From an optimization exercise on the open Yosys and OpenROAD flow, aimed at small area, a short achievable clock period and few clock cycles per item; shortcuts taken in it are not production practice.
The RTL was checked by simulation tests, not by an equivalence proof against the original design.
The series may have gaps, and a smaller design here may also do less where the tests do not look.

run_1/final_clocks.png
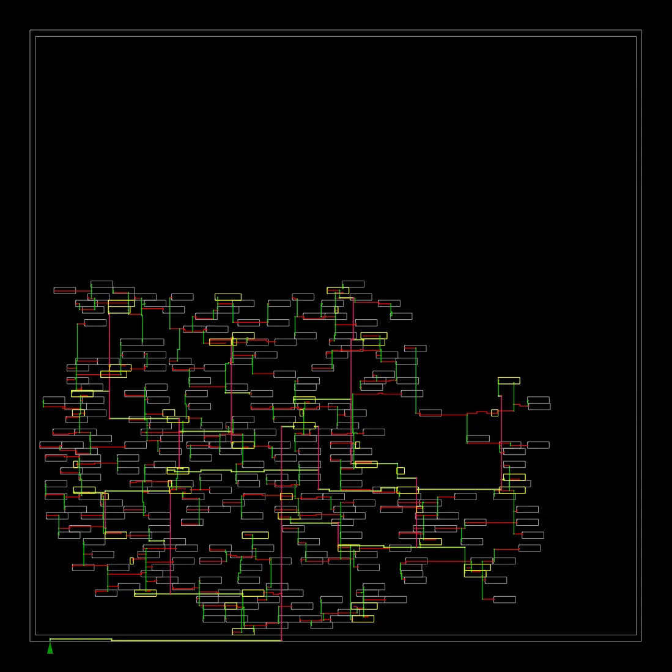
run_1/registers.png
(2 px per µm) Other sequential cells in the stronger gray, the rest of the logic in the fainter gray.
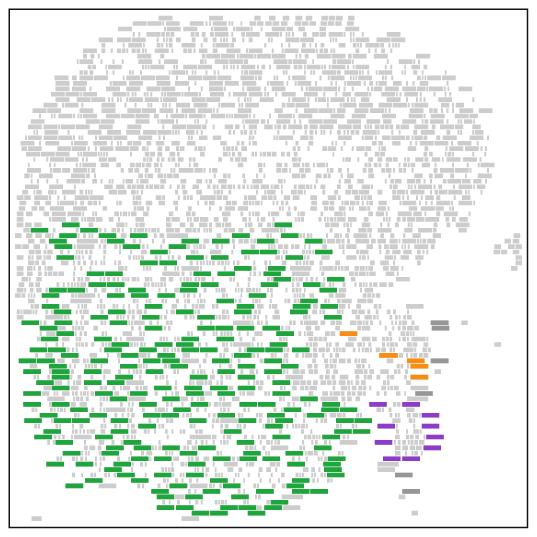
run_1/final_worst_path.png
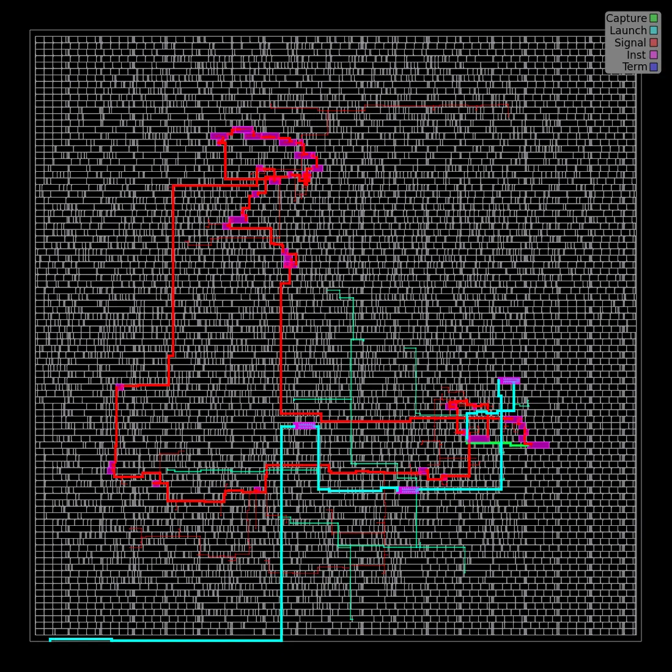
--- design/flow/config.mk ---
export PLATFORM = sky130hd
export DESIGN_NAME = fir_filter
export DESIGN_NICKNAME = fir_filter
export VERILOG_FILES = /design/flow/design.v
export SDC_FILE = /design/flow/constraint.sdc
export NUM_CORES = 4
export LEC_CHECK = 0
export CAP_MARGIN = 20
export CORE_MARGIN = 2
export CORE_UTILIZATION = 40
export SLEW_MARGIN = 20
--- design/flow/constraint.sdc ---
create_clock -name core_clock -period 11.0 [get_ports {clk}]
set_input_delay 2.2000 -clock core_clock [delete_from_list [all_inputs] [get_ports {clk}]]
set_output_delay 2.2000 -clock core_clock [all_outputs]
set_load 0.01 [all_outputs]
--- design/flow/design.v ---
`timescale 1ns / 10ps
module flex_counter #(
    parameter SIZE = 8
) (
    input logic clk,
    input logic n_rst,
    input logic clear,
    input logic count_enable,
    input logic [SIZE-1:0] rollover_val,
    output logic [SIZE-1:0] count_out,
    output logic rollover_flag
);
    logic [SIZE-1:0] count_next;
    logic rollover_next;
    always_comb begin
        if (clear) begin
            count_next = '0;
        end else if (count_enable) begin
            if (count_out >= rollover_val) begin
                count_next = '0; count_next[0] = 1'b1;
            end else begin
                count_next = count_out + 1;
            end
        end else begin
            count_next = count_out;
        end
    end
    always_comb begin
        rollover_next = 1'b0;
        if (!clear) begin
            rollover_next = (count_next >= rollover_val);
        end
    end
    always_ff @(posedge clk or negedge n_rst) begin
        if (!n_rst) begin
            count_out <= '0;
            rollover_flag <= 1'b0;
        end else begin
            count_out <= count_next;
            rollover_flag <= rollover_next;
        end
    end
endmodule
`timescale 1ns / 10ps
module sync #(
    parameter logic RST_VAL = 1'b0
) (
    input logic clk,
    input logic n_rst,
    input logic async_in,
    output logic sync_out
);
    logic stage1;
    always_ff @( posedge clk, negedge n_rst ) begin : sync_ff
        if(!n_rst) begin
            stage1 <= RST_VAL;
            sync_out <= RST_VAL;
        end
        else begin
            stage1 <= async_in;
            sync_out <= stage1;
        end
    end
endmodule
`timescale 1ns / 10ps
module counter (
    input logic clk,
    input logic n_rst,
    input logic cnt_up,
    input logic clear,
    output logic one_k_samples
);
    logic [9:0] count_out;
    logic [9:0] unused;
    flex_counter #(.SIZE(10)) counter (
        .clk(clk),
        .n_rst(n_rst),
        .clear(clear),
        .count_enable(cnt_up),
        .rollover_val(10'd1000),
        .count_out(count_out),
        .rollover_flag(one_k_samples)
    );
    assign unused = count_out;
endmodule
`timescale 1ns / 10ps
module magnitude (
  input  logic [16:0] in,
  output logic [15:0] out
);
  logic [16:0] in_temp;
  always_comb begin
    if (in[16] == 1'b1) begin
      in_temp = (~in) + 1'b1;
    end else begin
      in_temp = in;
    end
    out = in_temp[15:0];
  end
endmodule
`timescale 1ns / 10ps
module datapath (
    input  logic        clk,
    input  logic        n_reset,
    input  logic [2:0]  op,
    input  logic [3:0]  src1,
    input  logic [3:0]  src2,
    input  logic [3:0]  dest,
    input  logic [15:0] ext_data1,
    input  logic [15:0] ext_data2,
    output logic [16:0] outreg_data,
    output logic        overflow
);
    logic [16*17-1:0] regs;
    logic [16:0] src1_data;
    logic [16:0] src2_data;
    logic [16:0] wdata;
    logic        wen;
    logic [17:0] sum;
    logic [33:0] prod;
    assign src1_data = regs[src1*17 +: 17];
    assign src2_data = regs[src2*17 +: 17];
    assign outreg_data = regs[16:0];
    always_comb begin
        wen = 1'b1;
        wdata = '0;
        overflow = 1'b0;
        sum = '0;
        prod = '0;
        case (op)
            3'd1: wdata = src1_data;
            3'd2: wdata = {1'b0, ext_data1};
            3'd3: wdata = {1'b0, ext_data2};
            3'd4: begin
                sum = {src1_data[16], src1_data} + {src2_data[16], src2_data};
                wdata = sum[16:0];
                overflow = sum[17] ^ sum[16];
            end
            3'd5: begin
                sum = {src1_data[16], src1_data} - {src2_data[16], src2_data};
                wdata = sum[16:0];
                overflow = sum[17] ^ sum[16];
            end
            3'd6: begin
                prod = $signed(src1_data) * $signed(src2_data);
                wdata = prod[31:15];
                overflow = !((prod[33:31] == 3'b000) || (prod[33:31] == 3'b111));
            end
            default: wen = 1'b0;
        endcase
    end
    genvar i;
    generate
        for (i = 0; i < 16; i++) begin : g_reg
            always_ff @(posedge clk or negedge n_reset) begin
                if (!n_reset) begin
                    regs[i*17 +: 17] <= '0;
                end else if (wen && (dest == i)) begin
                    regs[i*17 +: 17] <= wdata;
                end
            end
        end
    endgenerate
endmodule
`timescale 1ns / 10ps
module controller (
    input logic clk,
    input logic n_rst,
    input logic dr,
    input logic lc,
    input logic overflow,
    output logic cnt_up,
    output logic clear,
    output logic modwait,
    output logic [2:0] op,
    output logic [3:0] src1,
    output logic [3:0] src2,
    output logic [3:0] dest,
    output logic err
);
    logic busy_modwait_next;
    typedef enum logic [4:0] {
        IDLE = 5'd0,
        CHECK_DR = 5'd1,
        SHIFT4_3 = 5'd2,
        SHIFT3_2 = 5'd3,
        SHIFT2_1 = 5'd4,
        SHIFT1_0 = 5'd5,
        CLR_ACC = 5'd6,
        MUL_0 = 5'd7,
        ACC_0 = 5'd8,
        MUL_1 = 5'd9,
        ACC_1 = 5'd10,
        MUL_2 = 5'd11,
        ACC_2 = 5'd12,
        MUL_3 = 5'd13,
        ACC_3 = 5'd14,
        DONE = 5'd15,
        LOAD_F0 = 5'd16,
        LOAD_F1 = 5'd17,
        LOAD_F2 = 5'd18,
        LOAD_F3 = 5'd19,
        DR_ERROR = 5'd20,
        OVERFLOW = 5'd21,
        LOAD_F0_WAIT = 5'd22,
        LOAD_F1_WAIT = 5'd23,
        LOAD_F2_WAIT = 5'd24,
        LOAD_F3_WAIT = 5'd25,
        CHECK_DR_ERR = 5'd26
    } state_t;
    state_t state, state_next;
    always_ff @(posedge clk or negedge n_rst) begin
        if (!n_rst) begin
            state <= IDLE;
        end else begin
            state <= state_next;
        end
    end
    always_comb begin
        busy_modwait_next = !(state_next == IDLE || 
                              state_next == LOAD_F0_WAIT || 
                              state_next == LOAD_F1_WAIT || 
                              state_next == LOAD_F2_WAIT || 
                              state_next == LOAD_F3_WAIT || 
                              state_next == DONE || 
                              state_next == DR_ERROR || 
                              state_next == CHECK_DR_ERR ||
                              state_next == OVERFLOW);
    end
    always_ff @(posedge clk or negedge n_rst) begin
        if (!n_rst) begin
            modwait <= 1'b0;
        end else begin
            modwait <= busy_modwait_next;
        end
    end
    always_comb begin
        state_next = state;
        unique case (state)
            IDLE: begin
                if (lc) begin
                    state_next = LOAD_F0;
                end
                else if (dr) begin
                    state_next = CHECK_DR;
                end
            end
            CHECK_DR: begin
                if (!dr) begin
                    state_next = DR_ERROR;
                end else begin
                    state_next = SHIFT4_3;
                end
            end
            DR_ERROR: begin
                if (lc) begin
                    state_next = LOAD_F0;
                end
                else if (dr) begin
                    state_next = CHECK_DR;
                end
            end
            CHECK_DR_ERR: begin
                if (dr) begin
                    state_next = SHIFT4_3;
                end
            end
            SHIFT4_3: begin
                state_next = SHIFT3_2;
            end
            SHIFT3_2: begin
                state_next = SHIFT2_1;
            end
            SHIFT2_1: begin
                state_next = SHIFT1_0;
            end
            SHIFT1_0: begin
                state_next = CLR_ACC;
            end
            CLR_ACC: begin
                state_next = MUL_0;
            end
            MUL_0: begin
                if (!overflow) begin
                    state_next = ACC_0;
                end else begin
                    state_next = OVERFLOW;
                end
            end
            ACC_0: begin
                if (!overflow) begin
                    state_next = MUL_1;
                end else begin
                    state_next = OVERFLOW;
                end
            end
            MUL_1: begin
                if (!overflow) begin
                    state_next = ACC_1;
                end else begin
                    state_next = OVERFLOW;
                end
            end
            ACC_1: begin
                if (!overflow) begin
                    state_next = MUL_2;
                end else begin
                    state_next = OVERFLOW;
                end
            end
            MUL_2: begin
                if (!overflow) begin
                    state_next = ACC_2;
                end else begin
                    state_next = OVERFLOW;
                end
            end
            ACC_2: begin
                if (!overflow) begin
                    state_next = MUL_3;
                end else begin
                    state_next = OVERFLOW;
                end
            end
            MUL_3: begin
                if (!overflow) begin
                    state_next = ACC_3;
                end else begin
                    state_next = OVERFLOW;
                end
            end
            ACC_3: begin
                if (!overflow) begin
                    state_next = DONE;
                end else begin
                    state_next = OVERFLOW;
                end
            end
            DONE: begin
                state_next = IDLE;
            end
            LOAD_F0: begin
                state_next = LOAD_F0_WAIT;
            end
            LOAD_F0_WAIT: begin
                if (lc) begin
                    state_next = LOAD_F1;
                end
            end
            LOAD_F1: begin
                state_next = LOAD_F1_WAIT;
            end
            LOAD_F1_WAIT: begin
                if (lc) begin
                state_next = LOAD_F2;
                end
            end
            LOAD_F2: begin
                state_next = LOAD_F2_WAIT;
            end
            LOAD_F2_WAIT: begin
                if (lc) begin
                state_next = LOAD_F3;
                end
            end
            LOAD_F3: begin
                state_next = LOAD_F3_WAIT;
            end
            LOAD_F3_WAIT: begin
                state_next = IDLE;
            end
            OVERFLOW: begin
                if (lc) begin
                    state_next = LOAD_F0;
                end else if (dr) begin
                    state_next = CHECK_DR;
                end
            end
            default: state_next = IDLE;
        endcase
    end
    always_comb begin
        clear = 1'd0;
        cnt_up = 1'd0;
        op = 3'd0;
        src1 = 4'd0;
        src2 = 4'd0;
        dest = 4'd0;
        err = 1'd0;
        unique case (state)
            IDLE: begin
            end
            CHECK_DR: begin
                err = 1'd0;
            end
            DR_ERROR: begin
                err = 1'd1;
            end
            CHECK_DR_ERR: begin
                err = 1'd1;
            end
            SHIFT4_3: begin
                op = 3'd1;
                src1 = 4'd3;
                dest = 4'd4;
            end
            SHIFT3_2: begin
                op = 3'd1;
                src1 = 4'd2;
                dest = 4'd3;
            end
            SHIFT2_1: begin 
                op = 3'd1;
                src1 = 4'd1;
                dest = 4'd2;
            end
            SHIFT1_0: begin
                op = 3'd2;
                src1 = 4'd0;
                dest = 4'd1;
            end
            CLR_ACC: begin
                op   = 3'd5;  
                src1 = 4'd0;
                src2 = 4'd0;
                dest = 4'd0;
            end
            MUL_0: begin
                op = 3'd6;
                src1 = 4'd1;
                src2 = 4'd5;
                dest = 4'd9;
                cnt_up = 1'd1;
            end
            ACC_0: begin
                op = 3'd4;
                src1 = 4'd0;
                src2 = 4'd9;
                dest = 4'd0;
            end
            MUL_1: begin
                op = 3'd6;
                src1 = 4'd2;
                src2 = 4'd6;
                dest = 4'd9;
            end
            ACC_1: begin
                op = 3'd5;
                src1 = 4'd0;
                src2 = 4'd9;
                dest = 4'd0;
            end
            MUL_2: begin
                op = 3'd6;
                src1 = 4'd3;
                src2 = 4'd7;
                dest = 4'd9;
            end
            ACC_2: begin
                op = 3'd4;
                src1 = 4'd0;
                src2 = 4'd9;
                dest = 4'd0;
            end
            MUL_3: begin
                op = 3'd6;
                src1 = 4'd4;
                src2 = 4'd8;
                dest = 4'd9;
            end
            ACC_3: begin
                op = 3'd5;
                src1 = 4'd0;
                src2 = 4'd9;
                dest = 4'd0;
            end
            DONE: begin
            end
            LOAD_F0: begin
                op = 3'd3;
                dest = 4'd5;
                clear = 1'd1;
            end
            LOAD_F0_WAIT: begin
            end
            LOAD_F1: begin
                op = 3'd3;
                dest = 4'd6;
            end
            LOAD_F1_WAIT: begin
            end
            LOAD_F2: begin
                op = 3'd3;
                dest = 4'd7;
            end
            LOAD_F2_WAIT: begin
            end
            LOAD_F3: begin
                op = 3'd3;
                dest = 4'd8;
            end
            LOAD_F3_WAIT: begin
            end
            OVERFLOW: begin
                err = 1'd1;
            end
        endcase
    end
endmodule
`timescale 1ns / 10ps
module fir_filter (
    input logic clk,
    input logic n_rst,
    input logic [15:0] sample_data,
    input logic [15:0] fir_coefficient,
    input logic load_coeff,
    input logic data_ready,
    output logic one_k_samples,
    output logic modwait,
    output logic [15:0] fir_out,
    output logic err
);
    logic cnt_up;
    logic clear;
    logic overflow;
    logic [2:0] op;
    logic [3:0] src1;
    logic [3:0] src2;
    logic [3:0] dest;
    logic [16:0] outreg_data;
    logic lc;
    logic dr;
    counter counter (
        .clk(clk),
        .n_rst(n_rst),
        .cnt_up(cnt_up),
        .clear(clear),
        .one_k_samples(one_k_samples)
    );
    controller FIR_controller (
        .clk(clk),
        .n_rst(n_rst),
        .dr(dr),
        .lc(lc),
        .overflow(overflow),
        .cnt_up(cnt_up),
        .clear(clear),
        .modwait(modwait),
        .op(op),
        .src1(src1),
        .src2(src2),
        .dest(dest),
        .err(err)
    );
    datapath datapath (
        .clk(clk),
        .n_reset(n_rst),
        .op(op),
        .src1(src1),
        .src2(src2),
        .dest(dest),
        .ext_data1(sample_data),
        .ext_data2(fir_coefficient),
        .outreg_data(outreg_data),
        .overflow(overflow)
    );
    magnitude magnitude (
        .in(outreg_data),
        .out(fir_out)
    );
    sync sync_lc (
        .clk(clk),
        .n_rst(n_rst),
        .async_in(load_coeff),
        .sync_out(lc)
    );
    sync sync_dr (
        .clk(clk),
        .n_rst(n_rst),
        .async_in(data_ready),
        .sync_out(dr)
    );
endmodule
--- design/flow/run.sh ---
#!/bin/bash
# synth_recipe.tcl (not shown) runs the flow's synth.tcl, then flattens the netlist and writes it again
# the make line also repeats each setting of config.mk as NAME=value (left out here)
make -C /OpenROAD-flow-scripts/flow DESIGN_CONFIG=/design/flow/config.mk WORK_HOME=/design/flow/orfs CLKGATE_MAP_FILE= SYNTH_SCRIPT=/design/flow/synth_recipe.tcl finish
==> results by group, run 1 <==
Global routing
  – Vias in the first global route: 21,178
  – All-layer global routing usage: 24.3%
  – Initial antenna violation count: 1
  – First-pass GRT wire length: 126 mm

CTS
  – CTS Hold Buffers Added: 0
  – H-tree Lvls: 1
  – CTS tree: yes
  – Setup Fix Bufs, Post-CTS: 0
  – Clock Pin Slew Worst Setup and Hold Paths: around 70 ps

Timing
  – # setup viols final: 0
  – RSZ-0062 raised after global routing: no
  – Final period util: 95.0%
  – Relative slew slack: 22.3%
  – Final hold viol count: 0
  – Worst slew pin tran: 1170 ps

Synth
  – Distinct cells, synth: 75
  – Prevailing post-synth register cell: dfrtp_1
  – Syn_area_per_cell: 8.39 µm²
  – Synth area leaders: dfrtp_1 25%, fa_1 23%, nand2_1 6.8%
  – Seq/Total Area, Yosys: between 20% and 30%
  – Ys Warns: 5
  – Synth area leader: dfrtp_1
  – Most frequent cell after synthesis: nand2_1
  – Cell Area, Synth: 25,900 µm²
  – Post-synth EDFFs: 0
  – Post-Syn Instances: just over 3,000

Detailed routing
  – Vias per cell: between 5 and 6
  – Final WL: 80.1 mm
  – WL per Instance: 20.1 µm
  – Iter 0 DRT Violations: 1,776
  – # DRC: 0

Run status
  – Status: no timing/DRC/antenna violations

Die
  – Die Footprint: approximately 67,000 µm²
  – Starting Density: 40.3%
  – FP Rows: 93
  – Core area: 64,200 µm²

Final layout
  – Layout area overhead: 12.0%
  – ANT cells: 0

Worst setup path
  – WP data arrival: 10,880 ps
  – Crit-path most repeated cell: fa_1
  – Critical Path Sink: FIR_controller.modwait$_DFF_PN0_
  – Crit path max-delay cell type: fa_1

Placed design
  – Placer Congestion: 0.944

Run
  – Max-cap violations: 0
Testbench counts for the RTL of run 1, summed over its fixed seeds: cycles 136,808, samples 8,040.
Notes on final_clocks.png above:
Clock Sinks: 257
clk latency of the worst-skew pair: 560 ps
Fin Clk Skew: 13.7 ps
clk_buf instances: 35
FFs & Latches: 257

Notes on registers.png above:
| signal | color | placed flops |
|---|---|---|
| datapath.regs | green | 236 |
| FIR_controller.state | orange | 5 |
| counter.counter.count_out | purple | 10 |
not colored: 6
Final Core Density: 45.1%
Seq area share: 22.2%

Notes on final_worst_path.png above:
Finished Layout Cells: 3,986
post-route minimum period: 10,450 ps

[run 1: cells in the final DEF (no fill, tap or decap), types with 26 or more instances in the layout]
cell,n
a21oi_1,257
nand2_1,467
dfrtp_1,256
buf_4,119
a31oi_1,26
nand3_1,96
ha_1,124
and2_1,114
clkbuf_16,27
xnor2_1,34
a21o_1,28
o21ai_0,118
mux2_2,30
nor2_1,317
mux2i_1,27
fa_1,297
inv_1,365
clkdlybuf4s50_1,53
[run 1: worst min-delay path by stage]
stage                             startpoint                         end  slack (ps)  cells after the start
finish              sync_dr.stage1$_DFF_PN0_  sync_dr.sync_out$_DFF_PN0_         360                      0
global route        sync_dr.stage1$_DFF_PN0_  sync_dr.sync_out$_DFF_PN0_         370                      0
CTS                 sync_dr.stage1$_DFF_PN0_  sync_dr.sync_out$_DFF_PN0_         360                      0
detailed placement  sync_dr.stage1$_DFF_PN0_  sync_dr.sync_out$_DFF_PN0_         340                      0
global placement    sync_dr.stage1$_DFF_PN0_  sync_dr.sync_out$_DFF_PN0_         340                      0
floorplan           sync_dr.stage1$_DFF_PN0_  sync_dr.sync_out$_DFF_PN0_         330                      0
[run 1: registers in the layout, summed over array words and instances, names as in the netlist]
register / count
sync_dr.sync_out: 1
datapath.regs: 236
counter.counter.count_out: 10
sync_dr.stage1: 1
counter.counter.rollover_flag: 1
FIR_controller.modwait: 1
FIR_controller.state: 5
sync_lc.sync_out: 1
sync_lc.stage1: 1
[run 1: worst max-delay path: cells and delay by family (launching register included)]
family                   cells  cell delay [ps]
buffers and inverters        9             1450
flip-flops                   1              510
AO/OA/AOI/OAI               13             2940
AND/OR/NAND/NOR              6             1430
adder cells (fa/ha/maj)      9             3960
[run 1: metal layers]
| metal | global-route usage, % | vias up | wire length [µm] |
|---|---|---|---|
| li1 | - | 10086 | - |
| met1 | 35.3 | 10715 | 35900 |
| met2 | 37.9 | 724 | 35800 |
| met3 | 3.68 | 115 | 5860 |
| met4 | 6.76 | 0 | 2530 |
| met5 | 0 | - | 0 |
[run 1: kinds of logic (layout without fill, tap and decap cells)]
group / after synthesis / after routing / synth area share, %
XOR/XNOR: 50 / 50 / 1.75
flip-flops: 257 / 257 / 24.8
AND/OR/NAND/NOR: 1147 / 1147 / 19.6
buffers and inverters: 545 / 592 / 7.97
adder cells (fa/ha/maj): 422 / 422 / 29.0
multiplexers: 57 / 57 / 2.35
AO/OA/AOI/OAI: 606 / 606 / 14.5
[run 1: final cells by class]
type	instances	area [µm²]
multi-input combinational	2282	17600
inverter	365	1370
timing repair buffer	177	1520
tap	855	1070
fill	6422	35200
clock inverter	15	287
clock buffer	35	746
sequential	257	6430
[run 1: what timing repair did]
action / CTS / global route
resized for setup: 0 / 7
endpoints found under the setup margin: 0 / 1
hold endpoints to repair: 0 / 0
[run 1: per-stage QoR]
| stage | hold slack [ps] | instance area [µm²] | instances | worst slack (ps) |
|---|---|---|---|---|
| after global routing | 368 | 29000 | 3986 | 14.1 |
| final | 361 | 29000 | 3986 | 552 |
| after floorplan | 331 | 25900 | 3084 | 1220 |
| after CTS | 363 | 28900 | 3985 | 424 |
| after detailed placement | 337 | 27900 | 3935 | 484 |
| after global placement | 345 | 27900 | 3935 | 531 |
run_1/drive_strength.png
(2 px per µm)
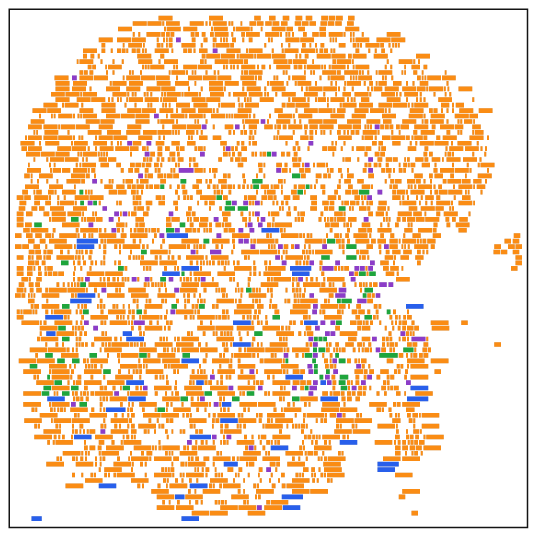

## Run 2: files that changed since run 1, shown whole
removed: design/flow/run.sh
==> design/flow/design.v <==
`timescale 1ns / 10ps
module flex_counter #(
    parameter SIZE = 8
) (
    input logic clk,
    input logic n_rst,
    input logic clear,
    input logic count_enable,
    input logic [SIZE-1:0] rollover_val,
    output logic [SIZE-1:0] count_out,
    output logic rollover_flag
);
    logic [SIZE-1:0] count_next;
    logic rollover_next;
    always_comb begin
        if (clear) begin
            count_next = '0;
        end else if (count_enable) begin
            if (count_out >= rollover_val) begin
                count_next = '0; count_next[0] = 1'b1;
            end else begin
                count_next = count_out + 1;
            end
        end else begin
            count_next = count_out;
        end
    end
    always_comb begin
        rollover_next = 1'b0;
        if (!clear) begin
            rollover_next = (count_next >= rollover_val);
        end
    end
    always_ff @(posedge clk or negedge n_rst) begin
        if (!n_rst) begin
            count_out <= '0;
            rollover_flag <= 1'b0;
        end else begin
            count_out <= count_next;
            rollover_flag <= rollover_next;
        end
    end
endmodule
`timescale 1ns / 10ps
module sync #(
    parameter logic RST_VAL = 1'b0
) (
    input logic clk,
    input logic n_rst,
    input logic async_in,
    output logic sync_out
);
    logic stage1;
    always_ff @( posedge clk, negedge n_rst ) begin : sync_ff
        if(!n_rst) begin
            stage1 <= RST_VAL;
            sync_out <= RST_VAL;
        end
        else begin
            stage1 <= async_in;
            sync_out <= stage1;
        end
    end
endmodule
`timescale 1ns / 10ps
module counter (
    input logic clk,
    input logic n_rst,
    input logic cnt_up,
    input logic clear,
    output logic one_k_samples
);
    logic [9:0] count_out;
    logic [9:0] unused;
    flex_counter #(.SIZE(10)) counter (
        .clk(clk),
        .n_rst(n_rst),
        .clear(clear),
        .count_enable(cnt_up),
        .rollover_val(10'd1000),
        .count_out(count_out),
        .rollover_flag(one_k_samples)
    );
    assign unused = count_out;
endmodule
`timescale 1ns / 10ps
module magnitude (
  input  logic [16:0] in,
  output logic [15:0] out
);
  logic [16:0] in_temp;
  always_comb begin
    if (in[16] == 1'b1) begin
      in_temp = (~in) + 1'b1;
    end else begin
      in_temp = in;
    end
    out = in_temp[15:0];
  end
endmodule
`timescale 1ns / 10ps
module datapath (
    input  logic        clk,
    input  logic        n_reset,
    input  logic [15:0] sample_data,
    input  logic [15:0] fir_coefficient,
    input  logic [3:0]  f_we,         
    input  logic        shift,        
    input  logic        out_we,       
    input  logic        use_alt,      
    input  logic [1:0]  alt_a_sel,    
    input  logic [1:0]  alt_f_sel,    
    input  logic [2:0]  st2_op,       
    input  logic        st2_init,     
    input  logic        st2_neg_a,    
    input  logic        st2_neg_b,    
    output logic        ovf,          
    output logic [15:0] fir_out
);
    logic [15:0] f0, f1, f2, f3;
    logic [15:0] x0, x1, x2;
    always_ff @(posedge clk or negedge n_reset) begin
        if (!n_reset) begin
            f0 <= '0; f1 <= '0; f2 <= '0; f3 <= '0;
        end else begin
            if (f_we[0]) f0 <= fir_coefficient;
            if (f_we[1]) f1 <= fir_coefficient;
            if (f_we[2]) f2 <= fir_coefficient;
            if (f_we[3]) f3 <= fir_coefficient;
        end
    end
    always_ff @(posedge clk or negedge n_reset) begin
        if (!n_reset) begin
            x0 <= '0; x1 <= '0; x2 <= '0;
        end else if (shift) begin
            x0 <= sample_data;
            x1 <= x0;
            x2 <= x1;
        end
    end
    logic [15:0] xalt, falt;
    logic [17:0] f0x3, faltx3;
    logic [15:0] a_next;
    always_comb begin
        case (alt_a_sel)
            2'd1: xalt = x0;
            2'd2: xalt = x1;
            default: xalt = x2;
        endcase
        case (alt_f_sel)
            2'd0: falt = f0;
            2'd1: falt = f1;
            2'd2: falt = f2;
            default: falt = f3;
        endcase
    end
    assign f0x3   = {2'b0, f0} + {1'b0, f0, 1'b0};
    assign faltx3 = {2'b0, falt} + {1'b0, falt, 1'b0};
    assign a_next = use_alt ? xalt : sample_data;
    logic [7:0]  op_s1, op_s2, op_s3;
    logic [15:0] op_f;
    logic [17:0] op_f3;
    always_ff @(posedge clk) begin
        for (int j = 0; j < 8; j++) begin
            op_s1[j] <= a_next[2*j] & ~a_next[2*j+1];
            op_s2[j] <= ~a_next[2*j] & a_next[2*j+1];
            op_s3[j] <= a_next[2*j] & a_next[2*j+1];
        end
        op_f  <= use_alt ? falt : f0;
        op_f3 <= use_alt ? faltx3 : f0x3;
    end
    logic [31:0] rs, rc;
    mul_tree tree (.s1(op_s1), .s2(op_s2), .s3(op_s3), .f(op_f), .f3(op_f3), .rs(rs), .rc(rc));
    logic [31:0] ps, pc;
    always_ff @(posedge clk) begin
        ps <= rs;
        pc <= rc;
    end
    logic [15:0] lo;
    logic        c15;
    logic [31:0] full;
    logic        pov;                  
    logic [18:0] ph, qh;
    assign lo   = {1'b0, ps[14:0]} + {1'b0, pc[14:0]};
    assign c15  = lo[15];
    assign full = ps + pc;
    assign pov  = full[31];
    assign ph   = {2'b0, ps[31:15]};
    assign qh   = {2'b0, pc[31:15]};
    logic [18:0] bank_a, bank_b;       
    logic        bank_ov;
    logic        neg_a, neg_b, is_t3;
    assign neg_a = st2_neg_a;
    assign neg_b = st2_neg_b;
    assign is_t3 = (st2_op == 3'd3);
    logic [18:0] base_a, base_b, in_a, in_b, sa, ca, sb, cb;
    logic [18:0] sum_a, sum_b0, sum_b1, new_a, new_b;
    assign base_a = st2_init ? 19'd0 : bank_a;
    assign base_b = st2_init ? {19{1'b1}} : bank_b;
    assign in_a = base_a ^ {19{neg_a}};
    assign in_b = base_b ^ {19{neg_b}};
    assign sa = in_a ^ ph ^ qh;
    assign ca = (in_a & ph) | (in_a & qh) | (ph & qh);
    assign sb = in_b ^ ph ^ qh;
    assign cb = (in_b & ph) | (in_b & qh) | (ph & qh);
    assign sum_a  = sa + {ca[17:0], c15};
    assign sum_b0 = sb + {cb[17:0], c15};
    assign sum_b1 = sb + {cb[17:0], c15} + 19'd1;
    assign new_a = is_t3 ? base_a : (sum_a ^ {19{neg_a}});
    assign new_b = sum_b0 ^ {19{neg_b}};
    logic [18:0] acc2, acc3, acc3m1;
    assign acc2   = sum_a;
    assign acc3   = sum_b1;
    assign acc3m1 = sum_b0;
    assign ovf = pov | bank_ov
               | (!acc2[18] && (acc2[17] || acc2[16]))
               | (acc3[18] && !(acc3[17] && acc3[16]));
    always_ff @(posedge clk or negedge n_reset) begin
        if (!n_reset) fir_out <= '0;
        else if (out_we) fir_out <= acc3[18] ? ~acc3m1[15:0] : acc3[15:0];
    end
    always_ff @(posedge clk or negedge n_reset) begin
        if (!n_reset) begin
            bank_a <= '0;
            bank_b <= {19{1'b1}};
            bank_ov <= 1'b0;
        end else if (st2_op != 3'd0) begin
            bank_a <= new_a;
            bank_b <= new_b;
            bank_ov <= (st2_init ? 1'b0 : bank_ov) | pov;
        end
    end
endmodule
module mul_tree (
    input  logic [7:0]  s1,    
    input  logic [7:0]  s2,    
    input  logic [7:0]  s3,    
    input  logic [15:0] f,     
    input  logic [17:0] f3,    
    output logic [31:0] rs,    
    output logic [31:0] rc
);
    logic pp0_0, pp0_1, pp0_2, pp0_3, pp0_4, pp0_5, pp0_6, pp0_7, pp0_8, pp0_9, pp0_10, pp0_11, pp0_12, pp0_13, pp0_14, pp0_15, pp0_16, pp0_17, pp1_0, pp1_1, pp1_2, pp1_3, pp1_4, pp1_5, pp1_6, pp1_7, pp1_8, pp1_9, pp1_10, pp1_11, pp1_12, pp1_13, pp1_14, pp1_15, pp1_16, pp1_17, pp2_0, pp2_1, pp2_2, pp2_3, pp2_4, pp2_5, pp2_6, pp2_7, pp2_8, pp2_9, pp2_10, pp2_11, pp2_12, pp2_13, pp2_14, pp2_15, pp2_16, pp2_17, pp3_0, pp3_1, pp3_2, pp3_3, pp3_4, pp3_5, pp3_6, pp3_7, pp3_8, pp3_9, pp3_10, pp3_11, pp3_12, pp3_13, pp3_14, pp3_15, pp3_16, pp3_17, pp4_0, pp4_1, pp4_2, pp4_3, pp4_4, pp4_5, pp4_6, pp4_7, pp4_8, pp4_9, pp4_10, pp4_11, pp4_12, pp4_13, pp4_14, pp4_15, pp4_16, pp4_17, pp5_0, pp5_1, pp5_2, pp5_3, pp5_4, pp5_5, pp5_6, pp5_7, pp5_8, pp5_9, pp5_10, pp5_11, pp5_12, pp5_13, pp5_14, pp5_15, pp5_16, pp5_17, pp6_0, pp6_1, pp6_2, pp6_3, pp6_4, pp6_5, pp6_6, pp6_7, pp6_8, pp6_9, pp6_10, pp6_11, pp6_12, pp6_13, pp6_14, pp6_15, pp6_16, pp6_17, pp7_0, pp7_1, pp7_2, pp7_3, pp7_4, pp7_5, pp7_6, pp7_7, pp7_8, pp7_9, pp7_10, pp7_11, pp7_12, pp7_13, pp7_14, pp7_15, pp7_16, pp7_17, hs0, hc0, fs0, fc0, fs1, fc1, hs1, hc1, fs2, fc2, fs3, fc3, fs4, fc4, fs5, fc5, fs6, fc6, fs7, fc7, fs8, fc8, hs2, hc2, fs9, fc9, hs3, hc3, fs10, fc10, hs4, hc4, hs5, hc5, fs11, fc11, fs12, fc12, hs6, hc6, fs13, fc13, fs14, fc14, fs15, fc15, fs16, fc16, fs17, fc17, fs18, fc18, fs19, fc19, fs20, fc20, fs21, fc21, fs22, fc22, fs23, fc23, fs24, fc24, fs25, fc25, fs26, fc26, fs27, fc27, fs28, fc28, fs29, fc29, fs30, fc30, fs31, fc31, fs32, fc32, fs33, fc33, fs34, fc34, fs35, fc35, fs36, fc36, fs37, fc37, hs7, hc7, fs38, fc38, hs8, hc8, hs9, hc9, fs39, fc39, fs40, fc40, fs41, fc41, fs42, fc42, fs43, fc43, fs44, fc44, fs45, fc45, fs46, fc46, fs47, fc47, fs48, fc48, fs49, fc49, fs50, fc50, fs51, fc51, fs52, fc52, fs53, fc53, fs54, fc54, fs55, fc55, fs56, fc56, fs57, fc57, fs58, fc58, hs10, hc10, hs11, hc11, fs59, fc59, fs60, fc60, fs61, fc61, fs62, fc62, fs63, fc63, fs64, fc64, fs65, fc65, fs66, fc66, fs67, fc67, fs68, fc68, fs69, fc69, fs70, fc70, fs71, fc71, fs72, fc72, fs73, fc73, fs74, fc74, fs75, fc75, fs76, fc76, fs77, fc77, fs78, fc78, fs79, fc79, fs80, fc80, fs81, fc81, fs82, fc82, hs12, hc12;
    assign pp0_0 = (s1[0] & f[0]) | (s3[0] & f3[0]);
    assign pp0_1 = (s1[0] & f[1]) | (s2[0] & f[0]) | (s3[0] & f3[1]);
    assign pp0_2 = (s1[0] & f[2]) | (s2[0] & f[1]) | (s3[0] & f3[2]);
    assign pp0_3 = (s1[0] & f[3]) | (s2[0] & f[2]) | (s3[0] & f3[3]);
    assign pp0_4 = (s1[0] & f[4]) | (s2[0] & f[3]) | (s3[0] & f3[4]);
    assign pp0_5 = (s1[0] & f[5]) | (s2[0] & f[4]) | (s3[0] & f3[5]);
    assign pp0_6 = (s1[0] & f[6]) | (s2[0] & f[5]) | (s3[0] & f3[6]);
    assign pp0_7 = (s1[0] & f[7]) | (s2[0] & f[6]) | (s3[0] & f3[7]);
    assign pp0_8 = (s1[0] & f[8]) | (s2[0] & f[7]) | (s3[0] & f3[8]);
    assign pp0_9 = (s1[0] & f[9]) | (s2[0] & f[8]) | (s3[0] & f3[9]);
    assign pp0_10 = (s1[0] & f[10]) | (s2[0] & f[9]) | (s3[0] & f3[10]);
    assign pp0_11 = (s1[0] & f[11]) | (s2[0] & f[10]) | (s3[0] & f3[11]);
    assign pp0_12 = (s1[0] & f[12]) | (s2[0] & f[11]) | (s3[0] & f3[12]);
    assign pp0_13 = (s1[0] & f[13]) | (s2[0] & f[12]) | (s3[0] & f3[13]);
    assign pp0_14 = (s1[0] & f[14]) | (s2[0] & f[13]) | (s3[0] & f3[14]);
    assign pp0_15 = (s1[0] & f[15]) | (s2[0] & f[14]) | (s3[0] & f3[15]);
    assign pp0_16 = (s2[0] & f[15]) | (s3[0] & f3[16]);
    assign pp0_17 = (s3[0] & f3[17]);
    assign pp1_0 = (s1[1] & f[0]) | (s3[1] & f3[0]);
    assign pp1_1 = (s1[1] & f[1]) | (s2[1] & f[0]) | (s3[1] & f3[1]);
    assign pp1_2 = (s1[1] & f[2]) | (s2[1] & f[1]) | (s3[1] & f3[2]);
    assign pp1_3 = (s1[1] & f[3]) | (s2[1] & f[2]) | (s3[1] & f3[3]);
    assign pp1_4 = (s1[1] & f[4]) | (s2[1] & f[3]) | (s3[1] & f3[4]);
    assign pp1_5 = (s1[1] & f[5]) | (s2[1] & f[4]) | (s3[1] & f3[5]);
    assign pp1_6 = (s1[1] & f[6]) | (s2[1] & f[5]) | (s3[1] & f3[6]);
    assign pp1_7 = (s1[1] & f[7]) | (s2[1] & f[6]) | (s3[1] & f3[7]);
    assign pp1_8 = (s1[1] & f[8]) | (s2[1] & f[7]) | (s3[1] & f3[8]);
    assign pp1_9 = (s1[1] & f[9]) | (s2[1] & f[8]) | (s3[1] & f3[9]);
    assign pp1_10 = (s1[1] & f[10]) | (s2[1] & f[9]) | (s3[1] & f3[10]);
    assign pp1_11 = (s1[1] & f[11]) | (s2[1] & f[10]) | (s3[1] & f3[11]);
    assign pp1_12 = (s1[1] & f[12]) | (s2[1] & f[11]) | (s3[1] & f3[12]);
    assign pp1_13 = (s1[1] & f[13]) | (s2[1] & f[12]) | (s3[1] & f3[13]);
    assign pp1_14 = (s1[1] & f[14]) | (s2[1] & f[13]) | (s3[1] & f3[14]);
    assign pp1_15 = (s1[1] & f[15]) | (s2[1] & f[14]) | (s3[1] & f3[15]);
    assign pp1_16 = (s2[1] & f[15]) | (s3[1] & f3[16]);
    assign pp1_17 = (s3[1] & f3[17]);
    assign pp2_0 = (s1[2] & f[0]) | (s3[2] & f3[0]);
    assign pp2_1 = (s1[2] & f[1]) | (s2[2] & f[0]) | (s3[2] & f3[1]);
    assign pp2_2 = (s1[2] & f[2]) | (s2[2] & f[1]) | (s3[2] & f3[2]);
    assign pp2_3 = (s1[2] & f[3]) | (s2[2] & f[2]) | (s3[2] & f3[3]);
    assign pp2_4 = (s1[2] & f[4]) | (s2[2] & f[3]) | (s3[2] & f3[4]);
    assign pp2_5 = (s1[2] & f[5]) | (s2[2] & f[4]) | (s3[2] & f3[5]);
    assign pp2_6 = (s1[2] & f[6]) | (s2[2] & f[5]) | (s3[2] & f3[6]);
    assign pp2_7 = (s1[2] & f[7]) | (s2[2] & f[6]) | (s3[2] & f3[7]);
    assign pp2_8 = (s1[2] & f[8]) | (s2[2] & f[7]) | (s3[2] & f3[8]);
    assign pp2_9 = (s1[2] & f[9]) | (s2[2] & f[8]) | (s3[2] & f3[9]);
    assign pp2_10 = (s1[2] & f[10]) | (s2[2] & f[9]) | (s3[2] & f3[10]);
    assign pp2_11 = (s1[2] & f[11]) | (s2[2] & f[10]) | (s3[2] & f3[11]);
    assign pp2_12 = (s1[2] & f[12]) | (s2[2] & f[11]) | (s3[2] & f3[12]);
    assign pp2_13 = (s1[2] & f[13]) | (s2[2] & f[12]) | (s3[2] & f3[13]);
    assign pp2_14 = (s1[2] & f[14]) | (s2[2] & f[13]) | (s3[2] & f3[14]);
    assign pp2_15 = (s1[2] & f[15]) | (s2[2] & f[14]) | (s3[2] & f3[15]);
    assign pp2_16 = (s2[2] & f[15]) | (s3[2] & f3[16]);
    assign pp2_17 = (s3[2] & f3[17]);
    assign pp3_0 = (s1[3] & f[0]) | (s3[3] & f3[0]);
    assign pp3_1 = (s1[3] & f[1]) | (s2[3] & f[0]) | (s3[3] & f3[1]);
    assign pp3_2 = (s1[3] & f[2]) | (s2[3] & f[1]) | (s3[3] & f3[2]);
    assign pp3_3 = (s1[3] & f[3]) | (s2[3] & f[2]) | (s3[3] & f3[3]);
    assign pp3_4 = (s1[3] & f[4]) | (s2[3] & f[3]) | (s3[3] & f3[4]);
    assign pp3_5 = (s1[3] & f[5]) | (s2[3] & f[4]) | (s3[3] & f3[5]);
    assign pp3_6 = (s1[3] & f[6]) | (s2[3] & f[5]) | (s3[3] & f3[6]);
    assign pp3_7 = (s1[3] & f[7]) | (s2[3] & f[6]) | (s3[3] & f3[7]);
    assign pp3_8 = (s1[3] & f[8]) | (s2[3] & f[7]) | (s3[3] & f3[8]);
    assign pp3_9 = (s1[3] & f[9]) | (s2[3] & f[8]) | (s3[3] & f3[9]);
    assign pp3_10 = (s1[3] & f[10]) | (s2[3] & f[9]) | (s3[3] & f3[10]);
    assign pp3_11 = (s1[3] & f[11]) | (s2[3] & f[10]) | (s3[3] & f3[11]);
    assign pp3_12 = (s1[3] & f[12]) | (s2[3] & f[11]) | (s3[3] & f3[12]);
    assign pp3_13 = (s1[3] & f[13]) | (s2[3] & f[12]) | (s3[3] & f3[13]);
    assign pp3_14 = (s1[3] & f[14]) | (s2[3] & f[13]) | (s3[3] & f3[14]);
    assign pp3_15 = (s1[3] & f[15]) | (s2[3] & f[14]) | (s3[3] & f3[15]);
    assign pp3_16 = (s2[3] & f[15]) | (s3[3] & f3[16]);
    assign pp3_17 = (s3[3] & f3[17]);
    assign pp4_0 = (s1[4] & f[0]) | (s3[4] & f3[0]);
    assign pp4_1 = (s1[4] & f[1]) | (s2[4] & f[0]) | (s3[4] & f3[1]);
    assign pp4_2 = (s1[4] & f[2]) | (s2[4] & f[1]) | (s3[4] & f3[2]);
    assign pp4_3 = (s1[4] & f[3]) | (s2[4] & f[2]) | (s3[4] & f3[3]);
    assign pp4_4 = (s1[4] & f[4]) | (s2[4] & f[3]) | (s3[4] & f3[4]);
    assign pp4_5 = (s1[4] & f[5]) | (s2[4] & f[4]) | (s3[4] & f3[5]);
    assign pp4_6 = (s1[4] & f[6]) | (s2[4] & f[5]) | (s3[4] & f3[6]);
    assign pp4_7 = (s1[4] & f[7]) | (s2[4] & f[6]) | (s3[4] & f3[7]);
    assign pp4_8 = (s1[4] & f[8]) | (s2[4] & f[7]) | (s3[4] & f3[8]);
    assign pp4_9 = (s1[4] & f[9]) | (s2[4] & f[8]) | (s3[4] & f3[9]);
    assign pp4_10 = (s1[4] & f[10]) | (s2[4] & f[9]) | (s3[4] & f3[10]);
    assign pp4_11 = (s1[4] & f[11]) | (s2[4] & f[10]) | (s3[4] & f3[11]);
    assign pp4_12 = (s1[4] & f[12]) | (s2[4] & f[11]) | (s3[4] & f3[12]);
    assign pp4_13 = (s1[4] & f[13]) | (s2[4] & f[12]) | (s3[4] & f3[13]);
    assign pp4_14 = (s1[4] & f[14]) | (s2[4] & f[13]) | (s3[4] & f3[14]);
    assign pp4_15 = (s1[4] & f[15]) | (s2[4] & f[14]) | (s3[4] & f3[15]);
    assign pp4_16 = (s2[4] & f[15]) | (s3[4] & f3[16]);
    assign pp4_17 = (s3[4] & f3[17]);
    assign pp5_0 = (s1[5] & f[0]) | (s3[5] & f3[0]);
    assign pp5_1 = (s1[5] & f[1]) | (s2[5] & f[0]) | (s3[5] & f3[1]);
    assign pp5_2 = (s1[5] & f[2]) | (s2[5] & f[1]) | (s3[5] & f3[2]);
    assign pp5_3 = (s1[5] & f[3]) | (s2[5] & f[2]) | (s3[5] & f3[3]);
    assign pp5_4 = (s1[5] & f[4]) | (s2[5] & f[3]) | (s3[5] & f3[4]);
    assign pp5_5 = (s1[5] & f[5]) | (s2[5] & f[4]) | (s3[5] & f3[5]);
    assign pp5_6 = (s1[5] & f[6]) | (s2[5] & f[5]) | (s3[5] & f3[6]);
    assign pp5_7 = (s1[5] & f[7]) | (s2[5] & f[6]) | (s3[5] & f3[7]);
    assign pp5_8 = (s1[5] & f[8]) | (s2[5] & f[7]) | (s3[5] & f3[8]);
    assign pp5_9 = (s1[5] & f[9]) | (s2[5] & f[8]) | (s3[5] & f3[9]);
    assign pp5_10 = (s1[5] & f[10]) | (s2[5] & f[9]) | (s3[5] & f3[10]);
    assign pp5_11 = (s1[5] & f[11]) | (s2[5] & f[10]) | (s3[5] & f3[11]);
    assign pp5_12 = (s1[5] & f[12]) | (s2[5] & f[11]) | (s3[5] & f3[12]);
    assign pp5_13 = (s1[5] & f[13]) | (s2[5] & f[12]) | (s3[5] & f3[13]);
    assign pp5_14 = (s1[5] & f[14]) | (s2[5] & f[13]) | (s3[5] & f3[14]);
    assign pp5_15 = (s1[5] & f[15]) | (s2[5] & f[14]) | (s3[5] & f3[15]);
    assign pp5_16 = (s2[5] & f[15]) | (s3[5] & f3[16]);
    assign pp5_17 = (s3[5] & f3[17]);
    assign pp6_0 = (s1[6] & f[0]) | (s3[6] & f3[0]);
    assign pp6_1 = (s1[6] & f[1]) | (s2[6] & f[0]) | (s3[6] & f3[1]);
    assign pp6_2 = (s1[6] & f[2]) | (s2[6] & f[1]) | (s3[6] & f3[2]);
    assign pp6_3 = (s1[6] & f[3]) | (s2[6] & f[2]) | (s3[6] & f3[3]);
    assign pp6_4 = (s1[6] & f[4]) | (s2[6] & f[3]) | (s3[6] & f3[4]);
    assign pp6_5 = (s1[6] & f[5]) | (s2[6] & f[4]) | (s3[6] & f3[5]);
    assign pp6_6 = (s1[6] & f[6]) | (s2[6] & f[5]) | (s3[6] & f3[6]);
    assign pp6_7 = (s1[6] & f[7]) | (s2[6] & f[6]) | (s3[6] & f3[7]);
    assign pp6_8 = (s1[6] & f[8]) | (s2[6] & f[7]) | (s3[6] & f3[8]);
    assign pp6_9 = (s1[6] & f[9]) | (s2[6] & f[8]) | (s3[6] & f3[9]);
    assign pp6_10 = (s1[6] & f[10]) | (s2[6] & f[9]) | (s3[6] & f3[10]);
    assign pp6_11 = (s1[6] & f[11]) | (s2[6] & f[10]) | (s3[6] & f3[11]);
    assign pp6_12 = (s1[6] & f[12]) | (s2[6] & f[11]) | (s3[6] & f3[12]);
    assign pp6_13 = (s1[6] & f[13]) | (s2[6] & f[12]) | (s3[6] & f3[13]);
    assign pp6_14 = (s1[6] & f[14]) | (s2[6] & f[13]) | (s3[6] & f3[14]);
    assign pp6_15 = (s1[6] & f[15]) | (s2[6] & f[14]) | (s3[6] & f3[15]);
    assign pp6_16 = (s2[6] & f[15]) | (s3[6] & f3[16]);
    assign pp6_17 = (s3[6] & f3[17]);
    assign pp7_0 = (s1[7] & f[0]) | (s3[7] & f3[0]);
    assign pp7_1 = (s1[7] & f[1]) | (s2[7] & f[0]) | (s3[7] & f3[1]);
    assign pp7_2 = (s1[7] & f[2]) | (s2[7] & f[1]) | (s3[7] & f3[2]);
    assign pp7_3 = (s1[7] & f[3]) | (s2[7] & f[2]) | (s3[7] & f3[3]);
    assign pp7_4 = (s1[7] & f[4]) | (s2[7] & f[3]) | (s3[7] & f3[4]);
    assign pp7_5 = (s1[7] & f[5]) | (s2[7] & f[4]) | (s3[7] & f3[5]);
    assign pp7_6 = (s1[7] & f[6]) | (s2[7] & f[5]) | (s3[7] & f3[6]);
    assign pp7_7 = (s1[7] & f[7]) | (s2[7] & f[6]) | (s3[7] & f3[7]);
    assign pp7_8 = (s1[7] & f[8]) | (s2[7] & f[7]) | (s3[7] & f3[8]);
    assign pp7_9 = (s1[7] & f[9]) | (s2[7] & f[8]) | (s3[7] & f3[9]);
    assign pp7_10 = (s1[7] & f[10]) | (s2[7] & f[9]) | (s3[7] & f3[10]);
    assign pp7_11 = (s1[7] & f[11]) | (s2[7] & f[10]) | (s3[7] & f3[11]);
    assign pp7_12 = (s1[7] & f[12]) | (s2[7] & f[11]) | (s3[7] & f3[12]);
    assign pp7_13 = (s1[7] & f[13]) | (s2[7] & f[12]) | (s3[7] & f3[13]);
    assign pp7_14 = (s1[7] & f[14]) | (s2[7] & f[13]) | (s3[7] & f3[14]);
    assign pp7_15 = (s1[7] & f[15]) | (s2[7] & f[14]) | (s3[7] & f3[15]);
    assign pp7_16 = (s2[7] & f[15]) | (s3[7] & f3[16]);
    assign pp7_17 = (s3[7] & f3[17]);
    assign hs0 = pp0_12 ^ pp1_10;
    assign hc0 = pp0_12 & pp1_10;
    assign fs0 = pp0_13 ^ pp1_11 ^ pp2_9;
    assign fc0 = (pp0_13 & pp1_11) | (pp0_13 & pp2_9) | (pp1_11 & pp2_9);
    assign fs1 = pp0_14 ^ pp1_12 ^ pp2_10;
    assign fc1 = (pp0_14 & pp1_12) | (pp0_14 & pp2_10) | (pp1_12 & pp2_10);
    assign hs1 = pp3_8 ^ pp4_6;
    assign hc1 = pp3_8 & pp4_6;
    assign fs2 = pp0_15 ^ pp1_13 ^ pp2_11;
    assign fc2 = (pp0_15 & pp1_13) | (pp0_15 & pp2_11) | (pp1_13 & pp2_11);
    assign fs3 = pp3_9 ^ pp4_7 ^ pp5_5;
    assign fc3 = (pp3_9 & pp4_7) | (pp3_9 & pp5_5) | (pp4_7 & pp5_5);
    assign fs4 = pp0_16 ^ pp1_14 ^ pp2_12;
    assign fc4 = (pp0_16 & pp1_14) | (pp0_16 & pp2_12) | (pp1_14 & pp2_12);
    assign fs5 = pp3_10 ^ pp4_8 ^ pp5_6;
    assign fc5 = (pp3_10 & pp4_8) | (pp3_10 & pp5_6) | (pp4_8 & pp5_6);
    assign fs6 = pp0_17 ^ pp1_15 ^ pp2_13;
    assign fc6 = (pp0_17 & pp1_15) | (pp0_17 & pp2_13) | (pp1_15 & pp2_13);
    assign fs7 = pp3_11 ^ pp4_9 ^ pp5_7;
    assign fc7 = (pp3_11 & pp4_9) | (pp3_11 & pp5_7) | (pp4_9 & pp5_7);
    assign fs8 = pp1_16 ^ pp2_14 ^ pp3_12;
    assign fc8 = (pp1_16 & pp2_14) | (pp1_16 & pp3_12) | (pp2_14 & pp3_12);
    assign hs2 = pp4_10 ^ pp5_8;
    assign hc2 = pp4_10 & pp5_8;
    assign fs9 = pp1_17 ^ pp2_15 ^ pp3_13;
    assign fc9 = (pp1_17 & pp2_15) | (pp1_17 & pp3_13) | (pp2_15 & pp3_13);
    assign hs3 = pp4_11 ^ pp5_9;
    assign hc3 = pp4_11 & pp5_9;
    assign fs10 = pp2_16 ^ pp3_14 ^ pp4_12;
    assign fc10 = (pp2_16 & pp3_14) | (pp2_16 & pp4_12) | (pp3_14 & pp4_12);
    assign hs4 = pp2_17 ^ pp3_15;
    assign hc4 = pp2_17 & pp3_15;
    assign hs5 = pp0_8 ^ pp1_6;
    assign hc5 = pp0_8 & pp1_6;
    assign fs11 = pp0_9 ^ pp1_7 ^ pp2_5;
    assign fc11 = (pp0_9 & pp1_7) | (pp0_9 & pp2_5) | (pp1_7 & pp2_5);
    assign fs12 = pp0_10 ^ pp1_8 ^ pp2_6;
    assign fc12 = (pp0_10 & pp1_8) | (pp0_10 & pp2_6) | (pp1_8 & pp2_6);
    assign hs6 = pp3_4 ^ pp4_2;
    assign hc6 = pp3_4 & pp4_2;
    assign fs13 = pp0_11 ^ pp1_9 ^ pp2_7;
    assign fc13 = (pp0_11 & pp1_9) | (pp0_11 & pp2_7) | (pp1_9 & pp2_7);
    assign fs14 = pp3_5 ^ pp4_3 ^ pp5_1;
    assign fc14 = (pp3_5 & pp4_3) | (pp3_5 & pp5_1) | (pp4_3 & pp5_1);
    assign fs15 = hs0 ^ pp2_8 ^ pp3_6;
    assign fc15 = (hs0 & pp2_8) | (hs0 & pp3_6) | (pp2_8 & pp3_6);
    assign fs16 = pp4_4 ^ pp5_2 ^ pp6_0;
    assign fc16 = (pp4_4 & pp5_2) | (pp4_4 & pp6_0) | (pp5_2 & pp6_0);
    assign fs17 = hc0 ^ fs0 ^ pp3_7;
    assign fc17 = (hc0 & fs0) | (hc0 & pp3_7) | (fs0 & pp3_7);
    assign fs18 = pp4_5 ^ pp5_3 ^ pp6_1;
    assign fc18 = (pp4_5 & pp5_3) | (pp4_5 & pp6_1) | (pp5_3 & pp6_1);
    assign fs19 = fc0 ^ fs1 ^ hs1;
    assign fc19 = (fc0 & fs1) | (fc0 & hs1) | (fs1 & hs1);
    assign fs20 = pp5_4 ^ pp6_2 ^ pp7_0;
    assign fc20 = (pp5_4 & pp6_2) | (pp5_4 & pp7_0) | (pp6_2 & pp7_0);
    assign fs21 = fc1 ^ hc1 ^ fs2;
    assign fc21 = (fc1 & hc1) | (fc1 & fs2) | (hc1 & fs2);
    assign fs22 = fs3 ^ pp6_3 ^ pp7_1;
    assign fc22 = (fs3 & pp6_3) | (fs3 & pp7_1) | (pp6_3 & pp7_1);
    assign fs23 = fc2 ^ fc3 ^ fs4;
    assign fc23 = (fc2 & fc3) | (fc2 & fs4) | (fc3 & fs4);
    assign fs24 = fs5 ^ pp6_4 ^ pp7_2;
    assign fc24 = (fs5 & pp6_4) | (fs5 & pp7_2) | (pp6_4 & pp7_2);
    assign fs25 = fc4 ^ fc5 ^ fs6;
    assign fc25 = (fc4 & fc5) | (fc4 & fs6) | (fc5 & fs6);
    assign fs26 = fs7 ^ pp6_5 ^ pp7_3;
    assign fc26 = (fs7 & pp6_5) | (fs7 & pp7_3) | (pp6_5 & pp7_3);
    assign fs27 = fc6 ^ fc7 ^ fs8;
    assign fc27 = (fc6 & fc7) | (fc6 & fs8) | (fc7 & fs8);
    assign fs28 = hs2 ^ pp6_6 ^ pp7_4;
    assign fc28 = (hs2 & pp6_6) | (hs2 & pp7_4) | (pp6_6 & pp7_4);
    assign fs29 = fc8 ^ hc2 ^ fs9;
    assign fc29 = (fc8 & hc2) | (fc8 & fs9) | (hc2 & fs9);
    assign fs30 = hs3 ^ pp6_7 ^ pp7_5;
    assign fc30 = (hs3 & pp6_7) | (hs3 & pp7_5) | (pp6_7 & pp7_5);
    assign fs31 = fc9 ^ hc3 ^ fs10;
    assign fc31 = (fc9 & hc3) | (fc9 & fs10) | (hc3 & fs10);
    assign fs32 = pp5_10 ^ pp6_8 ^ pp7_6;
    assign fc32 = (pp5_10 & pp6_8) | (pp5_10 & pp7_6) | (pp6_8 & pp7_6);
    assign fs33 = fc10 ^ hs4 ^ pp4_13;
    assign fc33 = (fc10 & hs4) | (fc10 & pp4_13) | (hs4 & pp4_13);
    assign fs34 = pp5_11 ^ pp6_9 ^ pp7_7;
    assign fc34 = (pp5_11 & pp6_9) | (pp5_11 & pp7_7) | (pp6_9 & pp7_7);
    assign fs35 = hc4 ^ pp3_16 ^ pp4_14;
    assign fc35 = (hc4 & pp3_16) | (hc4 & pp4_14) | (pp3_16 & pp4_14);
    assign fs36 = pp5_12 ^ pp6_10 ^ pp7_8;
    assign fc36 = (pp5_12 & pp6_10) | (pp5_12 & pp7_8) | (pp6_10 & pp7_8);
    assign fs37 = pp3_17 ^ pp4_15 ^ pp5_13;
    assign fc37 = (pp3_17 & pp4_15) | (pp3_17 & pp5_13) | (pp4_15 & pp5_13);
    assign hs7 = pp6_11 ^ pp7_9;
    assign hc7 = pp6_11 & pp7_9;
    assign fs38 = pp4_16 ^ pp5_14 ^ pp6_12;
    assign fc38 = (pp4_16 & pp5_14) | (pp4_16 & pp6_12) | (pp5_14 & pp6_12);
    assign hs8 = pp4_17 ^ pp5_15;
    assign hc8 = pp4_17 & pp5_15;
    assign hs9 = pp0_6 ^ pp1_4;
    assign hc9 = pp0_6 & pp1_4;
    assign fs39 = pp0_7 ^ pp1_5 ^ pp2_3;
    assign fc39 = (pp0_7 & pp1_5) | (pp0_7 & pp2_3) | (pp1_5 & pp2_3);
    assign fs40 = hs5 ^ pp2_4 ^ pp3_2;
    assign fc40 = (hs5 & pp2_4) | (hs5 & pp3_2) | (pp2_4 & pp3_2);
    assign fs41 = hc5 ^ fs11 ^ pp3_3;
    assign fc41 = (hc5 & fs11) | (hc5 & pp3_3) | (fs11 & pp3_3);
    assign fs42 = fc11 ^ fs12 ^ hs6;
    assign fc42 = (fc11 & fs12) | (fc11 & hs6) | (fs12 & hs6);
    assign fs43 = fc12 ^ hc6 ^ fs13;
    assign fc43 = (fc12 & hc6) | (fc12 & fs13) | (hc6 & fs13);
    assign fs44 = fc13 ^ fc14 ^ fs15;
    assign fc44 = (fc13 & fc14) | (fc13 & fs15) | (fc14 & fs15);
    assign fs45 = fc15 ^ fc16 ^ fs17;
    assign fc45 = (fc15 & fc16) | (fc15 & fs17) | (fc16 & fs17);
    assign fs46 = fc17 ^ fc18 ^ fs19;
    assign fc46 = (fc17 & fc18) | (fc17 & fs19) | (fc18 & fs19);
    assign fs47 = fc19 ^ fc20 ^ fs21;
    assign fc47 = (fc19 & fc20) | (fc19 & fs21) | (fc20 & fs21);
    assign fs48 = fc21 ^ fc22 ^ fs23;
    assign fc48 = (fc21 & fc22) | (fc21 & fs23) | (fc22 & fs23);
    assign fs49 = fc23 ^ fc24 ^ fs25;
    assign fc49 = (fc23 & fc24) | (fc23 & fs25) | (fc24 & fs25);
    assign fs50 = fc25 ^ fc26 ^ fs27;
    assign fc50 = (fc25 & fc26) | (fc25 & fs27) | (fc26 & fs27);
    assign fs51 = fc27 ^ fc28 ^ fs29;
    assign fc51 = (fc27 & fc28) | (fc27 & fs29) | (fc28 & fs29);
    assign fs52 = fc29 ^ fc30 ^ fs31;
    assign fc52 = (fc29 & fc30) | (fc29 & fs31) | (fc30 & fs31);
    assign fs53 = fc31 ^ fc32 ^ fs33;
    assign fc53 = (fc31 & fc32) | (fc31 & fs33) | (fc32 & fs33);
    assign fs54 = fc33 ^ fc34 ^ fs35;
    assign fc54 = (fc33 & fc34) | (fc33 & fs35) | (fc34 & fs35);
    assign fs55 = fc35 ^ fc36 ^ fs37;
    assign fc55 = (fc35 & fc36) | (fc35 & fs37) | (fc36 & fs37);
    assign fs56 = fc37 ^ hc7 ^ fs38;
    assign fc56 = (fc37 & hc7) | (fc37 & fs38) | (hc7 & fs38);
    assign fs57 = fc38 ^ hs8 ^ pp6_13;
    assign fc57 = (fc38 & hs8) | (fc38 & pp6_13) | (hs8 & pp6_13);
    assign fs58 = hc8 ^ pp5_16 ^ pp6_14;
    assign fc58 = (hc8 & pp5_16) | (hc8 & pp6_14) | (pp5_16 & pp6_14);
    assign hs10 = pp5_17 ^ pp6_15;
    assign hc10 = pp5_17 & pp6_15;
    assign hs11 = pp0_4 ^ pp1_2;
    assign hc11 = pp0_4 & pp1_2;
    assign fs59 = pp0_5 ^ pp1_3 ^ pp2_1;
    assign fc59 = (pp0_5 & pp1_3) | (pp0_5 & pp2_1) | (pp1_3 & pp2_1);
    assign fs60 = hs9 ^ pp2_2 ^ pp3_0;
    assign fc60 = (hs9 & pp2_2) | (hs9 & pp3_0) | (pp2_2 & pp3_0);
    assign fs61 = hc9 ^ fs39 ^ pp3_1;
    assign fc61 = (hc9 & fs39) | (hc9 & pp3_1) | (fs39 & pp3_1);
    assign fs62 = fc39 ^ fs40 ^ pp4_0;
    assign fc62 = (fc39 & fs40) | (fc39 & pp4_0) | (fs40 & pp4_0);
    assign fs63 = fc40 ^ fs41 ^ pp4_1;
    assign fc63 = (fc40 & fs41) | (fc40 & pp4_1) | (fs41 & pp4_1);
    assign fs64 = fc41 ^ fs42 ^ pp5_0;
    assign fc64 = (fc41 & fs42) | (fc41 & pp5_0) | (fs42 & pp5_0);
    assign fs65 = fc42 ^ fs43 ^ fs14;
    assign fc65 = (fc42 & fs43) | (fc42 & fs14) | (fs43 & fs14);
    assign fs66 = fc43 ^ fs44 ^ fs16;
    assign fc66 = (fc43 & fs44) | (fc43 & fs16) | (fs44 & fs16);
    assign fs67 = fc44 ^ fs45 ^ fs18;
    assign fc67 = (fc44 & fs45) | (fc44 & fs18) | (fs45 & fs18);
    assign fs68 = fc45 ^ fs46 ^ fs20;
    assign fc68 = (fc45 & fs46) | (fc45 & fs20) | (fs46 & fs20);
    assign fs69 = fc46 ^ fs47 ^ fs22;
    assign fc69 = (fc46 & fs47) | (fc46 & fs22) | (fs47 & fs22);
    assign fs70 = fc47 ^ fs48 ^ fs24;
    assign fc70 = (fc47 & fs48) | (fc47 & fs24) | (fs48 & fs24);
    assign fs71 = fc48 ^ fs49 ^ fs26;
    assign fc71 = (fc48 & fs49) | (fc48 & fs26) | (fs49 & fs26);
    assign fs72 = fc49 ^ fs50 ^ fs28;
    assign fc72 = (fc49 & fs50) | (fc49 & fs28) | (fs50 & fs28);
    assign fs73 = fc50 ^ fs51 ^ fs30;
    assign fc73 = (fc50 & fs51) | (fc50 & fs30) | (fs51 & fs30);
    assign fs74 = fc51 ^ fs52 ^ fs32;
    assign fc74 = (fc51 & fs52) | (fc51 & fs32) | (fs52 & fs32);
    assign fs75 = fc52 ^ fs53 ^ fs34;
    assign fc75 = (fc52 & fs53) | (fc52 & fs34) | (fs53 & fs34);
    assign fs76 = fc53 ^ fs54 ^ fs36;
    assign fc76 = (fc53 & fs54) | (fc53 & fs36) | (fs54 & fs36);
    assign fs77 = fc54 ^ fs55 ^ hs7;
    assign fc77 = (fc54 & fs55) | (fc54 & hs7) | (fs55 & hs7);
    assign fs78 = fc55 ^ fs56 ^ pp7_10;
    assign fc78 = (fc55 & fs56) | (fc55 & pp7_10) | (fs56 & pp7_10);
    assign fs79 = fc56 ^ fs57 ^ pp7_11;
    assign fc79 = (fc56 & fs57) | (fc56 & pp7_11) | (fs57 & pp7_11);
    assign fs80 = fc57 ^ fs58 ^ pp7_12;
    assign fc80 = (fc57 & fs58) | (fc57 & pp7_12) | (fs58 & pp7_12);
    assign fs81 = fc58 ^ hs10 ^ pp7_13;
    assign fc81 = (fc58 & hs10) | (fc58 & pp7_13) | (hs10 & pp7_13);
    assign fs82 = hc10 ^ pp6_16 ^ pp7_14;
    assign fc82 = (hc10 & pp6_16) | (hc10 & pp7_14) | (pp6_16 & pp7_14);
    assign hs12 = pp6_17 ^ pp7_15;
    assign hc12 = pp6_17 & pp7_15;
    assign rs[0] = pp0_0;
    assign rc[0] = 1'b0;
    assign rs[1] = pp0_1;
    assign rc[1] = 1'b0;
    assign rs[2] = pp0_2;
    assign rc[2] = pp1_0;
    assign rs[3] = pp0_3;
    assign rc[3] = pp1_1;
    assign rs[4] = hs11;
    assign rc[4] = pp2_0;
    assign rs[5] = hc11;
    assign rc[5] = fs59;
    assign rs[6] = fc59;
    assign rc[6] = fs60;
    assign rs[7] = fc60;
    assign rc[7] = fs61;
    assign rs[8] = fc61;
    assign rc[8] = fs62;
    assign rs[9] = fc62;
    assign rc[9] = fs63;
    assign rs[10] = fc63;
    assign rc[10] = fs64;
    assign rs[11] = fc64;
    assign rc[11] = fs65;
    assign rs[12] = fc65;
    assign rc[12] = fs66;
    assign rs[13] = fc66;
    assign rc[13] = fs67;
    assign rs[14] = fc67;
    assign rc[14] = fs68;
    assign rs[15] = fc68;
    assign rc[15] = fs69;
    assign rs[16] = fc69;
    assign rc[16] = fs70;
    assign rs[17] = fc70;
    assign rc[17] = fs71;
    assign rs[18] = fc71;
    assign rc[18] = fs72;
    assign rs[19] = fc72;
    assign rc[19] = fs73;
    assign rs[20] = fc73;
    assign rc[20] = fs74;
    assign rs[21] = fc74;
    assign rc[21] = fs75;
    assign rs[22] = fc75;
    assign rc[22] = fs76;
    assign rs[23] = fc76;
    assign rc[23] = fs77;
    assign rs[24] = fc77;
    assign rc[24] = fs78;
    assign rs[25] = fc78;
    assign rc[25] = fs79;
    assign rs[26] = fc79;
    assign rc[26] = fs80;
    assign rs[27] = fc80;
    assign rc[27] = fs81;
    assign rs[28] = fc81;
    assign rc[28] = fs82;
    assign rs[29] = fc82;
    assign rc[29] = hs12;
    assign rs[30] = hc12;
    assign rc[30] = pp7_16;
    assign rs[31] = pp7_17;
    assign rc[31] = 1'b0;
endmodule
`timescale 1ns / 10ps
module controller (
    input  logic       clk,
    input  logic       n_rst,
    input  logic       dr,
    input  logic       lc,
    input  logic       ovf,
    output logic       cnt_up,
    output logic       clear,
    output logic       modwait,
    output logic       err,
    output logic [3:0] f_we,
    output logic       shift,
    output logic       out_we,
    output logic       use_alt,
    output logic [1:0] alt_a_sel,
    output logic [1:0] alt_f_sel,
    output logic [2:0] st2_op,
    output logic       st2_init,
    output logic       st2_neg_a,
    output logic       st2_neg_b
);
    typedef enum logic [1:0] {
        IDLE  = 2'd0,
        SAMP  = 2'd1,    
        LOAD  = 2'd2,    
        LWAIT = 2'd3     
    } state_t;
    state_t state, state_next;
    logic [1:0] k, k_next;           
    logic seen_samp, seen_load;
    logic post_commit, post_load;    
    logic [2:0] tag_op, tag_op_next, tag_st2_next;
    logic init_op, init_op_next, init_st2_next;
    always_comb begin
        state_next = state;
        k_next = k;
        seen_samp = 1'b0;
        seen_load = 1'b0;
        case (state)
            IDLE: begin
                if (lc) begin
                    state_next = LOAD;
                    k_next = 2'd0;
                    seen_load = 1'b1;
                end else if (dr) begin
                    state_next = SAMP;
                    seen_samp = 1'b1;
                end
            end
            SAMP: state_next = IDLE;
            LOAD: state_next = LWAIT;
            LWAIT: begin
                if (k == 2'd3) begin
                    state_next = IDLE;
                end else if (lc) begin
                    state_next = LOAD;
                    k_next = k + 2'd1;
                    seen_load = 1'b1;
                end
            end
            default: state_next = IDLE;
        endcase
    end
    assign shift  = (state == SAMP) && dr;
    assign out_we = shift;
    assign cnt_up = shift;
    assign clear  = (state == LOAD) && (k == 2'd0);
    always_comb begin
        f_we = 4'd0;
        if (seen_load) f_we[k_next] = 1'b1;
        if (state == LOAD) f_we[k] = 1'b1;
    end
    logic lw_load;                   
    logic [1:0] alt_a_next, alt_f_next;
    assign lw_load = (state == LWAIT) && lc && (k != 2'd3);
    always_comb begin
        use_alt = 1'b0;
        tag_op_next = 3'd0;
        init_op_next = 1'b0;
        if (seen_samp) begin
            use_alt = 1'b1; tag_op_next = 3'd3; init_op_next = 1'b1;
        end else if (lw_load) begin
            use_alt = 1'b1; init_op_next = 1'b1;
            tag_op_next = (k == 2'd2) ? 3'd1 : 3'd3;
        end else if (state == SAMP) begin
            use_alt = 1'b1;
            if (dr) tag_op_next = 3'd2;
        end else if ((state == LOAD) && (k != 2'd0)) begin
            use_alt = 1'b1;
            tag_op_next = (k == 2'd2) ? 3'd1 : 3'd2;
        end else if (post_commit) begin
            use_alt = 1'b1; tag_op_next = 3'd1;
        end else if (post_load && (k != 2'd0)) begin
            use_alt = 1'b1;
            tag_op_next = (k == 2'd2) ? 3'd2 : (k == 2'd3) ? 3'd3 : 3'd1;
        end
    end
    always_comb begin
        if (state == SAMP) begin
            alt_a_next = 2'd1; alt_f_next = 2'd1;                        
        end else if (state == LOAD) begin                                
            if (k == 2'd2) begin alt_a_next = 2'd2; alt_f_next = 2'd2; end
            else if (k == 2'd3) begin alt_a_next = 2'd3; alt_f_next = 2'd3; end
            else begin alt_a_next = 2'd1; alt_f_next = 2'd1; end
        end else if (state_next == SAMP) begin
            alt_a_next = 2'd1; alt_f_next = 2'd2;
        end else if (state_next == LOAD) begin
            if (k_next == 2'd2) begin alt_a_next = 2'd1; alt_f_next = 2'd1; end
            else begin alt_a_next = 2'd2; alt_f_next = 2'd2; end
        end else if (state_next == LWAIT) begin                          
            if (k_next == 2'd2) begin alt_a_next = 2'd1; alt_f_next = 2'd1; end
            else begin alt_a_next = 2'd3; alt_f_next = 2'd3; end
        end else begin                                                   
            alt_a_next = 2'd2; alt_f_next = 2'd3;
        end
    end
    always_comb begin
        tag_st2_next = tag_op;
        init_st2_next = init_op;
        if (seen_samp || ((state == SAMP) && !dr)) begin
            tag_st2_next = 3'd0;
        end
    end
    always_ff @(posedge clk or negedge n_rst) begin
        if (!n_rst) begin
            state <= IDLE;
            k <= 2'd0;
            modwait <= 1'b0;
            err <= 1'b0;
            post_commit <= 1'b0;
            post_load <= 1'b0;
            tag_op <= 3'd0;
            init_op <= 1'b0;
            st2_op <= 3'd0;
            st2_init <= 1'b0;
            st2_neg_a <= 1'b0;
            st2_neg_b <= 1'b0;
            alt_a_sel <= 2'd1;
            alt_f_sel <= 2'd1;
        end else begin
            state <= state_next;
            k <= k_next;
            modwait <= (state_next == SAMP) || (state_next == LOAD);
            if (state == SAMP) err <= dr ? ovf : 1'b1;
            else if (seen_load) err <= 1'b0;
            post_commit <= shift;
            post_load <= (state == LOAD);
            tag_op <= tag_op_next;
            init_op <= init_op_next;
            st2_op <= tag_st2_next;
            st2_init <= init_st2_next;
            st2_neg_a <= (tag_st2_next == 3'd1);
            st2_neg_b <= (tag_st2_next == 3'd1) || (tag_st2_next == 3'd3);
            alt_a_sel <= alt_a_next;
            alt_f_sel <= alt_f_next;
        end
    end
endmodule
`timescale 1ns / 10ps
module fir_filter (
    input logic clk,
    input logic n_rst,
    input logic [15:0] sample_data,
    input logic [15:0] fir_coefficient,
    input logic load_coeff,
    input logic data_ready,
    output logic one_k_samples,
    output logic modwait,
    output logic [15:0] fir_out,
    output logic err
);
    logic cnt_up;
    logic clear;
    logic ovf;
    logic lc;
    logic dr;
    logic [3:0] f_we;
    logic shift;
    logic out_we;
    logic use_alt;
    logic [1:0] alt_a_sel;
    logic [1:0] alt_f_sel;
    logic [2:0] st2_op;
    logic st2_init;
    logic st2_neg_a;
    logic st2_neg_b;
    counter counter (
        .clk(clk),
        .n_rst(n_rst),
        .cnt_up(cnt_up),
        .clear(clear),
        .one_k_samples(one_k_samples)
    );
    controller FIR_controller (
        .clk(clk),
        .n_rst(n_rst),
        .dr(dr),
        .lc(lc),
        .ovf(ovf),
        .cnt_up(cnt_up),
        .clear(clear),
        .modwait(modwait),
        .err(err),
        .f_we(f_we),
        .shift(shift),
        .out_we(out_we),
        .use_alt(use_alt),
        .alt_a_sel(alt_a_sel),
        .alt_f_sel(alt_f_sel),
        .st2_op(st2_op),
        .st2_init(st2_init),
        .st2_neg_a(st2_neg_a),
        .st2_neg_b(st2_neg_b)
    );
    datapath datapath (
        .clk(clk),
        .n_reset(n_rst),
        .sample_data(sample_data),
        .fir_coefficient(fir_coefficient),
        .f_we(f_we),
        .shift(shift),
        .out_we(out_we),
        .use_alt(use_alt),
        .alt_a_sel(alt_a_sel),
        .alt_f_sel(alt_f_sel),
        .st2_op(st2_op),
        .st2_init(st2_init),
        .st2_neg_a(st2_neg_a),
        .st2_neg_b(st2_neg_b),
        .ovf(ovf),
        .fir_out(fir_out)
    );
    sync sync_lc (
        .clk(clk),
        .n_rst(n_rst),
        .async_in(load_coeff),
        .sync_out(lc)
    );
    sync sync_dr (
        .clk(clk),
        .n_rst(n_rst),
        .async_in(data_ready),
        .sync_out(dr)
    );
endmodule
==> design/flow/flow/run.sh <==
#!/bin/bash
# The standard layout, with repair_timing asked to reach more setup slack
# than the design's clock period needs. Make's output goes to flow_make.log;
# each ORFS step keeps its own log under orfs/logs/.
set -euo pipefail
bash standard.sh SETUP_SLACK_MARGIN=7 finish > flow_make.log 2>&1
==> design/flow/standard.sh <==
#!/bin/bash
# synth_recipe.tcl (not shown) runs the flow's synth.tcl, then flattens the netlist and writes it again
# the make line also repeats each setting of config.mk as NAME=value (left out here)
make -C /OpenROAD-flow-scripts/flow DESIGN_CONFIG=/design/flow/config.mk WORK_HOME=/design/flow/orfs CLKGATE_MAP_FILE= SYNTH_SCRIPT=/design/flow/synth_recipe.tcl "${@:-finish}"
run_2/drive_strength.png
(3 px per µm)
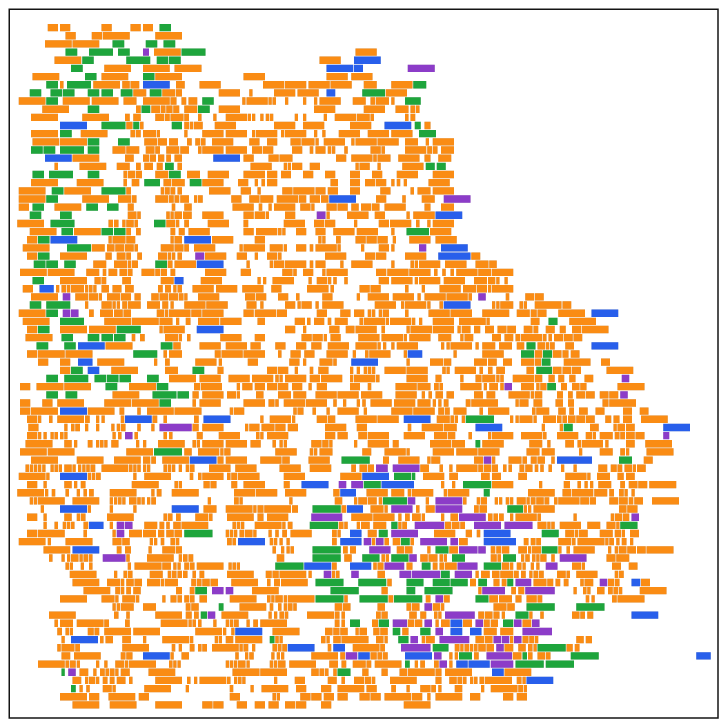
| size | color | cells | share | most used |
|---|---|---|---|---|
| drive 6 and up | blue | 69 | 3.0% | clkbuf_16 |
| drive 3 to 4 | purple | 83 | 3.6% | buf_4 |
| drive 2 | green | 182 | 7.9% | mux2_2 |
| drive 1 or less | orange | 1,961 | 85% | inv_1 |
Layout area overhead: 15.9%
fin worst setup slack: 6670 ps
Non-clock buffers: 109
design area: 24,900 µm²

run_2/registers.png
(2 px per µm) Other sequential cells in the stronger gray, the rest of the logic in the fainter gray.
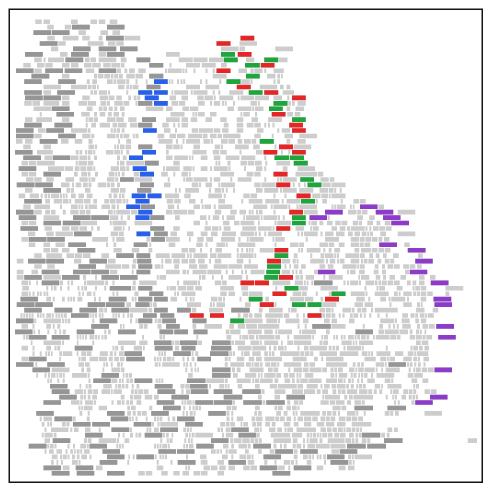
| signal | color | placed flops |
|---|---|---|
| datapath.op_f3 | blue | 17 |
| datapath.ps | red | 30 |
| datapath.bank_a | purple | 19 |
| datapath.pc | green | 29 |
Seq area share: 29.7%
Final Core Density: 47.1%

==> run 2 against run 1 <==
Non-clock buffer count is 68 lower. Register-to-register slack improved by 6100 ps. First-iteration DRC count grew 26%. Hold slack improved by 4.0 ps. Sequential cell count grew 60. Sequential share of layout area increased by 7.5 points. Synthesized cell count is 27% lower. Synthesized area fell by 17%.
==> results by group, run 2 <==
CTS
  – CTS tree: yes
  – H-tree Lvls: 2 (+1)
  – CTS Hold Buffers Added: 0 (unchanged)

Final layout
  – Multi-input logic area: 13,100 µm² (-25%)
  – Top reg by flops: datapath.ps
  – Most frequent cells in the layout: 289 x inv_1, 226 x nand2_1, 176 x dfrtp_1
  – Largest registers: datapath.ps (30), datapath.pc (29)
  – Filler cells: 4,893 (-24%)
  – Reg area: 7390 µm² (+15%)

Synth
  – Post-Syn Instances: 2,243 (-27%)
  – Synth area leaders: dfrtp_1 21%, fa_1 11%, dfxtp_1 11%
  – Ys Warns: 4 (-1)
  – Most frequent cell after synthesis: inv_1
  – Synth area leader: dfrtp_1
  – Cell Area, Synth: 21,500 µm² (-17%)
  – Syn_area_per_cell: 9.57 µm² (+14%)
  – Syn_nets: ~2,500
  – Prevailing post-synth register cell: dfrtp_1
  – Distinct cells, synth: 80 (+6.7%)

Run status
  – Status: no timing/DRC/antenna violations

Timing
  – RSZ-0062 raised after global routing: yes
  – Final period util: 39.3% (-56 points)
  – Worst slew pin tran: 1080 ps (-89.9 ps)
  – Final hold viol count: 0 (unchanged)
  – Post-route minimum period: 4330 ps (-6120 ps)
  – # setup viols final: 0 (unchanged)

Detailed routing
  – Final WL: 57.2 mm (-29%)
  – # DRC: 0 (unchanged)
  – WL per Instance: 19.2 µm (-4.5%)
  – Vias per cell: 5.66 (+4.3%)

Global routing
  – Vias in the first global route: 17,013 (-20%)
  – Initial antenna violation count: 0 (-1)
  – First-pass GRT wire length: 93.4 mm (-26%)
  – All-layer global routing usage: 20.7% (-3.6 points)

Worst setup path
  – WP data arrival: 4840 ps (-6040 ps)

Run
  – Max-cap violations: 0 (unchanged)

Die
  – Core area: 52,900 µm² (-18%)
  – Starting Density: 40.6% (+0.33 points)
  – Die Ht: 236 µm
  – FP Rows: 84 (-9.7%)

Placed design
  – Dpl ws: 5850 ps (+5370 ps)
  – Cell count after placement: 2,868 (-27%)
Testbench counts for the RTL of run 2, summed over its fixed seeds: cycles 32,288, samples 8,040.
run_2/final_clocks.png
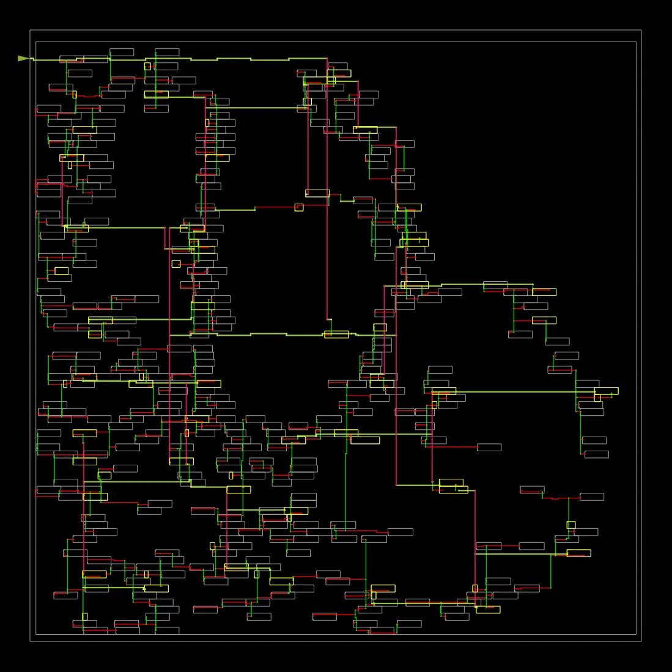
Clock Sinks: 317
Fin Clk Skew: 44.2 ps
clk_buf instances: 56
clk latency of the worst-skew pair: 590 ps

run_2/hierarchy.png
(2 px per µm) Other sequential cells in the stronger gray, the rest of the logic in the fainter gray.
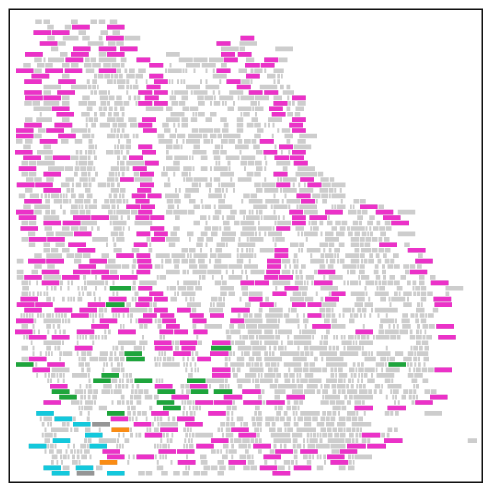
| scope | color | placed flops |
|---|---|---|
| datapath | magenta | 283 |
| FIR_controller | green | 19 |
| sync_dr | orange | 2 |
| counter | cyan | 11 |
not colored: 2
Finished Layout Cells: 2,983
Die Footprint: 55,600 µm²

-- run 2: cell types whose count changed after synthesis, sizes merged, moves of 116 or more --
cell | before | now
nand2 | 467 | 228
nor2 | 329 | 121
fa | 297 | 119
a21oi | 272 | 122
a222oi | 0 | 119
dfxtp | 0 | 116
-- run 2: final timing paths --
kind	from	to	depth (start not counted)
max in group asynchronous	n_rst	FIR_controller.alt_f_sel[1]$_DFF_PN0_	3
min in group asynchronous	n_rst	datapath.bank_a[18]$_DFFE_PN0P_	1
worst min register to register	sync_dr.stage1$_DFF_PN0_	sync_dr.sync_out$_DFF_PN0_	0
worst max-delay path	FIR_controller.st2_op[0]$_DFF_PN0_	datapath.fir_out[13]$_DFFE_PN0P_	16
worst min-delay path	sync_dr.stage1$_DFF_PN0_	sync_dr.sync_out$_DFF_PN0_	0
worst max register to register	FIR_controller.st2_op[0]$_DFF_PN0_	datapath.fir_out[13]$_DFFE_PN0P_	16
-- run 2: final cells by class --
type,count,area share (%)
inverters,292,4.42
well taps,688,3.46
multi-input cells,1504,52.8
clock buffers,56,4.60
repair buffers,109,4.29
clock inverters,17,0.744
flip-flops and latches,317,29.7
-- run 2: cells by family (layout without fill, tap and decap cells) --
family | Yosys count | in the layout | synth area share [%]
xor+xnor | 124 | 125 | 5.09
flops | 317 | 317 | 34.4
simple gates | 522 | 522 | 11.2
fa+ha+maj | 249 | 249 | 18.7
buf+inv | 423 | 474 | 7.41
compound gates | 514 | 514 | 17.5
mux | 94 | 94 | 5.76
-- run 2: timing repair --
item                       in CTS  in global routing
gates cloned                    2                  0
buffers inserted               32                  8
resized for setup             106                 17
pin swaps                      45                 13
setup endpoints to repair      21                 87
-- run 2: per-layer routing --
metal  vias to the layer above  wire length (µm)  track usage [%]
li1                       7845                 -                -
met1                      8289             25500             28.4
met2                       626             26300             33.3
met3                       127              3720             3.39
met4                         0              1700             7.18
met5                         -                 0                0
-- run 2: critical path, cell delays in order, from the launching register on --
cell and delay (ps):
dfrtp_4 520, buf_8 160, xor2_1 180, fa_1 560, inv_1 70, ha_4 260
o21a_1 230, and4_1 230, a211oi_2 310, xnor2_2 170, o2111a_2 280, nand4_4 120
nor4b_4 290, buf_6 170, xnor2_4 110, or4_1 520, nand3_1 90
-- run 2: metrics by stage --
| step | area, µm² | hold WS [ps] |
|---|---|---|
| global route | 24900 | 370 |
| floorplan | 21600 | 331 |
| finish | 24900 | 365 |
| global placement | 22600 | 360 |
| detailed placement | 22600 | 360 |
| CTS | 24800 | 373 |
run_2/final_worst_path.png
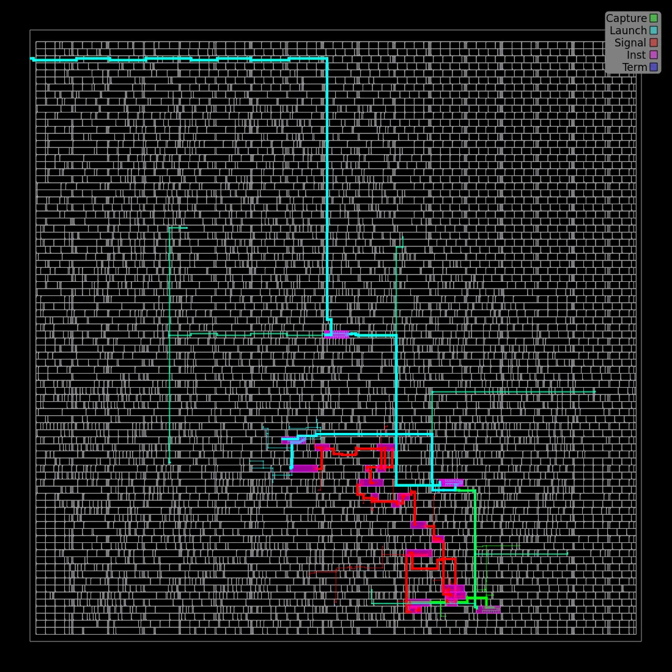

==> inputs of run 3 (changes only) <==
==> design/flow/run.sh (new file) <==
#!/bin/bash
# synth_recipe.tcl (not shown) runs the flow's synth.tcl, then flattens the netlist and writes it again
# the make line also repeats each setting of config.mk as NAME=value (left out here)
make -C /OpenROAD-flow-scripts/flow DESIGN_CONFIG=/design/flow/config.mk WORK_HOME=/design/flow/orfs CLKGATE_MAP_FILE= SYNTH_SCRIPT=/design/flow/synth_recipe.tcl finish
removed: design/flow/flow/run.sh
removed: design/flow/standard.sh
run_3/final_worst_path.png
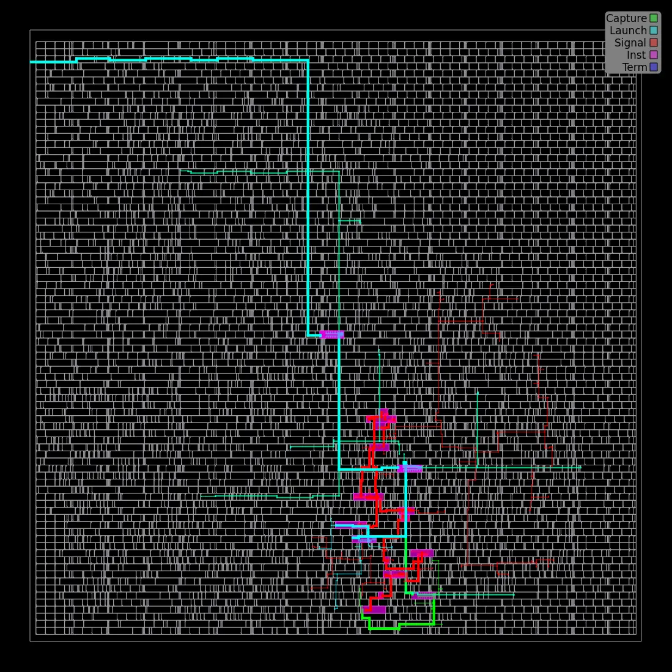
Finished Layout Cells: 2,938
setup TNS: 0 ps
Final Core Density: 45.1%
post-route minimum period: 5290 ps

run_3/final_clocks.png
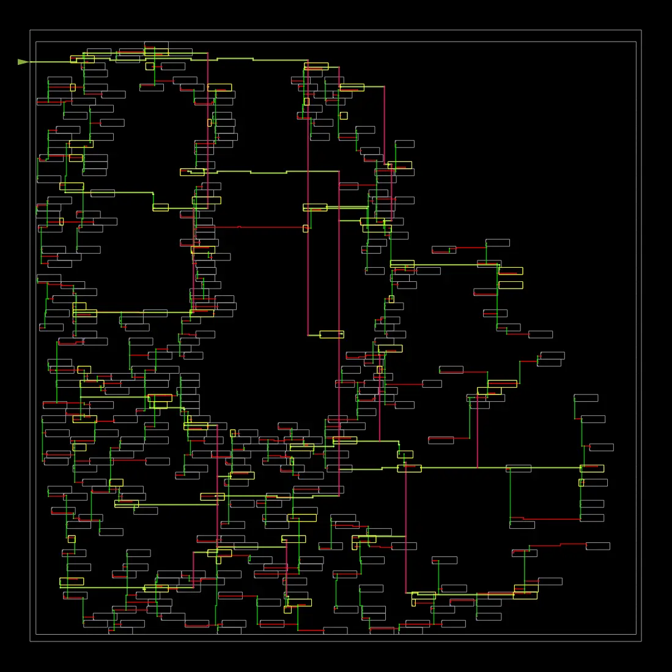
TritonCTS Buffers: 38
clk latency of the worst-skew pair: 570 ps
clk_buf instances: 51

run_3/met3.png
(2 px per µm)
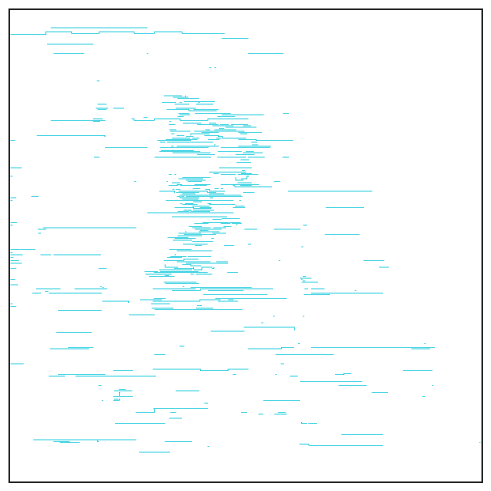
share of all routed wire: 6.8%
longest straight run: 61.6 µm
nets with wire on the layer: 186
wire length on this layer: 3,720 µm
final WL: 55.1 mm
global routing usage on met3: 3.34%

run_3/hierarchy.png
(2 px per µm) Other sequential cells in the stronger gray, the rest of the logic in the fainter gray.
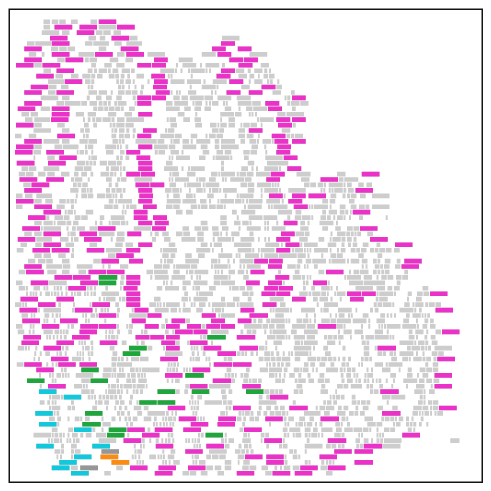
| scope | color | placed flops |
|---|---|---|
| sync_dr | orange | 2 |
| datapath | magenta | 283 |
| counter | cyan | 11 |
| FIR_controller | green | 19 |

==> run 3 against run 2 <==
Critical path type unchanged. Still clean. Synthesized area unchanged. First-iteration DRC count down 8.8%. Critical path depth is 1 higher. Global-route usage decreased by 0.96 points. Register-to-register slack got worse by 970 ps. Clock skew down 19 ps. Setup slack got worse by 970 ps. Synthesized cell count did not move.
==> results by group, run 3 <==
Synth
  – Post-synth EDFFs: 0
  – Most frequent cell after synthesis: inv_1
  – Cell Area, Synth: 21,500 µm² (unchanged)
  – Synth area leaders: dfrtp_1 21%, fa_1 11%, dfxtp_1 11%
  – Prevailing post-synth register cell: dfrtp_1
  – Syn_area_per_cell: 9.57 µm² (unchanged)
  – Post-Syn Instances: 2,243 (unchanged)
  – Synth area leader: dfrtp_1
  – FFs w/ async S/R, synth: about 63%
  – Seq/Total Area, Yosys: 34.4%
  – Syn_nets: 2,528 (unchanged)
  – Distinct cells, synth: 80 (unchanged)
  – Ys Warns: 4 (unchanged)

Worst setup path
  – Worst r2r src: FIR_controller.st2_init$_DFF_PN0_
  – Critical path's top delay family: simple AND/OR/NAND/NOR gates
  – Critical path, cell by cell: buf_4 -> nor2_1 -> xor2_1 -> fa_1 -> inv_1 -> ha_1 -> fa_1 -> a211oi_2 -> o21bai_4 -> a2111o_1 -> o21ai_1 -> xnor2_1 -> nand3_1 -> nor4b_4 -> xnor2_2 -> or4_1 -> nand3_1
  – Worst R2R End: datapath.fir_out[13]$_DFFE_PN0P_
  – WP data arrival: 5790 ps (+950 ps)
  – Critical Path Sink: datapath.fir_out[13]$_DFFE_PN0P_
  – Crit path buf inv count: 2 (-1)
  – Levels on crit path: 17 (+1)
  – CP max stage delay: 550 ps (about the same)
  – Crit. Startpoint: FIR_controller.st2_init$_DFF_PN0_
  – Crit path kind: reg2reg
  – Worst reg2reg path depth: 17 (+1)

Final layout
  – Most frequent cells in the layout: 291 x inv_1, 227 x nand2_1, 178 x dfrtp_1
  – Largest registers: datapath.ps (30), datapath.pc (29)
  – Filler cells: 5,013 (+2.5%)
  – Top reg by flops: datapath.ps
  – Layout area overhead: 11.1%

CTS
  – CTS Hold Buffers Added: 0 (unchanged)
  – H-tree Lvls: 2 (unchanged)
  – Root buf cell: clkbuf_16
  – PostCTS Resize Cnt: 0 (-100%)
  – CTS Buffer Depth: 3
  – Clock Sinks: 317 (unchanged)
  – Setup Fix Bufs, Post-CTS: 0 (-100%)

Global routing
  – All-layer global routing usage: 19.8% (-0.96 points)
  – Vias in the first global route: 16,600 (-2.4%)
  – Initial antenna violation count: 0 (unchanged)
  – First-pass GRT wire length: 89.6 mm (-4.0%)

Run status
  – Status: no timing/DRC/antenna violations

Timing
  – Fin worst setup slack: 5710 ps (-969 ps)
  – # setup viols final: 0 (unchanged)
  – Final period util: 48.1% (+8.8 points)
  – Worst slew pin tran: 1080 ps (+0.263 ps)
  – Fin Clk Skew: 25.6 ps (-18.6 ps)
  – RSZ-0062 raised after global routing: no

Die
  – FP Rows: 84 (unchanged)
  – Core area: 52,900 µm² (unchanged)
  – Die Ht: 236 µm (unchanged)
  – Starting Density: 40.6% (unchanged)
  – Die Footprint: 55,600 µm² (unchanged)

Placed design
  – Cell count after placement: 2,868 (unchanged)
  – Dpl ws: 5640 ps (-212 ps)

Detailed routing
  – WL per Instance: 18.8 µm (-2.2%)
  – Vias per cell: 5.62 (-0.79%)
[run 3: cell count changes in the layout (fill, tap and decap cells not counted), moves of 6 or more]
cell	before	now
a21oi_1	116	122
ha_1	118	129
xnor2_1	61	68
o21ai_0	56	67
a21oi_2	6	0
o21ai_2	6	0
buf_6	9	0
ha_4	10	0
buf_4	40	14
[run 3: layout make-up]
cell class                 instances  area [µm²]  area share (%)
inverter                         292        1100            4.59
clock buffer                      51        1100            4.62
clock inverter                    19         229           0.960
multi-input combinational       1503       12500            52.6
tap                              688         861            3.61
timing repair buffer              68         649            2.72
sequential                       317        7380            30.9
[run 3: cells by family (layout without fill, tap and decap cells)]
kind of cell             count (synthesis)  in the layout  share of synthesized area, %
AO/OA/AOI/OAI                          514            514                          17.5
XOR/XNOR                               124            124                          5.09
adder cells (fa/ha/maj)                249            249                          18.7
buffers and inverters                  423            430                          7.41
flip-flops                             317            317                          34.4
multiplexers                            94             94                          5.76
AND/OR/NAND/NOR                        522            522                          11.2
[run 3: metal layers]
layer	routed length, µm	global-route usage [%]	vias to the layer above
li1	-	-	7758
met1	24100	26.5	7976
met2	25600	32.4	645
met3	3720	3.34	122
met4	1690	6.87	0
met5	0	0	-
[run 3: worst register-to-register path: stages, from the launching register on]
cell and delay [ps]:
dfrtp_1 320, buf_4 390, nor2_1 140, xor2_1 180
fa_1 550, inv_1 40, ha_1 210, fa_1 460
a211oi_2 330, o21bai_4 130, a2111o_1 410, o21ai_1 90
xnor2_1 280, nand3_1 330, nor4b_4 470, xnor2_2 290
or4_1 540, nand3_1 90
[run 3: worst min-delay path by stage]
stage	start	end	slack (ps)	depth (start not counted)
after floorplan	FIR_controller.init_op$_DFF_PN0_	FIR_controller.st2_init$_DFF_PN0_	330	0
after global placement	sync_lc.stage1$_DFF_PN0_	sync_lc.sync_out$_DFF_PN0_	340	0
after detailed placement	sync_dr.stage1$_DFF_PN0_	sync_dr.sync_out$_DFF_PN0_	340	0
after CTS	sync_dr.stage1$_DFF_PN0_	sync_dr.sync_out$_DFF_PN0_	350	0
after global routing	sync_dr.stage1$_DFF_PN0_	sync_dr.sync_out$_DFF_PN0_	360	0
final	sync_dr.stage1$_DFF_PN0_	sync_dr.sync_out$_DFF_PN0_	350	0
[run 3: through the flow]
step	instance area (µm²)	hold WS, ps
after detailed placement	22500	339
final	23900	351
after CTS	23800	353
after floorplan	21500	331
after global placement	22500	340
after global routing	23900	356
run_3/drive_strength.png
(3 px per µm)
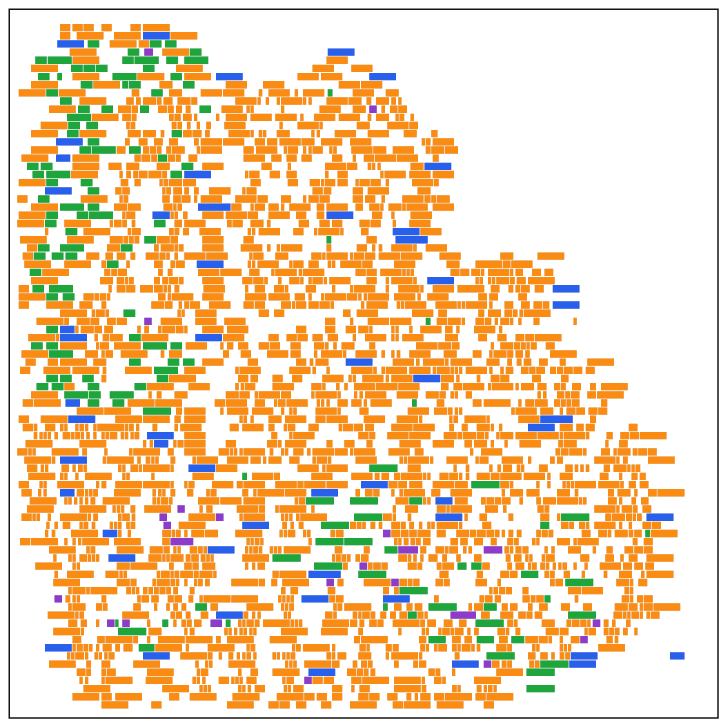

==> inputs of run 4 (changes only) <==
--- a/design/flow/design.v
+++ b/design/flow/design.v
@@ -107,10 +107,11 @@
     input  logic [3:0]  f_we,         
     input  logic        shift,        
     input  logic        out_we,       
-    input  logic        use_alt,      
+    input  logic        a_use_x,      
     input  logic [1:0]  alt_a_sel,    
+    input  logic        f_use_alt,    
     input  logic [1:0]  alt_f_sel,    
-    input  logic [2:0]  st2_op,       
+    input  logic [1:0]  st2_op,       
     input  logic        st2_init,     
     input  logic        st2_neg_a,    
     input  logic        st2_neg_b,    
@@ -138,9 +139,8 @@
             x2 <= x1;
         end
     end
-    logic [15:0] xalt, falt;
-    logic [17:0] f0x3, faltx3;
-    logic [15:0] a_next;
+    logic [15:0] xalt, falt, fsel, a_next;
+    logic [17:0] fsel3;
     always_comb begin
         case (alt_a_sel)
             2'd1: xalt = x0;
@@ -148,15 +148,14 @@
             default: xalt = x2;
         endcase
         case (alt_f_sel)
-            2'd0: falt = f0;
             2'd1: falt = f1;
             2'd2: falt = f2;
             default: falt = f3;
         endcase
     end
-    assign f0x3   = {2'b0, f0} + {1'b0, f0, 1'b0};
-    assign faltx3 = {2'b0, falt} + {1'b0, falt, 1'b0};
-    assign a_next = use_alt ? xalt : sample_data;
+    assign fsel   = f_use_alt ? falt : f0;
+    assign fsel3  = {2'b0, fsel} + {1'b0, fsel, 1'b0};
+    assign a_next = a_use_x ? xalt : sample_data;
     logic [7:0]  op_s1, op_s2, op_s3;
     logic [15:0] op_f;
     logic [17:0] op_f3;
@@ -166,8 +165,8 @@
             op_s2[j] <= ~a_next[2*j] & a_next[2*j+1];
             op_s3[j] <= a_next[2*j] & a_next[2*j+1];
         end
-        op_f  <= use_alt ? falt : f0;
-        op_f3 <= use_alt ? faltx3 : f0x3;
+        op_f  <= fsel;
+        op_f3 <= fsel3;
     end
     logic [31:0] rs, rc;
     mul_tree tree (.s1(op_s1), .s2(op_s2), .s3(op_s3), .f(op_f), .f3(op_f3), .rs(rs), .rc(rc));
@@ -176,42 +175,42 @@
         ps <= rs;
         pc <= rc;
     end
-    logic [15:0] lo;
-    logic        c15;
-    logic [31:0] full;
-    logic        pov;                  
-    logic [18:0] ph, qh;
-    assign lo   = {1'b0, ps[14:0]} + {1'b0, pc[14:0]};
-    assign c15  = lo[15];
-    assign full = ps + pc;
-    assign pov  = full[31];
-    assign ph   = {2'b0, ps[31:15]};
-    assign qh   = {2'b0, pc[31:15]};
-    logic [18:0] bank_a, bank_b;       
+    logic [31:0] prod;
+    logic [16:0] p;
+    assign prod = ps + pc;
+    always_ff @(posedge clk) begin
+        p <= prod[31:15];
+    end
+    logic [18:0] pv;
+    logic        pov;
+    assign pv  = {3'b0, p[15:0]};
+    assign pov = p[16];
+    logic [17:0] bank_a, bank_b;       
     logic        bank_ov;
-    logic        neg_a, neg_b, is_t3;
-    assign neg_a = st2_neg_a;
-    assign neg_b = st2_neg_b;
-    assign is_t3 = (st2_op == 3'd3);
-    logic [18:0] base_a, base_b, in_a, in_b, sa, ca, sb, cb;
-    logic [18:0] sum_a, sum_b0, sum_b1, new_a, new_b;
-    assign base_a = st2_init ? 19'd0 : bank_a;
-    assign base_b = st2_init ? {19{1'b1}} : bank_b;
-    assign in_a = base_a ^ {19{neg_a}};
-    assign in_b = base_b ^ {19{neg_b}};
-    assign sa = in_a ^ ph ^ qh;
-    assign ca = (in_a & ph) | (in_a & qh) | (ph & qh);
-    assign sb = in_b ^ ph ^ qh;
-    assign cb = (in_b & ph) | (in_b & qh) | (ph & qh);
-    assign sum_a  = sa + {ca[17:0], c15};
-    assign sum_b0 = sb + {cb[17:0], c15};
-    assign sum_b1 = sb + {cb[17:0], c15} + 19'd1;
-    assign new_a = is_t3 ? base_a : (sum_a ^ {19{neg_a}});
-    assign new_b = sum_b0 ^ {19{neg_b}};
+    logic [18:0] base_a, base_b, sum_a, sum_b, new_a, new_b;
+    logic [19:0] sum_bx;
+    assign base_a = st2_init ? 19'd0 : {bank_a[17], bank_a};
+    assign base_b = st2_init ? {19{1'b1}} : {bank_b[17], bank_b};
+    assign sum_a  = (base_a ^ {19{st2_neg_a}}) + pv;
+    assign sum_b  = (base_b ^ {19{st2_neg_b}}) + pv;
+    assign sum_bx = {base_b, 1'b1} + {pv, 1'b1};    
+    assign new_a = (st2_op == 2'd3) ? base_a : (sum_a ^ {19{st2_neg_a}});
+    assign new_b = sum_b ^ {19{st2_neg_b}};
+    always_ff @(posedge clk or negedge n_reset) begin
+        if (!n_reset) begin
+            bank_a <= '0;
+            bank_b <= {18{1'b1}};
+            bank_ov <= 1'b0;
+        end else if (st2_op != 2'd0) begin
+            bank_a <= new_a[17:0];
+            bank_b <= new_b[17:0];
+            bank_ov <= (st2_init ? 1'b0 : bank_ov) | pov;
+        end
+    end
     logic [18:0] acc2, acc3, acc3m1;
     assign acc2   = sum_a;
-    assign acc3   = sum_b1;
-    assign acc3m1 = sum_b0;
+    assign acc3m1 = sum_b;
+    assign acc3   = sum_bx[19:1];
     assign ovf = pov | bank_ov
                | (!acc2[18] && (acc2[17] || acc2[16]))
                | (acc3[18] && !(acc3[17] && acc3[16]));
@@ -219,17 +218,6 @@
         if (!n_reset) fir_out <= '0;
         else if (out_we) fir_out <= acc3[18] ? ~acc3m1[15:0] : acc3[15:0];
     end
-    always_ff @(posedge clk or negedge n_reset) begin
-        if (!n_reset) begin
-            bank_a <= '0;
-            bank_b <= {19{1'b1}};
-            bank_ov <= 1'b0;
-        end else if (st2_op != 3'd0) begin
-            bank_a <= new_a;
-            bank_b <= new_b;
-            bank_ov <= (st2_init ? 1'b0 : bank_ov) | pov;
-        end
-    end
 endmodule
 module mul_tree (
     input  logic [7:0]  s1,    
@@ -656,30 +644,53 @@
     output logic [3:0] f_we,
     output logic       shift,
     output logic       out_we,
-    output logic       use_alt,
+    output logic       a_use_x,
     output logic [1:0] alt_a_sel,
+    output logic       f_use_alt,
     output logic [1:0] alt_f_sel,
-    output logic [2:0] st2_op,
+    output logic [1:0] st2_op,
     output logic       st2_init,
     output logic       st2_neg_a,
     output logic       st2_neg_b
 );
-    typedef enum logic [1:0] {
-        IDLE  = 2'd0,
-        SAMP  = 2'd1,    
-        LOAD  = 2'd2,    
-        LWAIT = 2'd3     
+    typedef enum logic [2:0] {
+        IDLE  = 3'd0,
+        FAST  = 3'd1,    
+        SLOW  = 3'd2,    
+        LOAD  = 3'd3,    
+        LWAIT = 3'd4     
     } state_t;
+    typedef enum logic [2:0] {
+        K_DEF = 3'd0,    
+        K_R1  = 3'd1,    
+        K_R2  = 3'd2,    
+        K_R3  = 3'd3,    
+        K_B1  = 3'd5,    
+        K_B2  = 3'd6,    
+        K_B3  = 3'd7     
+    } kind_t;
     state_t state, state_next;
-    logic [1:0] k, k_next;           
-    logic seen_samp, seen_load;
-    logic post_commit, post_load;    
-    logic [2:0] tag_op, tag_op_next, tag_st2_next;
-    logic init_op, init_op_next, init_st2_next;
+    logic [1:0] k, k_next;
+    logic [2:0] sc, sc_next;         
+    logic slow_first;                
+    logic [2:0] pw, pw_next;         
+    logic bank_valid, bank_valid_next;
+    logic fast_seen, slow_seen, seen_load;
+    logic abort, slow_commit, event_samp, kill;
+    kind_t kind_next;
+    assign fast_seen = (state == IDLE) && dr && !lc && (pw == 3'd3);
+    assign slow_seen = (state == IDLE) && dr && !lc && (pw != 3'd3);
+    assign abort = (state == SLOW) && slow_first && !dr;
+    assign slow_commit = (state == SLOW) && (sc == 3'd7) && !abort;
+    assign event_samp = (state == FAST) || abort || slow_commit;
+    assign kill = ((pw == 3'd3) && !fast_seen)
+                || ((state == IDLE) && (pw != 3'd0) && (pw != 3'd3) && (dr || lc))
+                || ((state == FAST) && !dr)
+                || abort;
     always_comb begin
         state_next = state;
         k_next = k;
-        seen_samp = 1'b0;
+        sc_next = sc;
         seen_load = 1'b0;
         case (state)
             IDLE: begin
@@ -688,11 +699,19 @@
                     k_next = 2'd0;
                     seen_load = 1'b1;
                 end else if (dr) begin
-                    state_next = SAMP;
-                    seen_samp = 1'b1;
+                    if (pw == 3'd3) begin
+                        state_next = FAST;
+                    end else begin
+                        state_next = SLOW;
+                        sc_next = bank_valid ? 3'd5 : 3'd1;
+                    end
                 end
             end
-            SAMP: state_next = IDLE;
+            FAST: state_next = IDLE;
+            SLOW: begin
+                if (abort || (sc == 3'd7)) state_next = IDLE;
+                else sc_next = sc + 3'd1;
+            end
             LOAD: state_next = LWAIT;
             LWAIT: begin
                 if (k == 2'd3) begin
@@ -706,7 +725,7 @@
             default: state_next = IDLE;
         endcase
     end
-    assign shift  = (state == SAMP) && dr;
+    assign shift  = ((state == FAST) && dr) || slow_commit;
     assign out_we = shift;
     assign cnt_up = shift;
     assign clear  = (state == LOAD) && (k == 2'd0);
@@ -715,89 +734,103 @@
         if (seen_load) f_we[k_next] = 1'b1;
         if (state == LOAD) f_we[k] = 1'b1;
     end
-    logic lw_load;                   
-    logic [1:0] alt_a_next, alt_f_next;
-    assign lw_load = (state == LWAIT) && lc && (k != 2'd3);
     always_comb begin
-        use_alt = 1'b0;
-        tag_op_next = 3'd0;
-        init_op_next = 1'b0;
-        if (seen_samp) begin
-            use_alt = 1'b1; tag_op_next = 3'd3; init_op_next = 1'b1;
-        end else if (lw_load) begin
-            use_alt = 1'b1; init_op_next = 1'b1;
-            tag_op_next = (k == 2'd2) ? 3'd1 : 3'd3;
-        end else if (state == SAMP) begin
-            use_alt = 1'b1;
-            if (dr) tag_op_next = 3'd2;
-        end else if ((state == LOAD) && (k != 2'd0)) begin
-            use_alt = 1'b1;
-            tag_op_next = (k == 2'd2) ? 3'd1 : 3'd2;
-        end else if (post_commit) begin
-            use_alt = 1'b1; tag_op_next = 3'd1;
-        end else if (post_load && (k != 2'd0)) begin
-            use_alt = 1'b1;
-            tag_op_next = (k == 2'd2) ? 3'd2 : (k == 2'd3) ? 3'd3 : 3'd1;
-        end
+        bank_valid_next = bank_valid;
+        if (seen_load && (k_next != 2'd0)) bank_valid_next = 1'b0;
+        if (slow_commit) bank_valid_next = 1'b1;
     end
     always_comb begin
-        if (state == SAMP) begin
-            alt_a_next = 2'd1; alt_f_next = 2'd1;                        
-        end else if (state == LOAD) begin                                
-            if (k == 2'd2) begin alt_a_next = 2'd2; alt_f_next = 2'd2; end
-            else if (k == 2'd3) begin alt_a_next = 2'd3; alt_f_next = 2'd3; end
-            else begin alt_a_next = 2'd1; alt_f_next = 2'd1; end
-        end else if (state_next == SAMP) begin
-            alt_a_next = 2'd1; alt_f_next = 2'd2;
-        end else if (state_next == LOAD) begin
-            if (k_next == 2'd2) begin alt_a_next = 2'd1; alt_f_next = 2'd1; end
-            else begin alt_a_next = 2'd2; alt_f_next = 2'd2; end
-        end else if (state_next == LWAIT) begin                          
-            if (k_next == 2'd2) begin alt_a_next = 2'd1; alt_f_next = 2'd1; end
-            else begin alt_a_next = 2'd3; alt_f_next = 2'd3; end
-        end else begin                                                   
-            alt_a_next = 2'd2; alt_f_next = 2'd3;
-        end
+        pw_next = 3'd0;
+        if (event_samp && bank_valid_next) pw_next = 3'd1;
+        else if (!kill && (pw == 3'd1 || pw == 3'd2 || pw == 3'd3)) pw_next = pw + 3'd1;
     end
     always_comb begin
-        tag_st2_next = tag_op;
-        init_st2_next = init_op;
-        if (seen_samp || ((state == SAMP) && !dr)) begin
-            tag_st2_next = 3'd0;
+        kind_next = K_DEF;
+        if (slow_seen) kind_next = bank_valid ? K_B1 : K_R1;
+        else if (kill) kind_next = K_DEF;
+        else if (pw == 3'd1) kind_next = K_B1;
+        else if (pw == 3'd2) kind_next = K_B2;
+        else if (pw == 3'd3) kind_next = K_B3;
+        else if ((state == SLOW) && (sc != 3'd7)) begin
+            case (sc + 3'd1)
+                3'd2: kind_next = K_R2;
+                3'd3: kind_next = K_R3;
+                3'd4: kind_next = K_DEF;
+                3'd5: kind_next = K_B1;
+                3'd6: kind_next = K_B2;
+                default: kind_next = K_B3;
+            endcase
         end
     end
+    logic a_use_x_n, f_use_alt_n, init_n;
+    logic [1:0] a_sel_n, f_sel_n, op_n;
+    always_comb begin
+        a_use_x_n = 1'b1; a_sel_n = 2'd1; f_use_alt_n = 1'b1; f_sel_n = 2'd1;
+        op_n = 2'd0; init_n = 1'b0;
+        case (kind_next)
+            K_R1, K_B1: begin
+                a_sel_n = (kind_next == K_R1) ? 2'd3 : 2'd2; f_sel_n = 2'd3;
+                op_n = 2'd3; init_n = 1'b1;
+            end
+            K_R2: begin a_sel_n = 2'd2; f_sel_n = 2'd2; op_n = 2'd2; end
+            K_R3: begin a_sel_n = 2'd1; f_sel_n = 2'd1; op_n = 2'd1; end
+            K_B2: begin a_sel_n = 2'd1; f_sel_n = 2'd2; op_n = 2'd2; end
+            K_B3: begin a_use_x_n = 1'b0; f_sel_n = 2'd1; op_n = 2'd1; end
+            default: begin a_use_x_n = 1'b0; f_use_alt_n = 1'b0; end
+        endcase
+    end
+    logic [1:0] ptag_op, tag_op, tag_st1;
+    logic ptag_init, tag_op_init, tag_st1_init;
     always_ff @(posedge clk or negedge n_rst) begin
         if (!n_rst) begin
             state <= IDLE;
             k <= 2'd0;
+            sc <= 3'd0;
+            slow_first <= 1'b0;
+            pw <= 3'd0;
+            bank_valid <= 1'b1;
             modwait <= 1'b0;
             err <= 1'b0;
-            post_commit <= 1'b0;
-            post_load <= 1'b0;
-            tag_op <= 3'd0;
-            init_op <= 1'b0;
-            st2_op <= 3'd0;
+            a_use_x <= 1'b0;
+            alt_a_sel <= 2'd1;
+            f_use_alt <= 1'b0;
+            alt_f_sel <= 2'd1;
+            ptag_op <= 2'd0;
+            ptag_init <= 1'b0;
+            tag_op <= 2'd0;
+            tag_op_init <= 1'b0;
+            tag_st1 <= 2'd0;
+            tag_st1_init <= 1'b0;
+            st2_op <= 2'd0;
             st2_init <= 1'b0;
             st2_neg_a <= 1'b0;
             st2_neg_b <= 1'b0;
-            alt_a_sel <= 2'd1;
-            alt_f_sel <= 2'd1;
         end else begin
             state <= state_next;
             k <= k_next;
-            modwait <= (state_next == SAMP) || (state_next == LOAD);
-            if (state == SAMP) err <= dr ? ovf : 1'b1;
+            sc <= sc_next;
+            slow_first <= slow_seen;
+            pw <= pw_next;
+            bank_valid <= bank_valid_next;
+            modwait <= (state_next == FAST) || (state_next == SLOW) || (state_next == LOAD);
+            if (state == FAST) err <= dr ? ovf : 1'b1;
+            else if (abort) err <= 1'b1;
+            else if (slow_commit) err <= ovf;
             else if (seen_load) err <= 1'b0;
-            post_commit <= shift;
-            post_load <= (state == LOAD);
-            tag_op <= tag_op_next;
-            init_op <= init_op_next;
-            st2_op <= tag_st2_next;
-            st2_init <= init_st2_next;
-            st2_neg_a <= (tag_st2_next == 3'd1);
-            st2_neg_b <= (tag_st2_next == 3'd1) || (tag_st2_next == 3'd3);
-            alt_a_sel <= alt_a_next;
-            alt_f_sel <= alt_f_next;
+            a_use_x <= a_use_x_n;
+            alt_a_sel <= a_sel_n;
+            f_use_alt <= f_use_alt_n;
+            alt_f_sel <= f_sel_n;
+            ptag_op <= op_n;
+            ptag_init <= init_n;
+            tag_op <= kill ? 2'd0 : ptag_op;
+            tag_op_init <= ptag_init;
+            tag_st1 <= kill ? 2'd0 : tag_op;
+            tag_st1_init <= tag_op_init;
+            st2_op <= kill ? 2'd0 : tag_st1;
+            st2_init <= !kill && (tag_st1 != 2'd0) && tag_st1_init;
+            st2_neg_a <= !kill && (tag_st1 == 2'd1);
+            st2_neg_b <= !kill && ((tag_st1 == 2'd1) || (tag_st1 == 2'd3));
         end
     end
 endmodule
@@ -822,10 +855,11 @@
     logic [3:0] f_we;
     logic shift;
     logic out_we;
-    logic use_alt;
+    logic a_use_x;
     logic [1:0] alt_a_sel;
+    logic f_use_alt;
     logic [1:0] alt_f_sel;
-    logic [2:0] st2_op;
+    logic [1:0] st2_op;
     logic st2_init;
     logic st2_neg_a;
     logic st2_neg_b;
@@ -849,8 +883,9 @@
         .f_we(f_we),
         .shift(shift),
         .out_we(out_we),
-        .use_alt(use_alt),
+        .a_use_x(a_use_x),
         .alt_a_sel(alt_a_sel),
+        .f_use_alt(f_use_alt),
         .alt_f_sel(alt_f_sel),
         .st2_op(st2_op),
         .st2_init(st2_init),
@@ -865,8 +900,9 @@
         .f_we(f_we),
         .shift(shift),
         .out_we(out_we),
-        .use_alt(use_alt),
+        .a_use_x(a_use_x),
         .alt_a_sel(alt_a_sel),
+        .f_use_alt(f_use_alt),
         .alt_f_sel(alt_f_sel),
         .st2_op(st2_op),
         .st2_init(st2_init),
run_4/drive_strength.png
(3 px per µm)
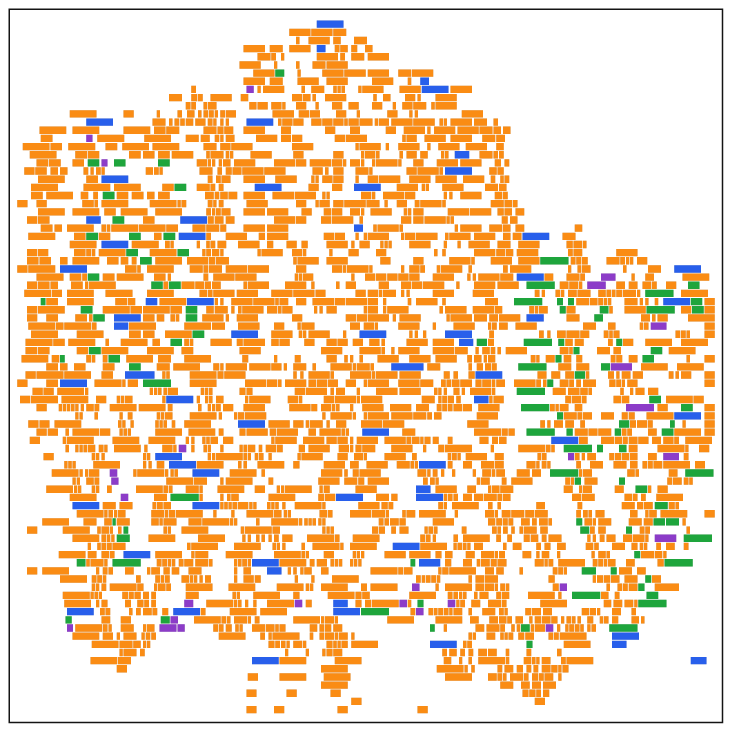
| size | color | cells | share | most used |
|---|---|---|---|---|
| drive 1 or less | orange | 2,090 | 92% | nand2_1 |
| drive 6 and up | blue | 63 | 2.8% | clkbuf_16 |
| drive 2 | green | 103 | 4.5% | mux2_2 |
| drive 3 to 4 | purple | 27 | 1.2% | buf_4 |
fin worst setup slack: 6360 ps
Non-clock buffers: 69
design area: 24,200 µm²
Layout area overhead: 11.1%

run_4/registers.png
(2 px per µm) Other sequential cells in the stronger gray, the rest of the logic in the fainter gray.
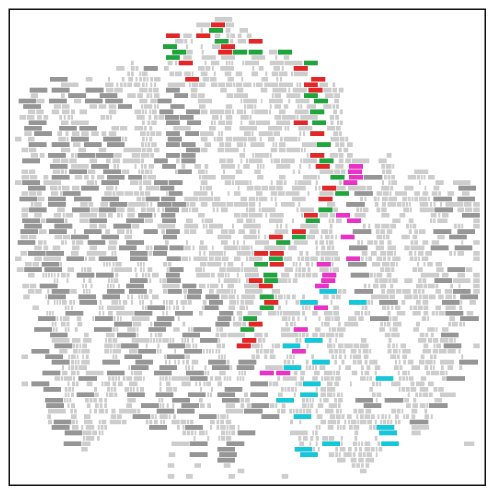
| signal | color | placed flops |
|---|---|---|
| datapath.p | magenta | 17 |
| datapath.pc | green | 29 |
| datapath.bank_a | cyan | 18 |
| datapath.ps | red | 30 |
not colored: 253
Seq area share: 33.3%
Reg area: 8050 µm²
Final Core Density: 45.0%

run_4/final_clocks.png
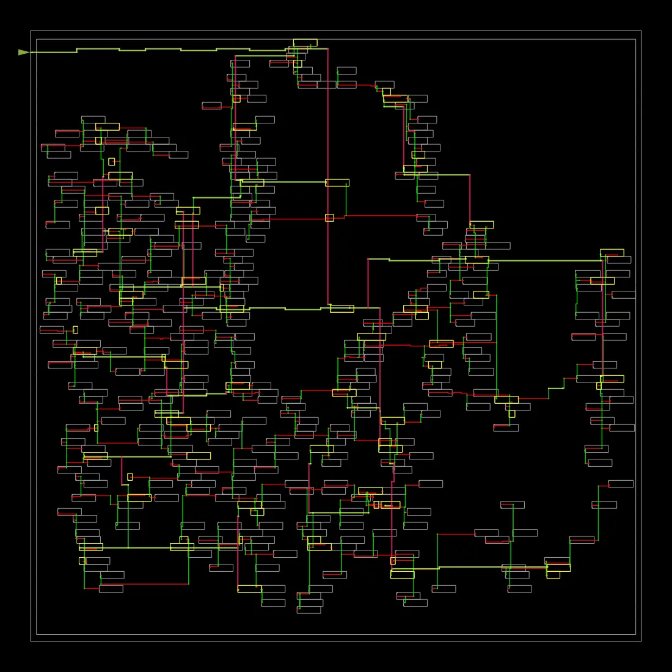
TritonCTS Buffers: 41
Fin Clk Skew: 20.6 ps

run_4/met3.png
(2 px per µm)
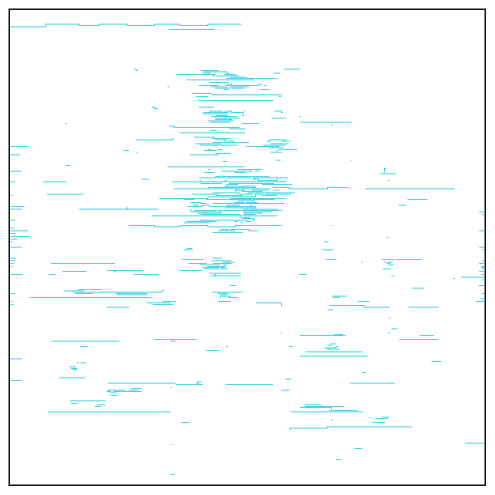
longest straight run: 62.6 µm
wire length on this layer: 3,580 µm
nets with wire on the layer: 217
share of all routed wire: 6.7%
main direction: horizontal
global routing usage on met3: 3.39%
final WL: 53.4 mm

==> run 4 against run 3 <==
Still clean. Synthesized area rose by 1.4%. Register-to-register slack improved by 660 ps. Cell area rose by 1.4%. Clock-buffer cell count rose by 7. Sequential cell count rose by 30. Setup slack improved by 660 ps. Sequential share of layout area rose by 2.3 points. Hold slack got worse by 3.2 ps. Die area rose by 1.3%. Critical path type unchanged.
==> results by group, run 4 <==
Synth
  – Seq/Total Area, Yosys: 37.0% (+2.6 points)
  – Synth area leader: dfrtp_1
  – Prevailing post-synth register cell: dfrtp_1
  – Post-synth EDFFs: 0 (unchanged)
  – Cell Area, Synth: 21,800 µm² (+1.4%)
  – Post-Syn Instances: 2,273 (+1.3%)
  – Most frequent cell after synthesis: nand2_1
  – Syn_nets: 2,527 (-0.040%)
  – Distinct cells, synth: 91 (+14%)
  – Ys Warns: 4 (unchanged)
  – Syn_area_per_cell: 9.58 µm² (about the same)
  – FFs w/ async S/R, synth: 61.7% (-1.7 points)

Min path
  – Min-delay src: sync_dr.stage1$_DFF_PN0_
  – Hold Path Depth: 0 (unchanged)
  – Hold worst-path end: sync_dr.sync_out$_DFF_PN0_

Run status
  – Status: no timing/DRC/antenna violations

Worst setup path
  – Worst R2R End: FIR_controller.err$_DFFE_PN0P_
  – WP data arrival: 5110 ps (-680 ps)
  – Worst reg2reg path depth: 13 (-4)
  – Startpoint types: register
  – Crit path kind: reg2reg
  – Worst r2r src: FIR_controller.st2_init$_DFF_PN0_

Detailed routing
  – # DRC: 0
  – DRT antenna net count: 0
  – Vias per cell: 5.61 (about the same)
  – WL per Instance: 17.9 µm (-4.5%)

Final layout
  – Largest registers: datapath.ps (30), datapath.pc (29)
  – Max FFs per register: 30
  – Top reg by flops: datapath.ps
  – Most frequent cells in the layout: 314 x nand2_1, 199 x inv_1, 192 x dfrtp_1

CTS
  – PostCTS Resize Cnt: 0 (unchanged)
  – Clk latency of the worst-skew pair: 570 ps (about the same)
  – Setup Fix Bufs, Post-CTS: 0 (unchanged)
  – H-tree Lvls: 2 (unchanged)
  – Clock Sinks: 347 (+9.5%)
  – Root buf cell: clkbuf_16
  – CTS Buffer Depth: 3 (unchanged)
  – CTS Hold Buffers Added: 0 (unchanged)

Timing
  – # setup viols final: 0 (unchanged)
  – RSZ-0062 raised after global routing: no
  – Hold WS: 348 ps (-3.25 ps)
  – Setup TNS: 0 ps (unchanged)
  – Post-route minimum period: 4640 ps (-659 ps)

Global routing
  – Initial antenna violation count: 0 (unchanged)
  – First-pass GRT wire length: 85.6 mm (-4.5%)
  – All-layer global routing usage: 18.7% (-1.1 points)
  – Vias in the first global route: 16,128 (-2.8%)

Die
  – Starting Density: 40.5% (-0.17 points)
  – Die Footprint: 56,300 µm² (+1.3%)
  – FP Rows: 85 (+1.2%)
  – Die Ht: 237 µm (+0.67%)
  – Core area: 53,800 µm² (+1.8%)

Placed design
  – Total placed instance area: 22,700 µm² (+0.93%)
Testbench counts for the RTL of run 4, summed over its fixed seeds: cycles 32,336, samples 8,040.
==> run 4: changes by cell type after synthesis, sizes merged, moves of 17 or more <==
cell	delta
inv	-92
a21oi	-54
dfxtp	+17
fa	-32
nor2	-35
mux2i	+33
o21ai	+55
nand2	+86
or2	+23
==> run 4: logic make-up after synthesis <==
| logic type | Yosys count | synth area share (%) |
|---|---|---|
| adder cells (fa/ha/maj) | 218 | 15.5 |
| buffers and inverters | 336 | 6.09 |
| XOR/XNOR | 124 | 5.05 |
| flip-flops | 347 | 37.0 |
| multiplexers | 127 | 6.42 |
| AND/OR/NAND/NOR | 617 | 13.0 |
| AO/OA/AOI/OAI | 504 | 17.0 |
==> run 4: per-stage QoR <==
step                std cells  worst slack (ps)  util (%)
finish                   2979              6360      45.0
global route             2979              6000      45.0
CTS                      2977              6350      44.9
detailed placement       2901              6340      42.2
global placement         2901              6420      42.2
floorplan                2273              7020         -
==> run 4: critical path, stage by stage, from the launching register on <==
cell and delay (ps):
dfrtp_1 910, clkinv_1 760, nand2_1 230, xnor2_1 80, ha_1 250, fa_1 460, a211oi_1 330, o21ai_1 150
a41oi_1 380, o21a_1 220, o211ai_1 200, mux2i_1 160, or2_1 210, a41oi_1 180
==> run 4: worst max path at each step <==
stage                     slack, ps                              to  depth (start not counted)                          startpoint
final                          6360  FIR_controller.err$_DFFE_PN0P_                         13   FIR_controller.st2_init$_DFF_PN0_
after global routing           6000  FIR_controller.err$_DFFE_PN0P_                         13   FIR_controller.st2_init$_DFF_PN0_
after CTS                      6350  FIR_controller.err$_DFFE_PN0P_                         13   FIR_controller.st2_init$_DFF_PN0_
after detailed placement       6340  FIR_controller.err$_DFFE_PN0P_                         13   FIR_controller.st2_init$_DFF_PN0_
after global placement         6420  FIR_controller.err$_DFFE_PN0P_                         13   FIR_controller.st2_init$_DFF_PN0_
after floorplan                7020  FIR_controller.err$_DFFE_PN0P_                         14  FIR_controller.st2_neg_a$_DFF_PN0_
==> run 4: layer usage <==
layer / up-vias / track usage (%) / share of wire [%] / wire [µm]
met5: - / 0 / 0 / 0
li1: 7948 / - / - / -
met1: 8049 / 24.8 / 45 / 23800
met2: 632 / 30.9 / 47 / 24800
met4: 0 / 6.37 / 2.2 / 1200
met3: 86 / 3.39 / 6.7 / 3580
==> run 4: layout make-up <==
type,count,area [µm²]
Timing Repair Buffer,69,682
Multi-Input combinational cell,1590,12400
Fill cell,5035,29600
Clock inverter,18,164
Clock buffer,58,1260
Inverter,201,754
Tap cell,696,871
Sequential cell,347,8050

[separate check: timing with driven ports]
In the flow no input, the clock included, has a driving cell. The finished layouts below were timed again as built, in two steps. Step 1: set_driving_cell puts a clkbuf_16 on clk and a buf_2 on each other input, an assumption about the parent block. Step 2 moves the port delays by t, midway between the first and last clock arrival at a register: inputs arrive t later, outputs are due t later. That takes back most of the time a late clock gives input paths. Three values: ideal, step 1, step 2; two values: the first two.
| run | t, ns | setup WS [ns] | slew at the worst register clock pin (ns) |
|---|---|---|---|
| run 1 | 0.603 | 0.552 / 0.552 / 0.552 | 0.07 / 0.07 |
| run 2 | 0.623 | 6.674 / 6.674 / 6.674 | 0.07 / 0.07 |
| run 3 | 0.613 | 5.705 / 5.705 / 5.705 | 0.06 / 0.06 |
| run 4 | 0.615 | 6.364 / 6.364 / 6.364 | 0.07 / 0.07 |
After both steps every run listed still meets setup and hold.
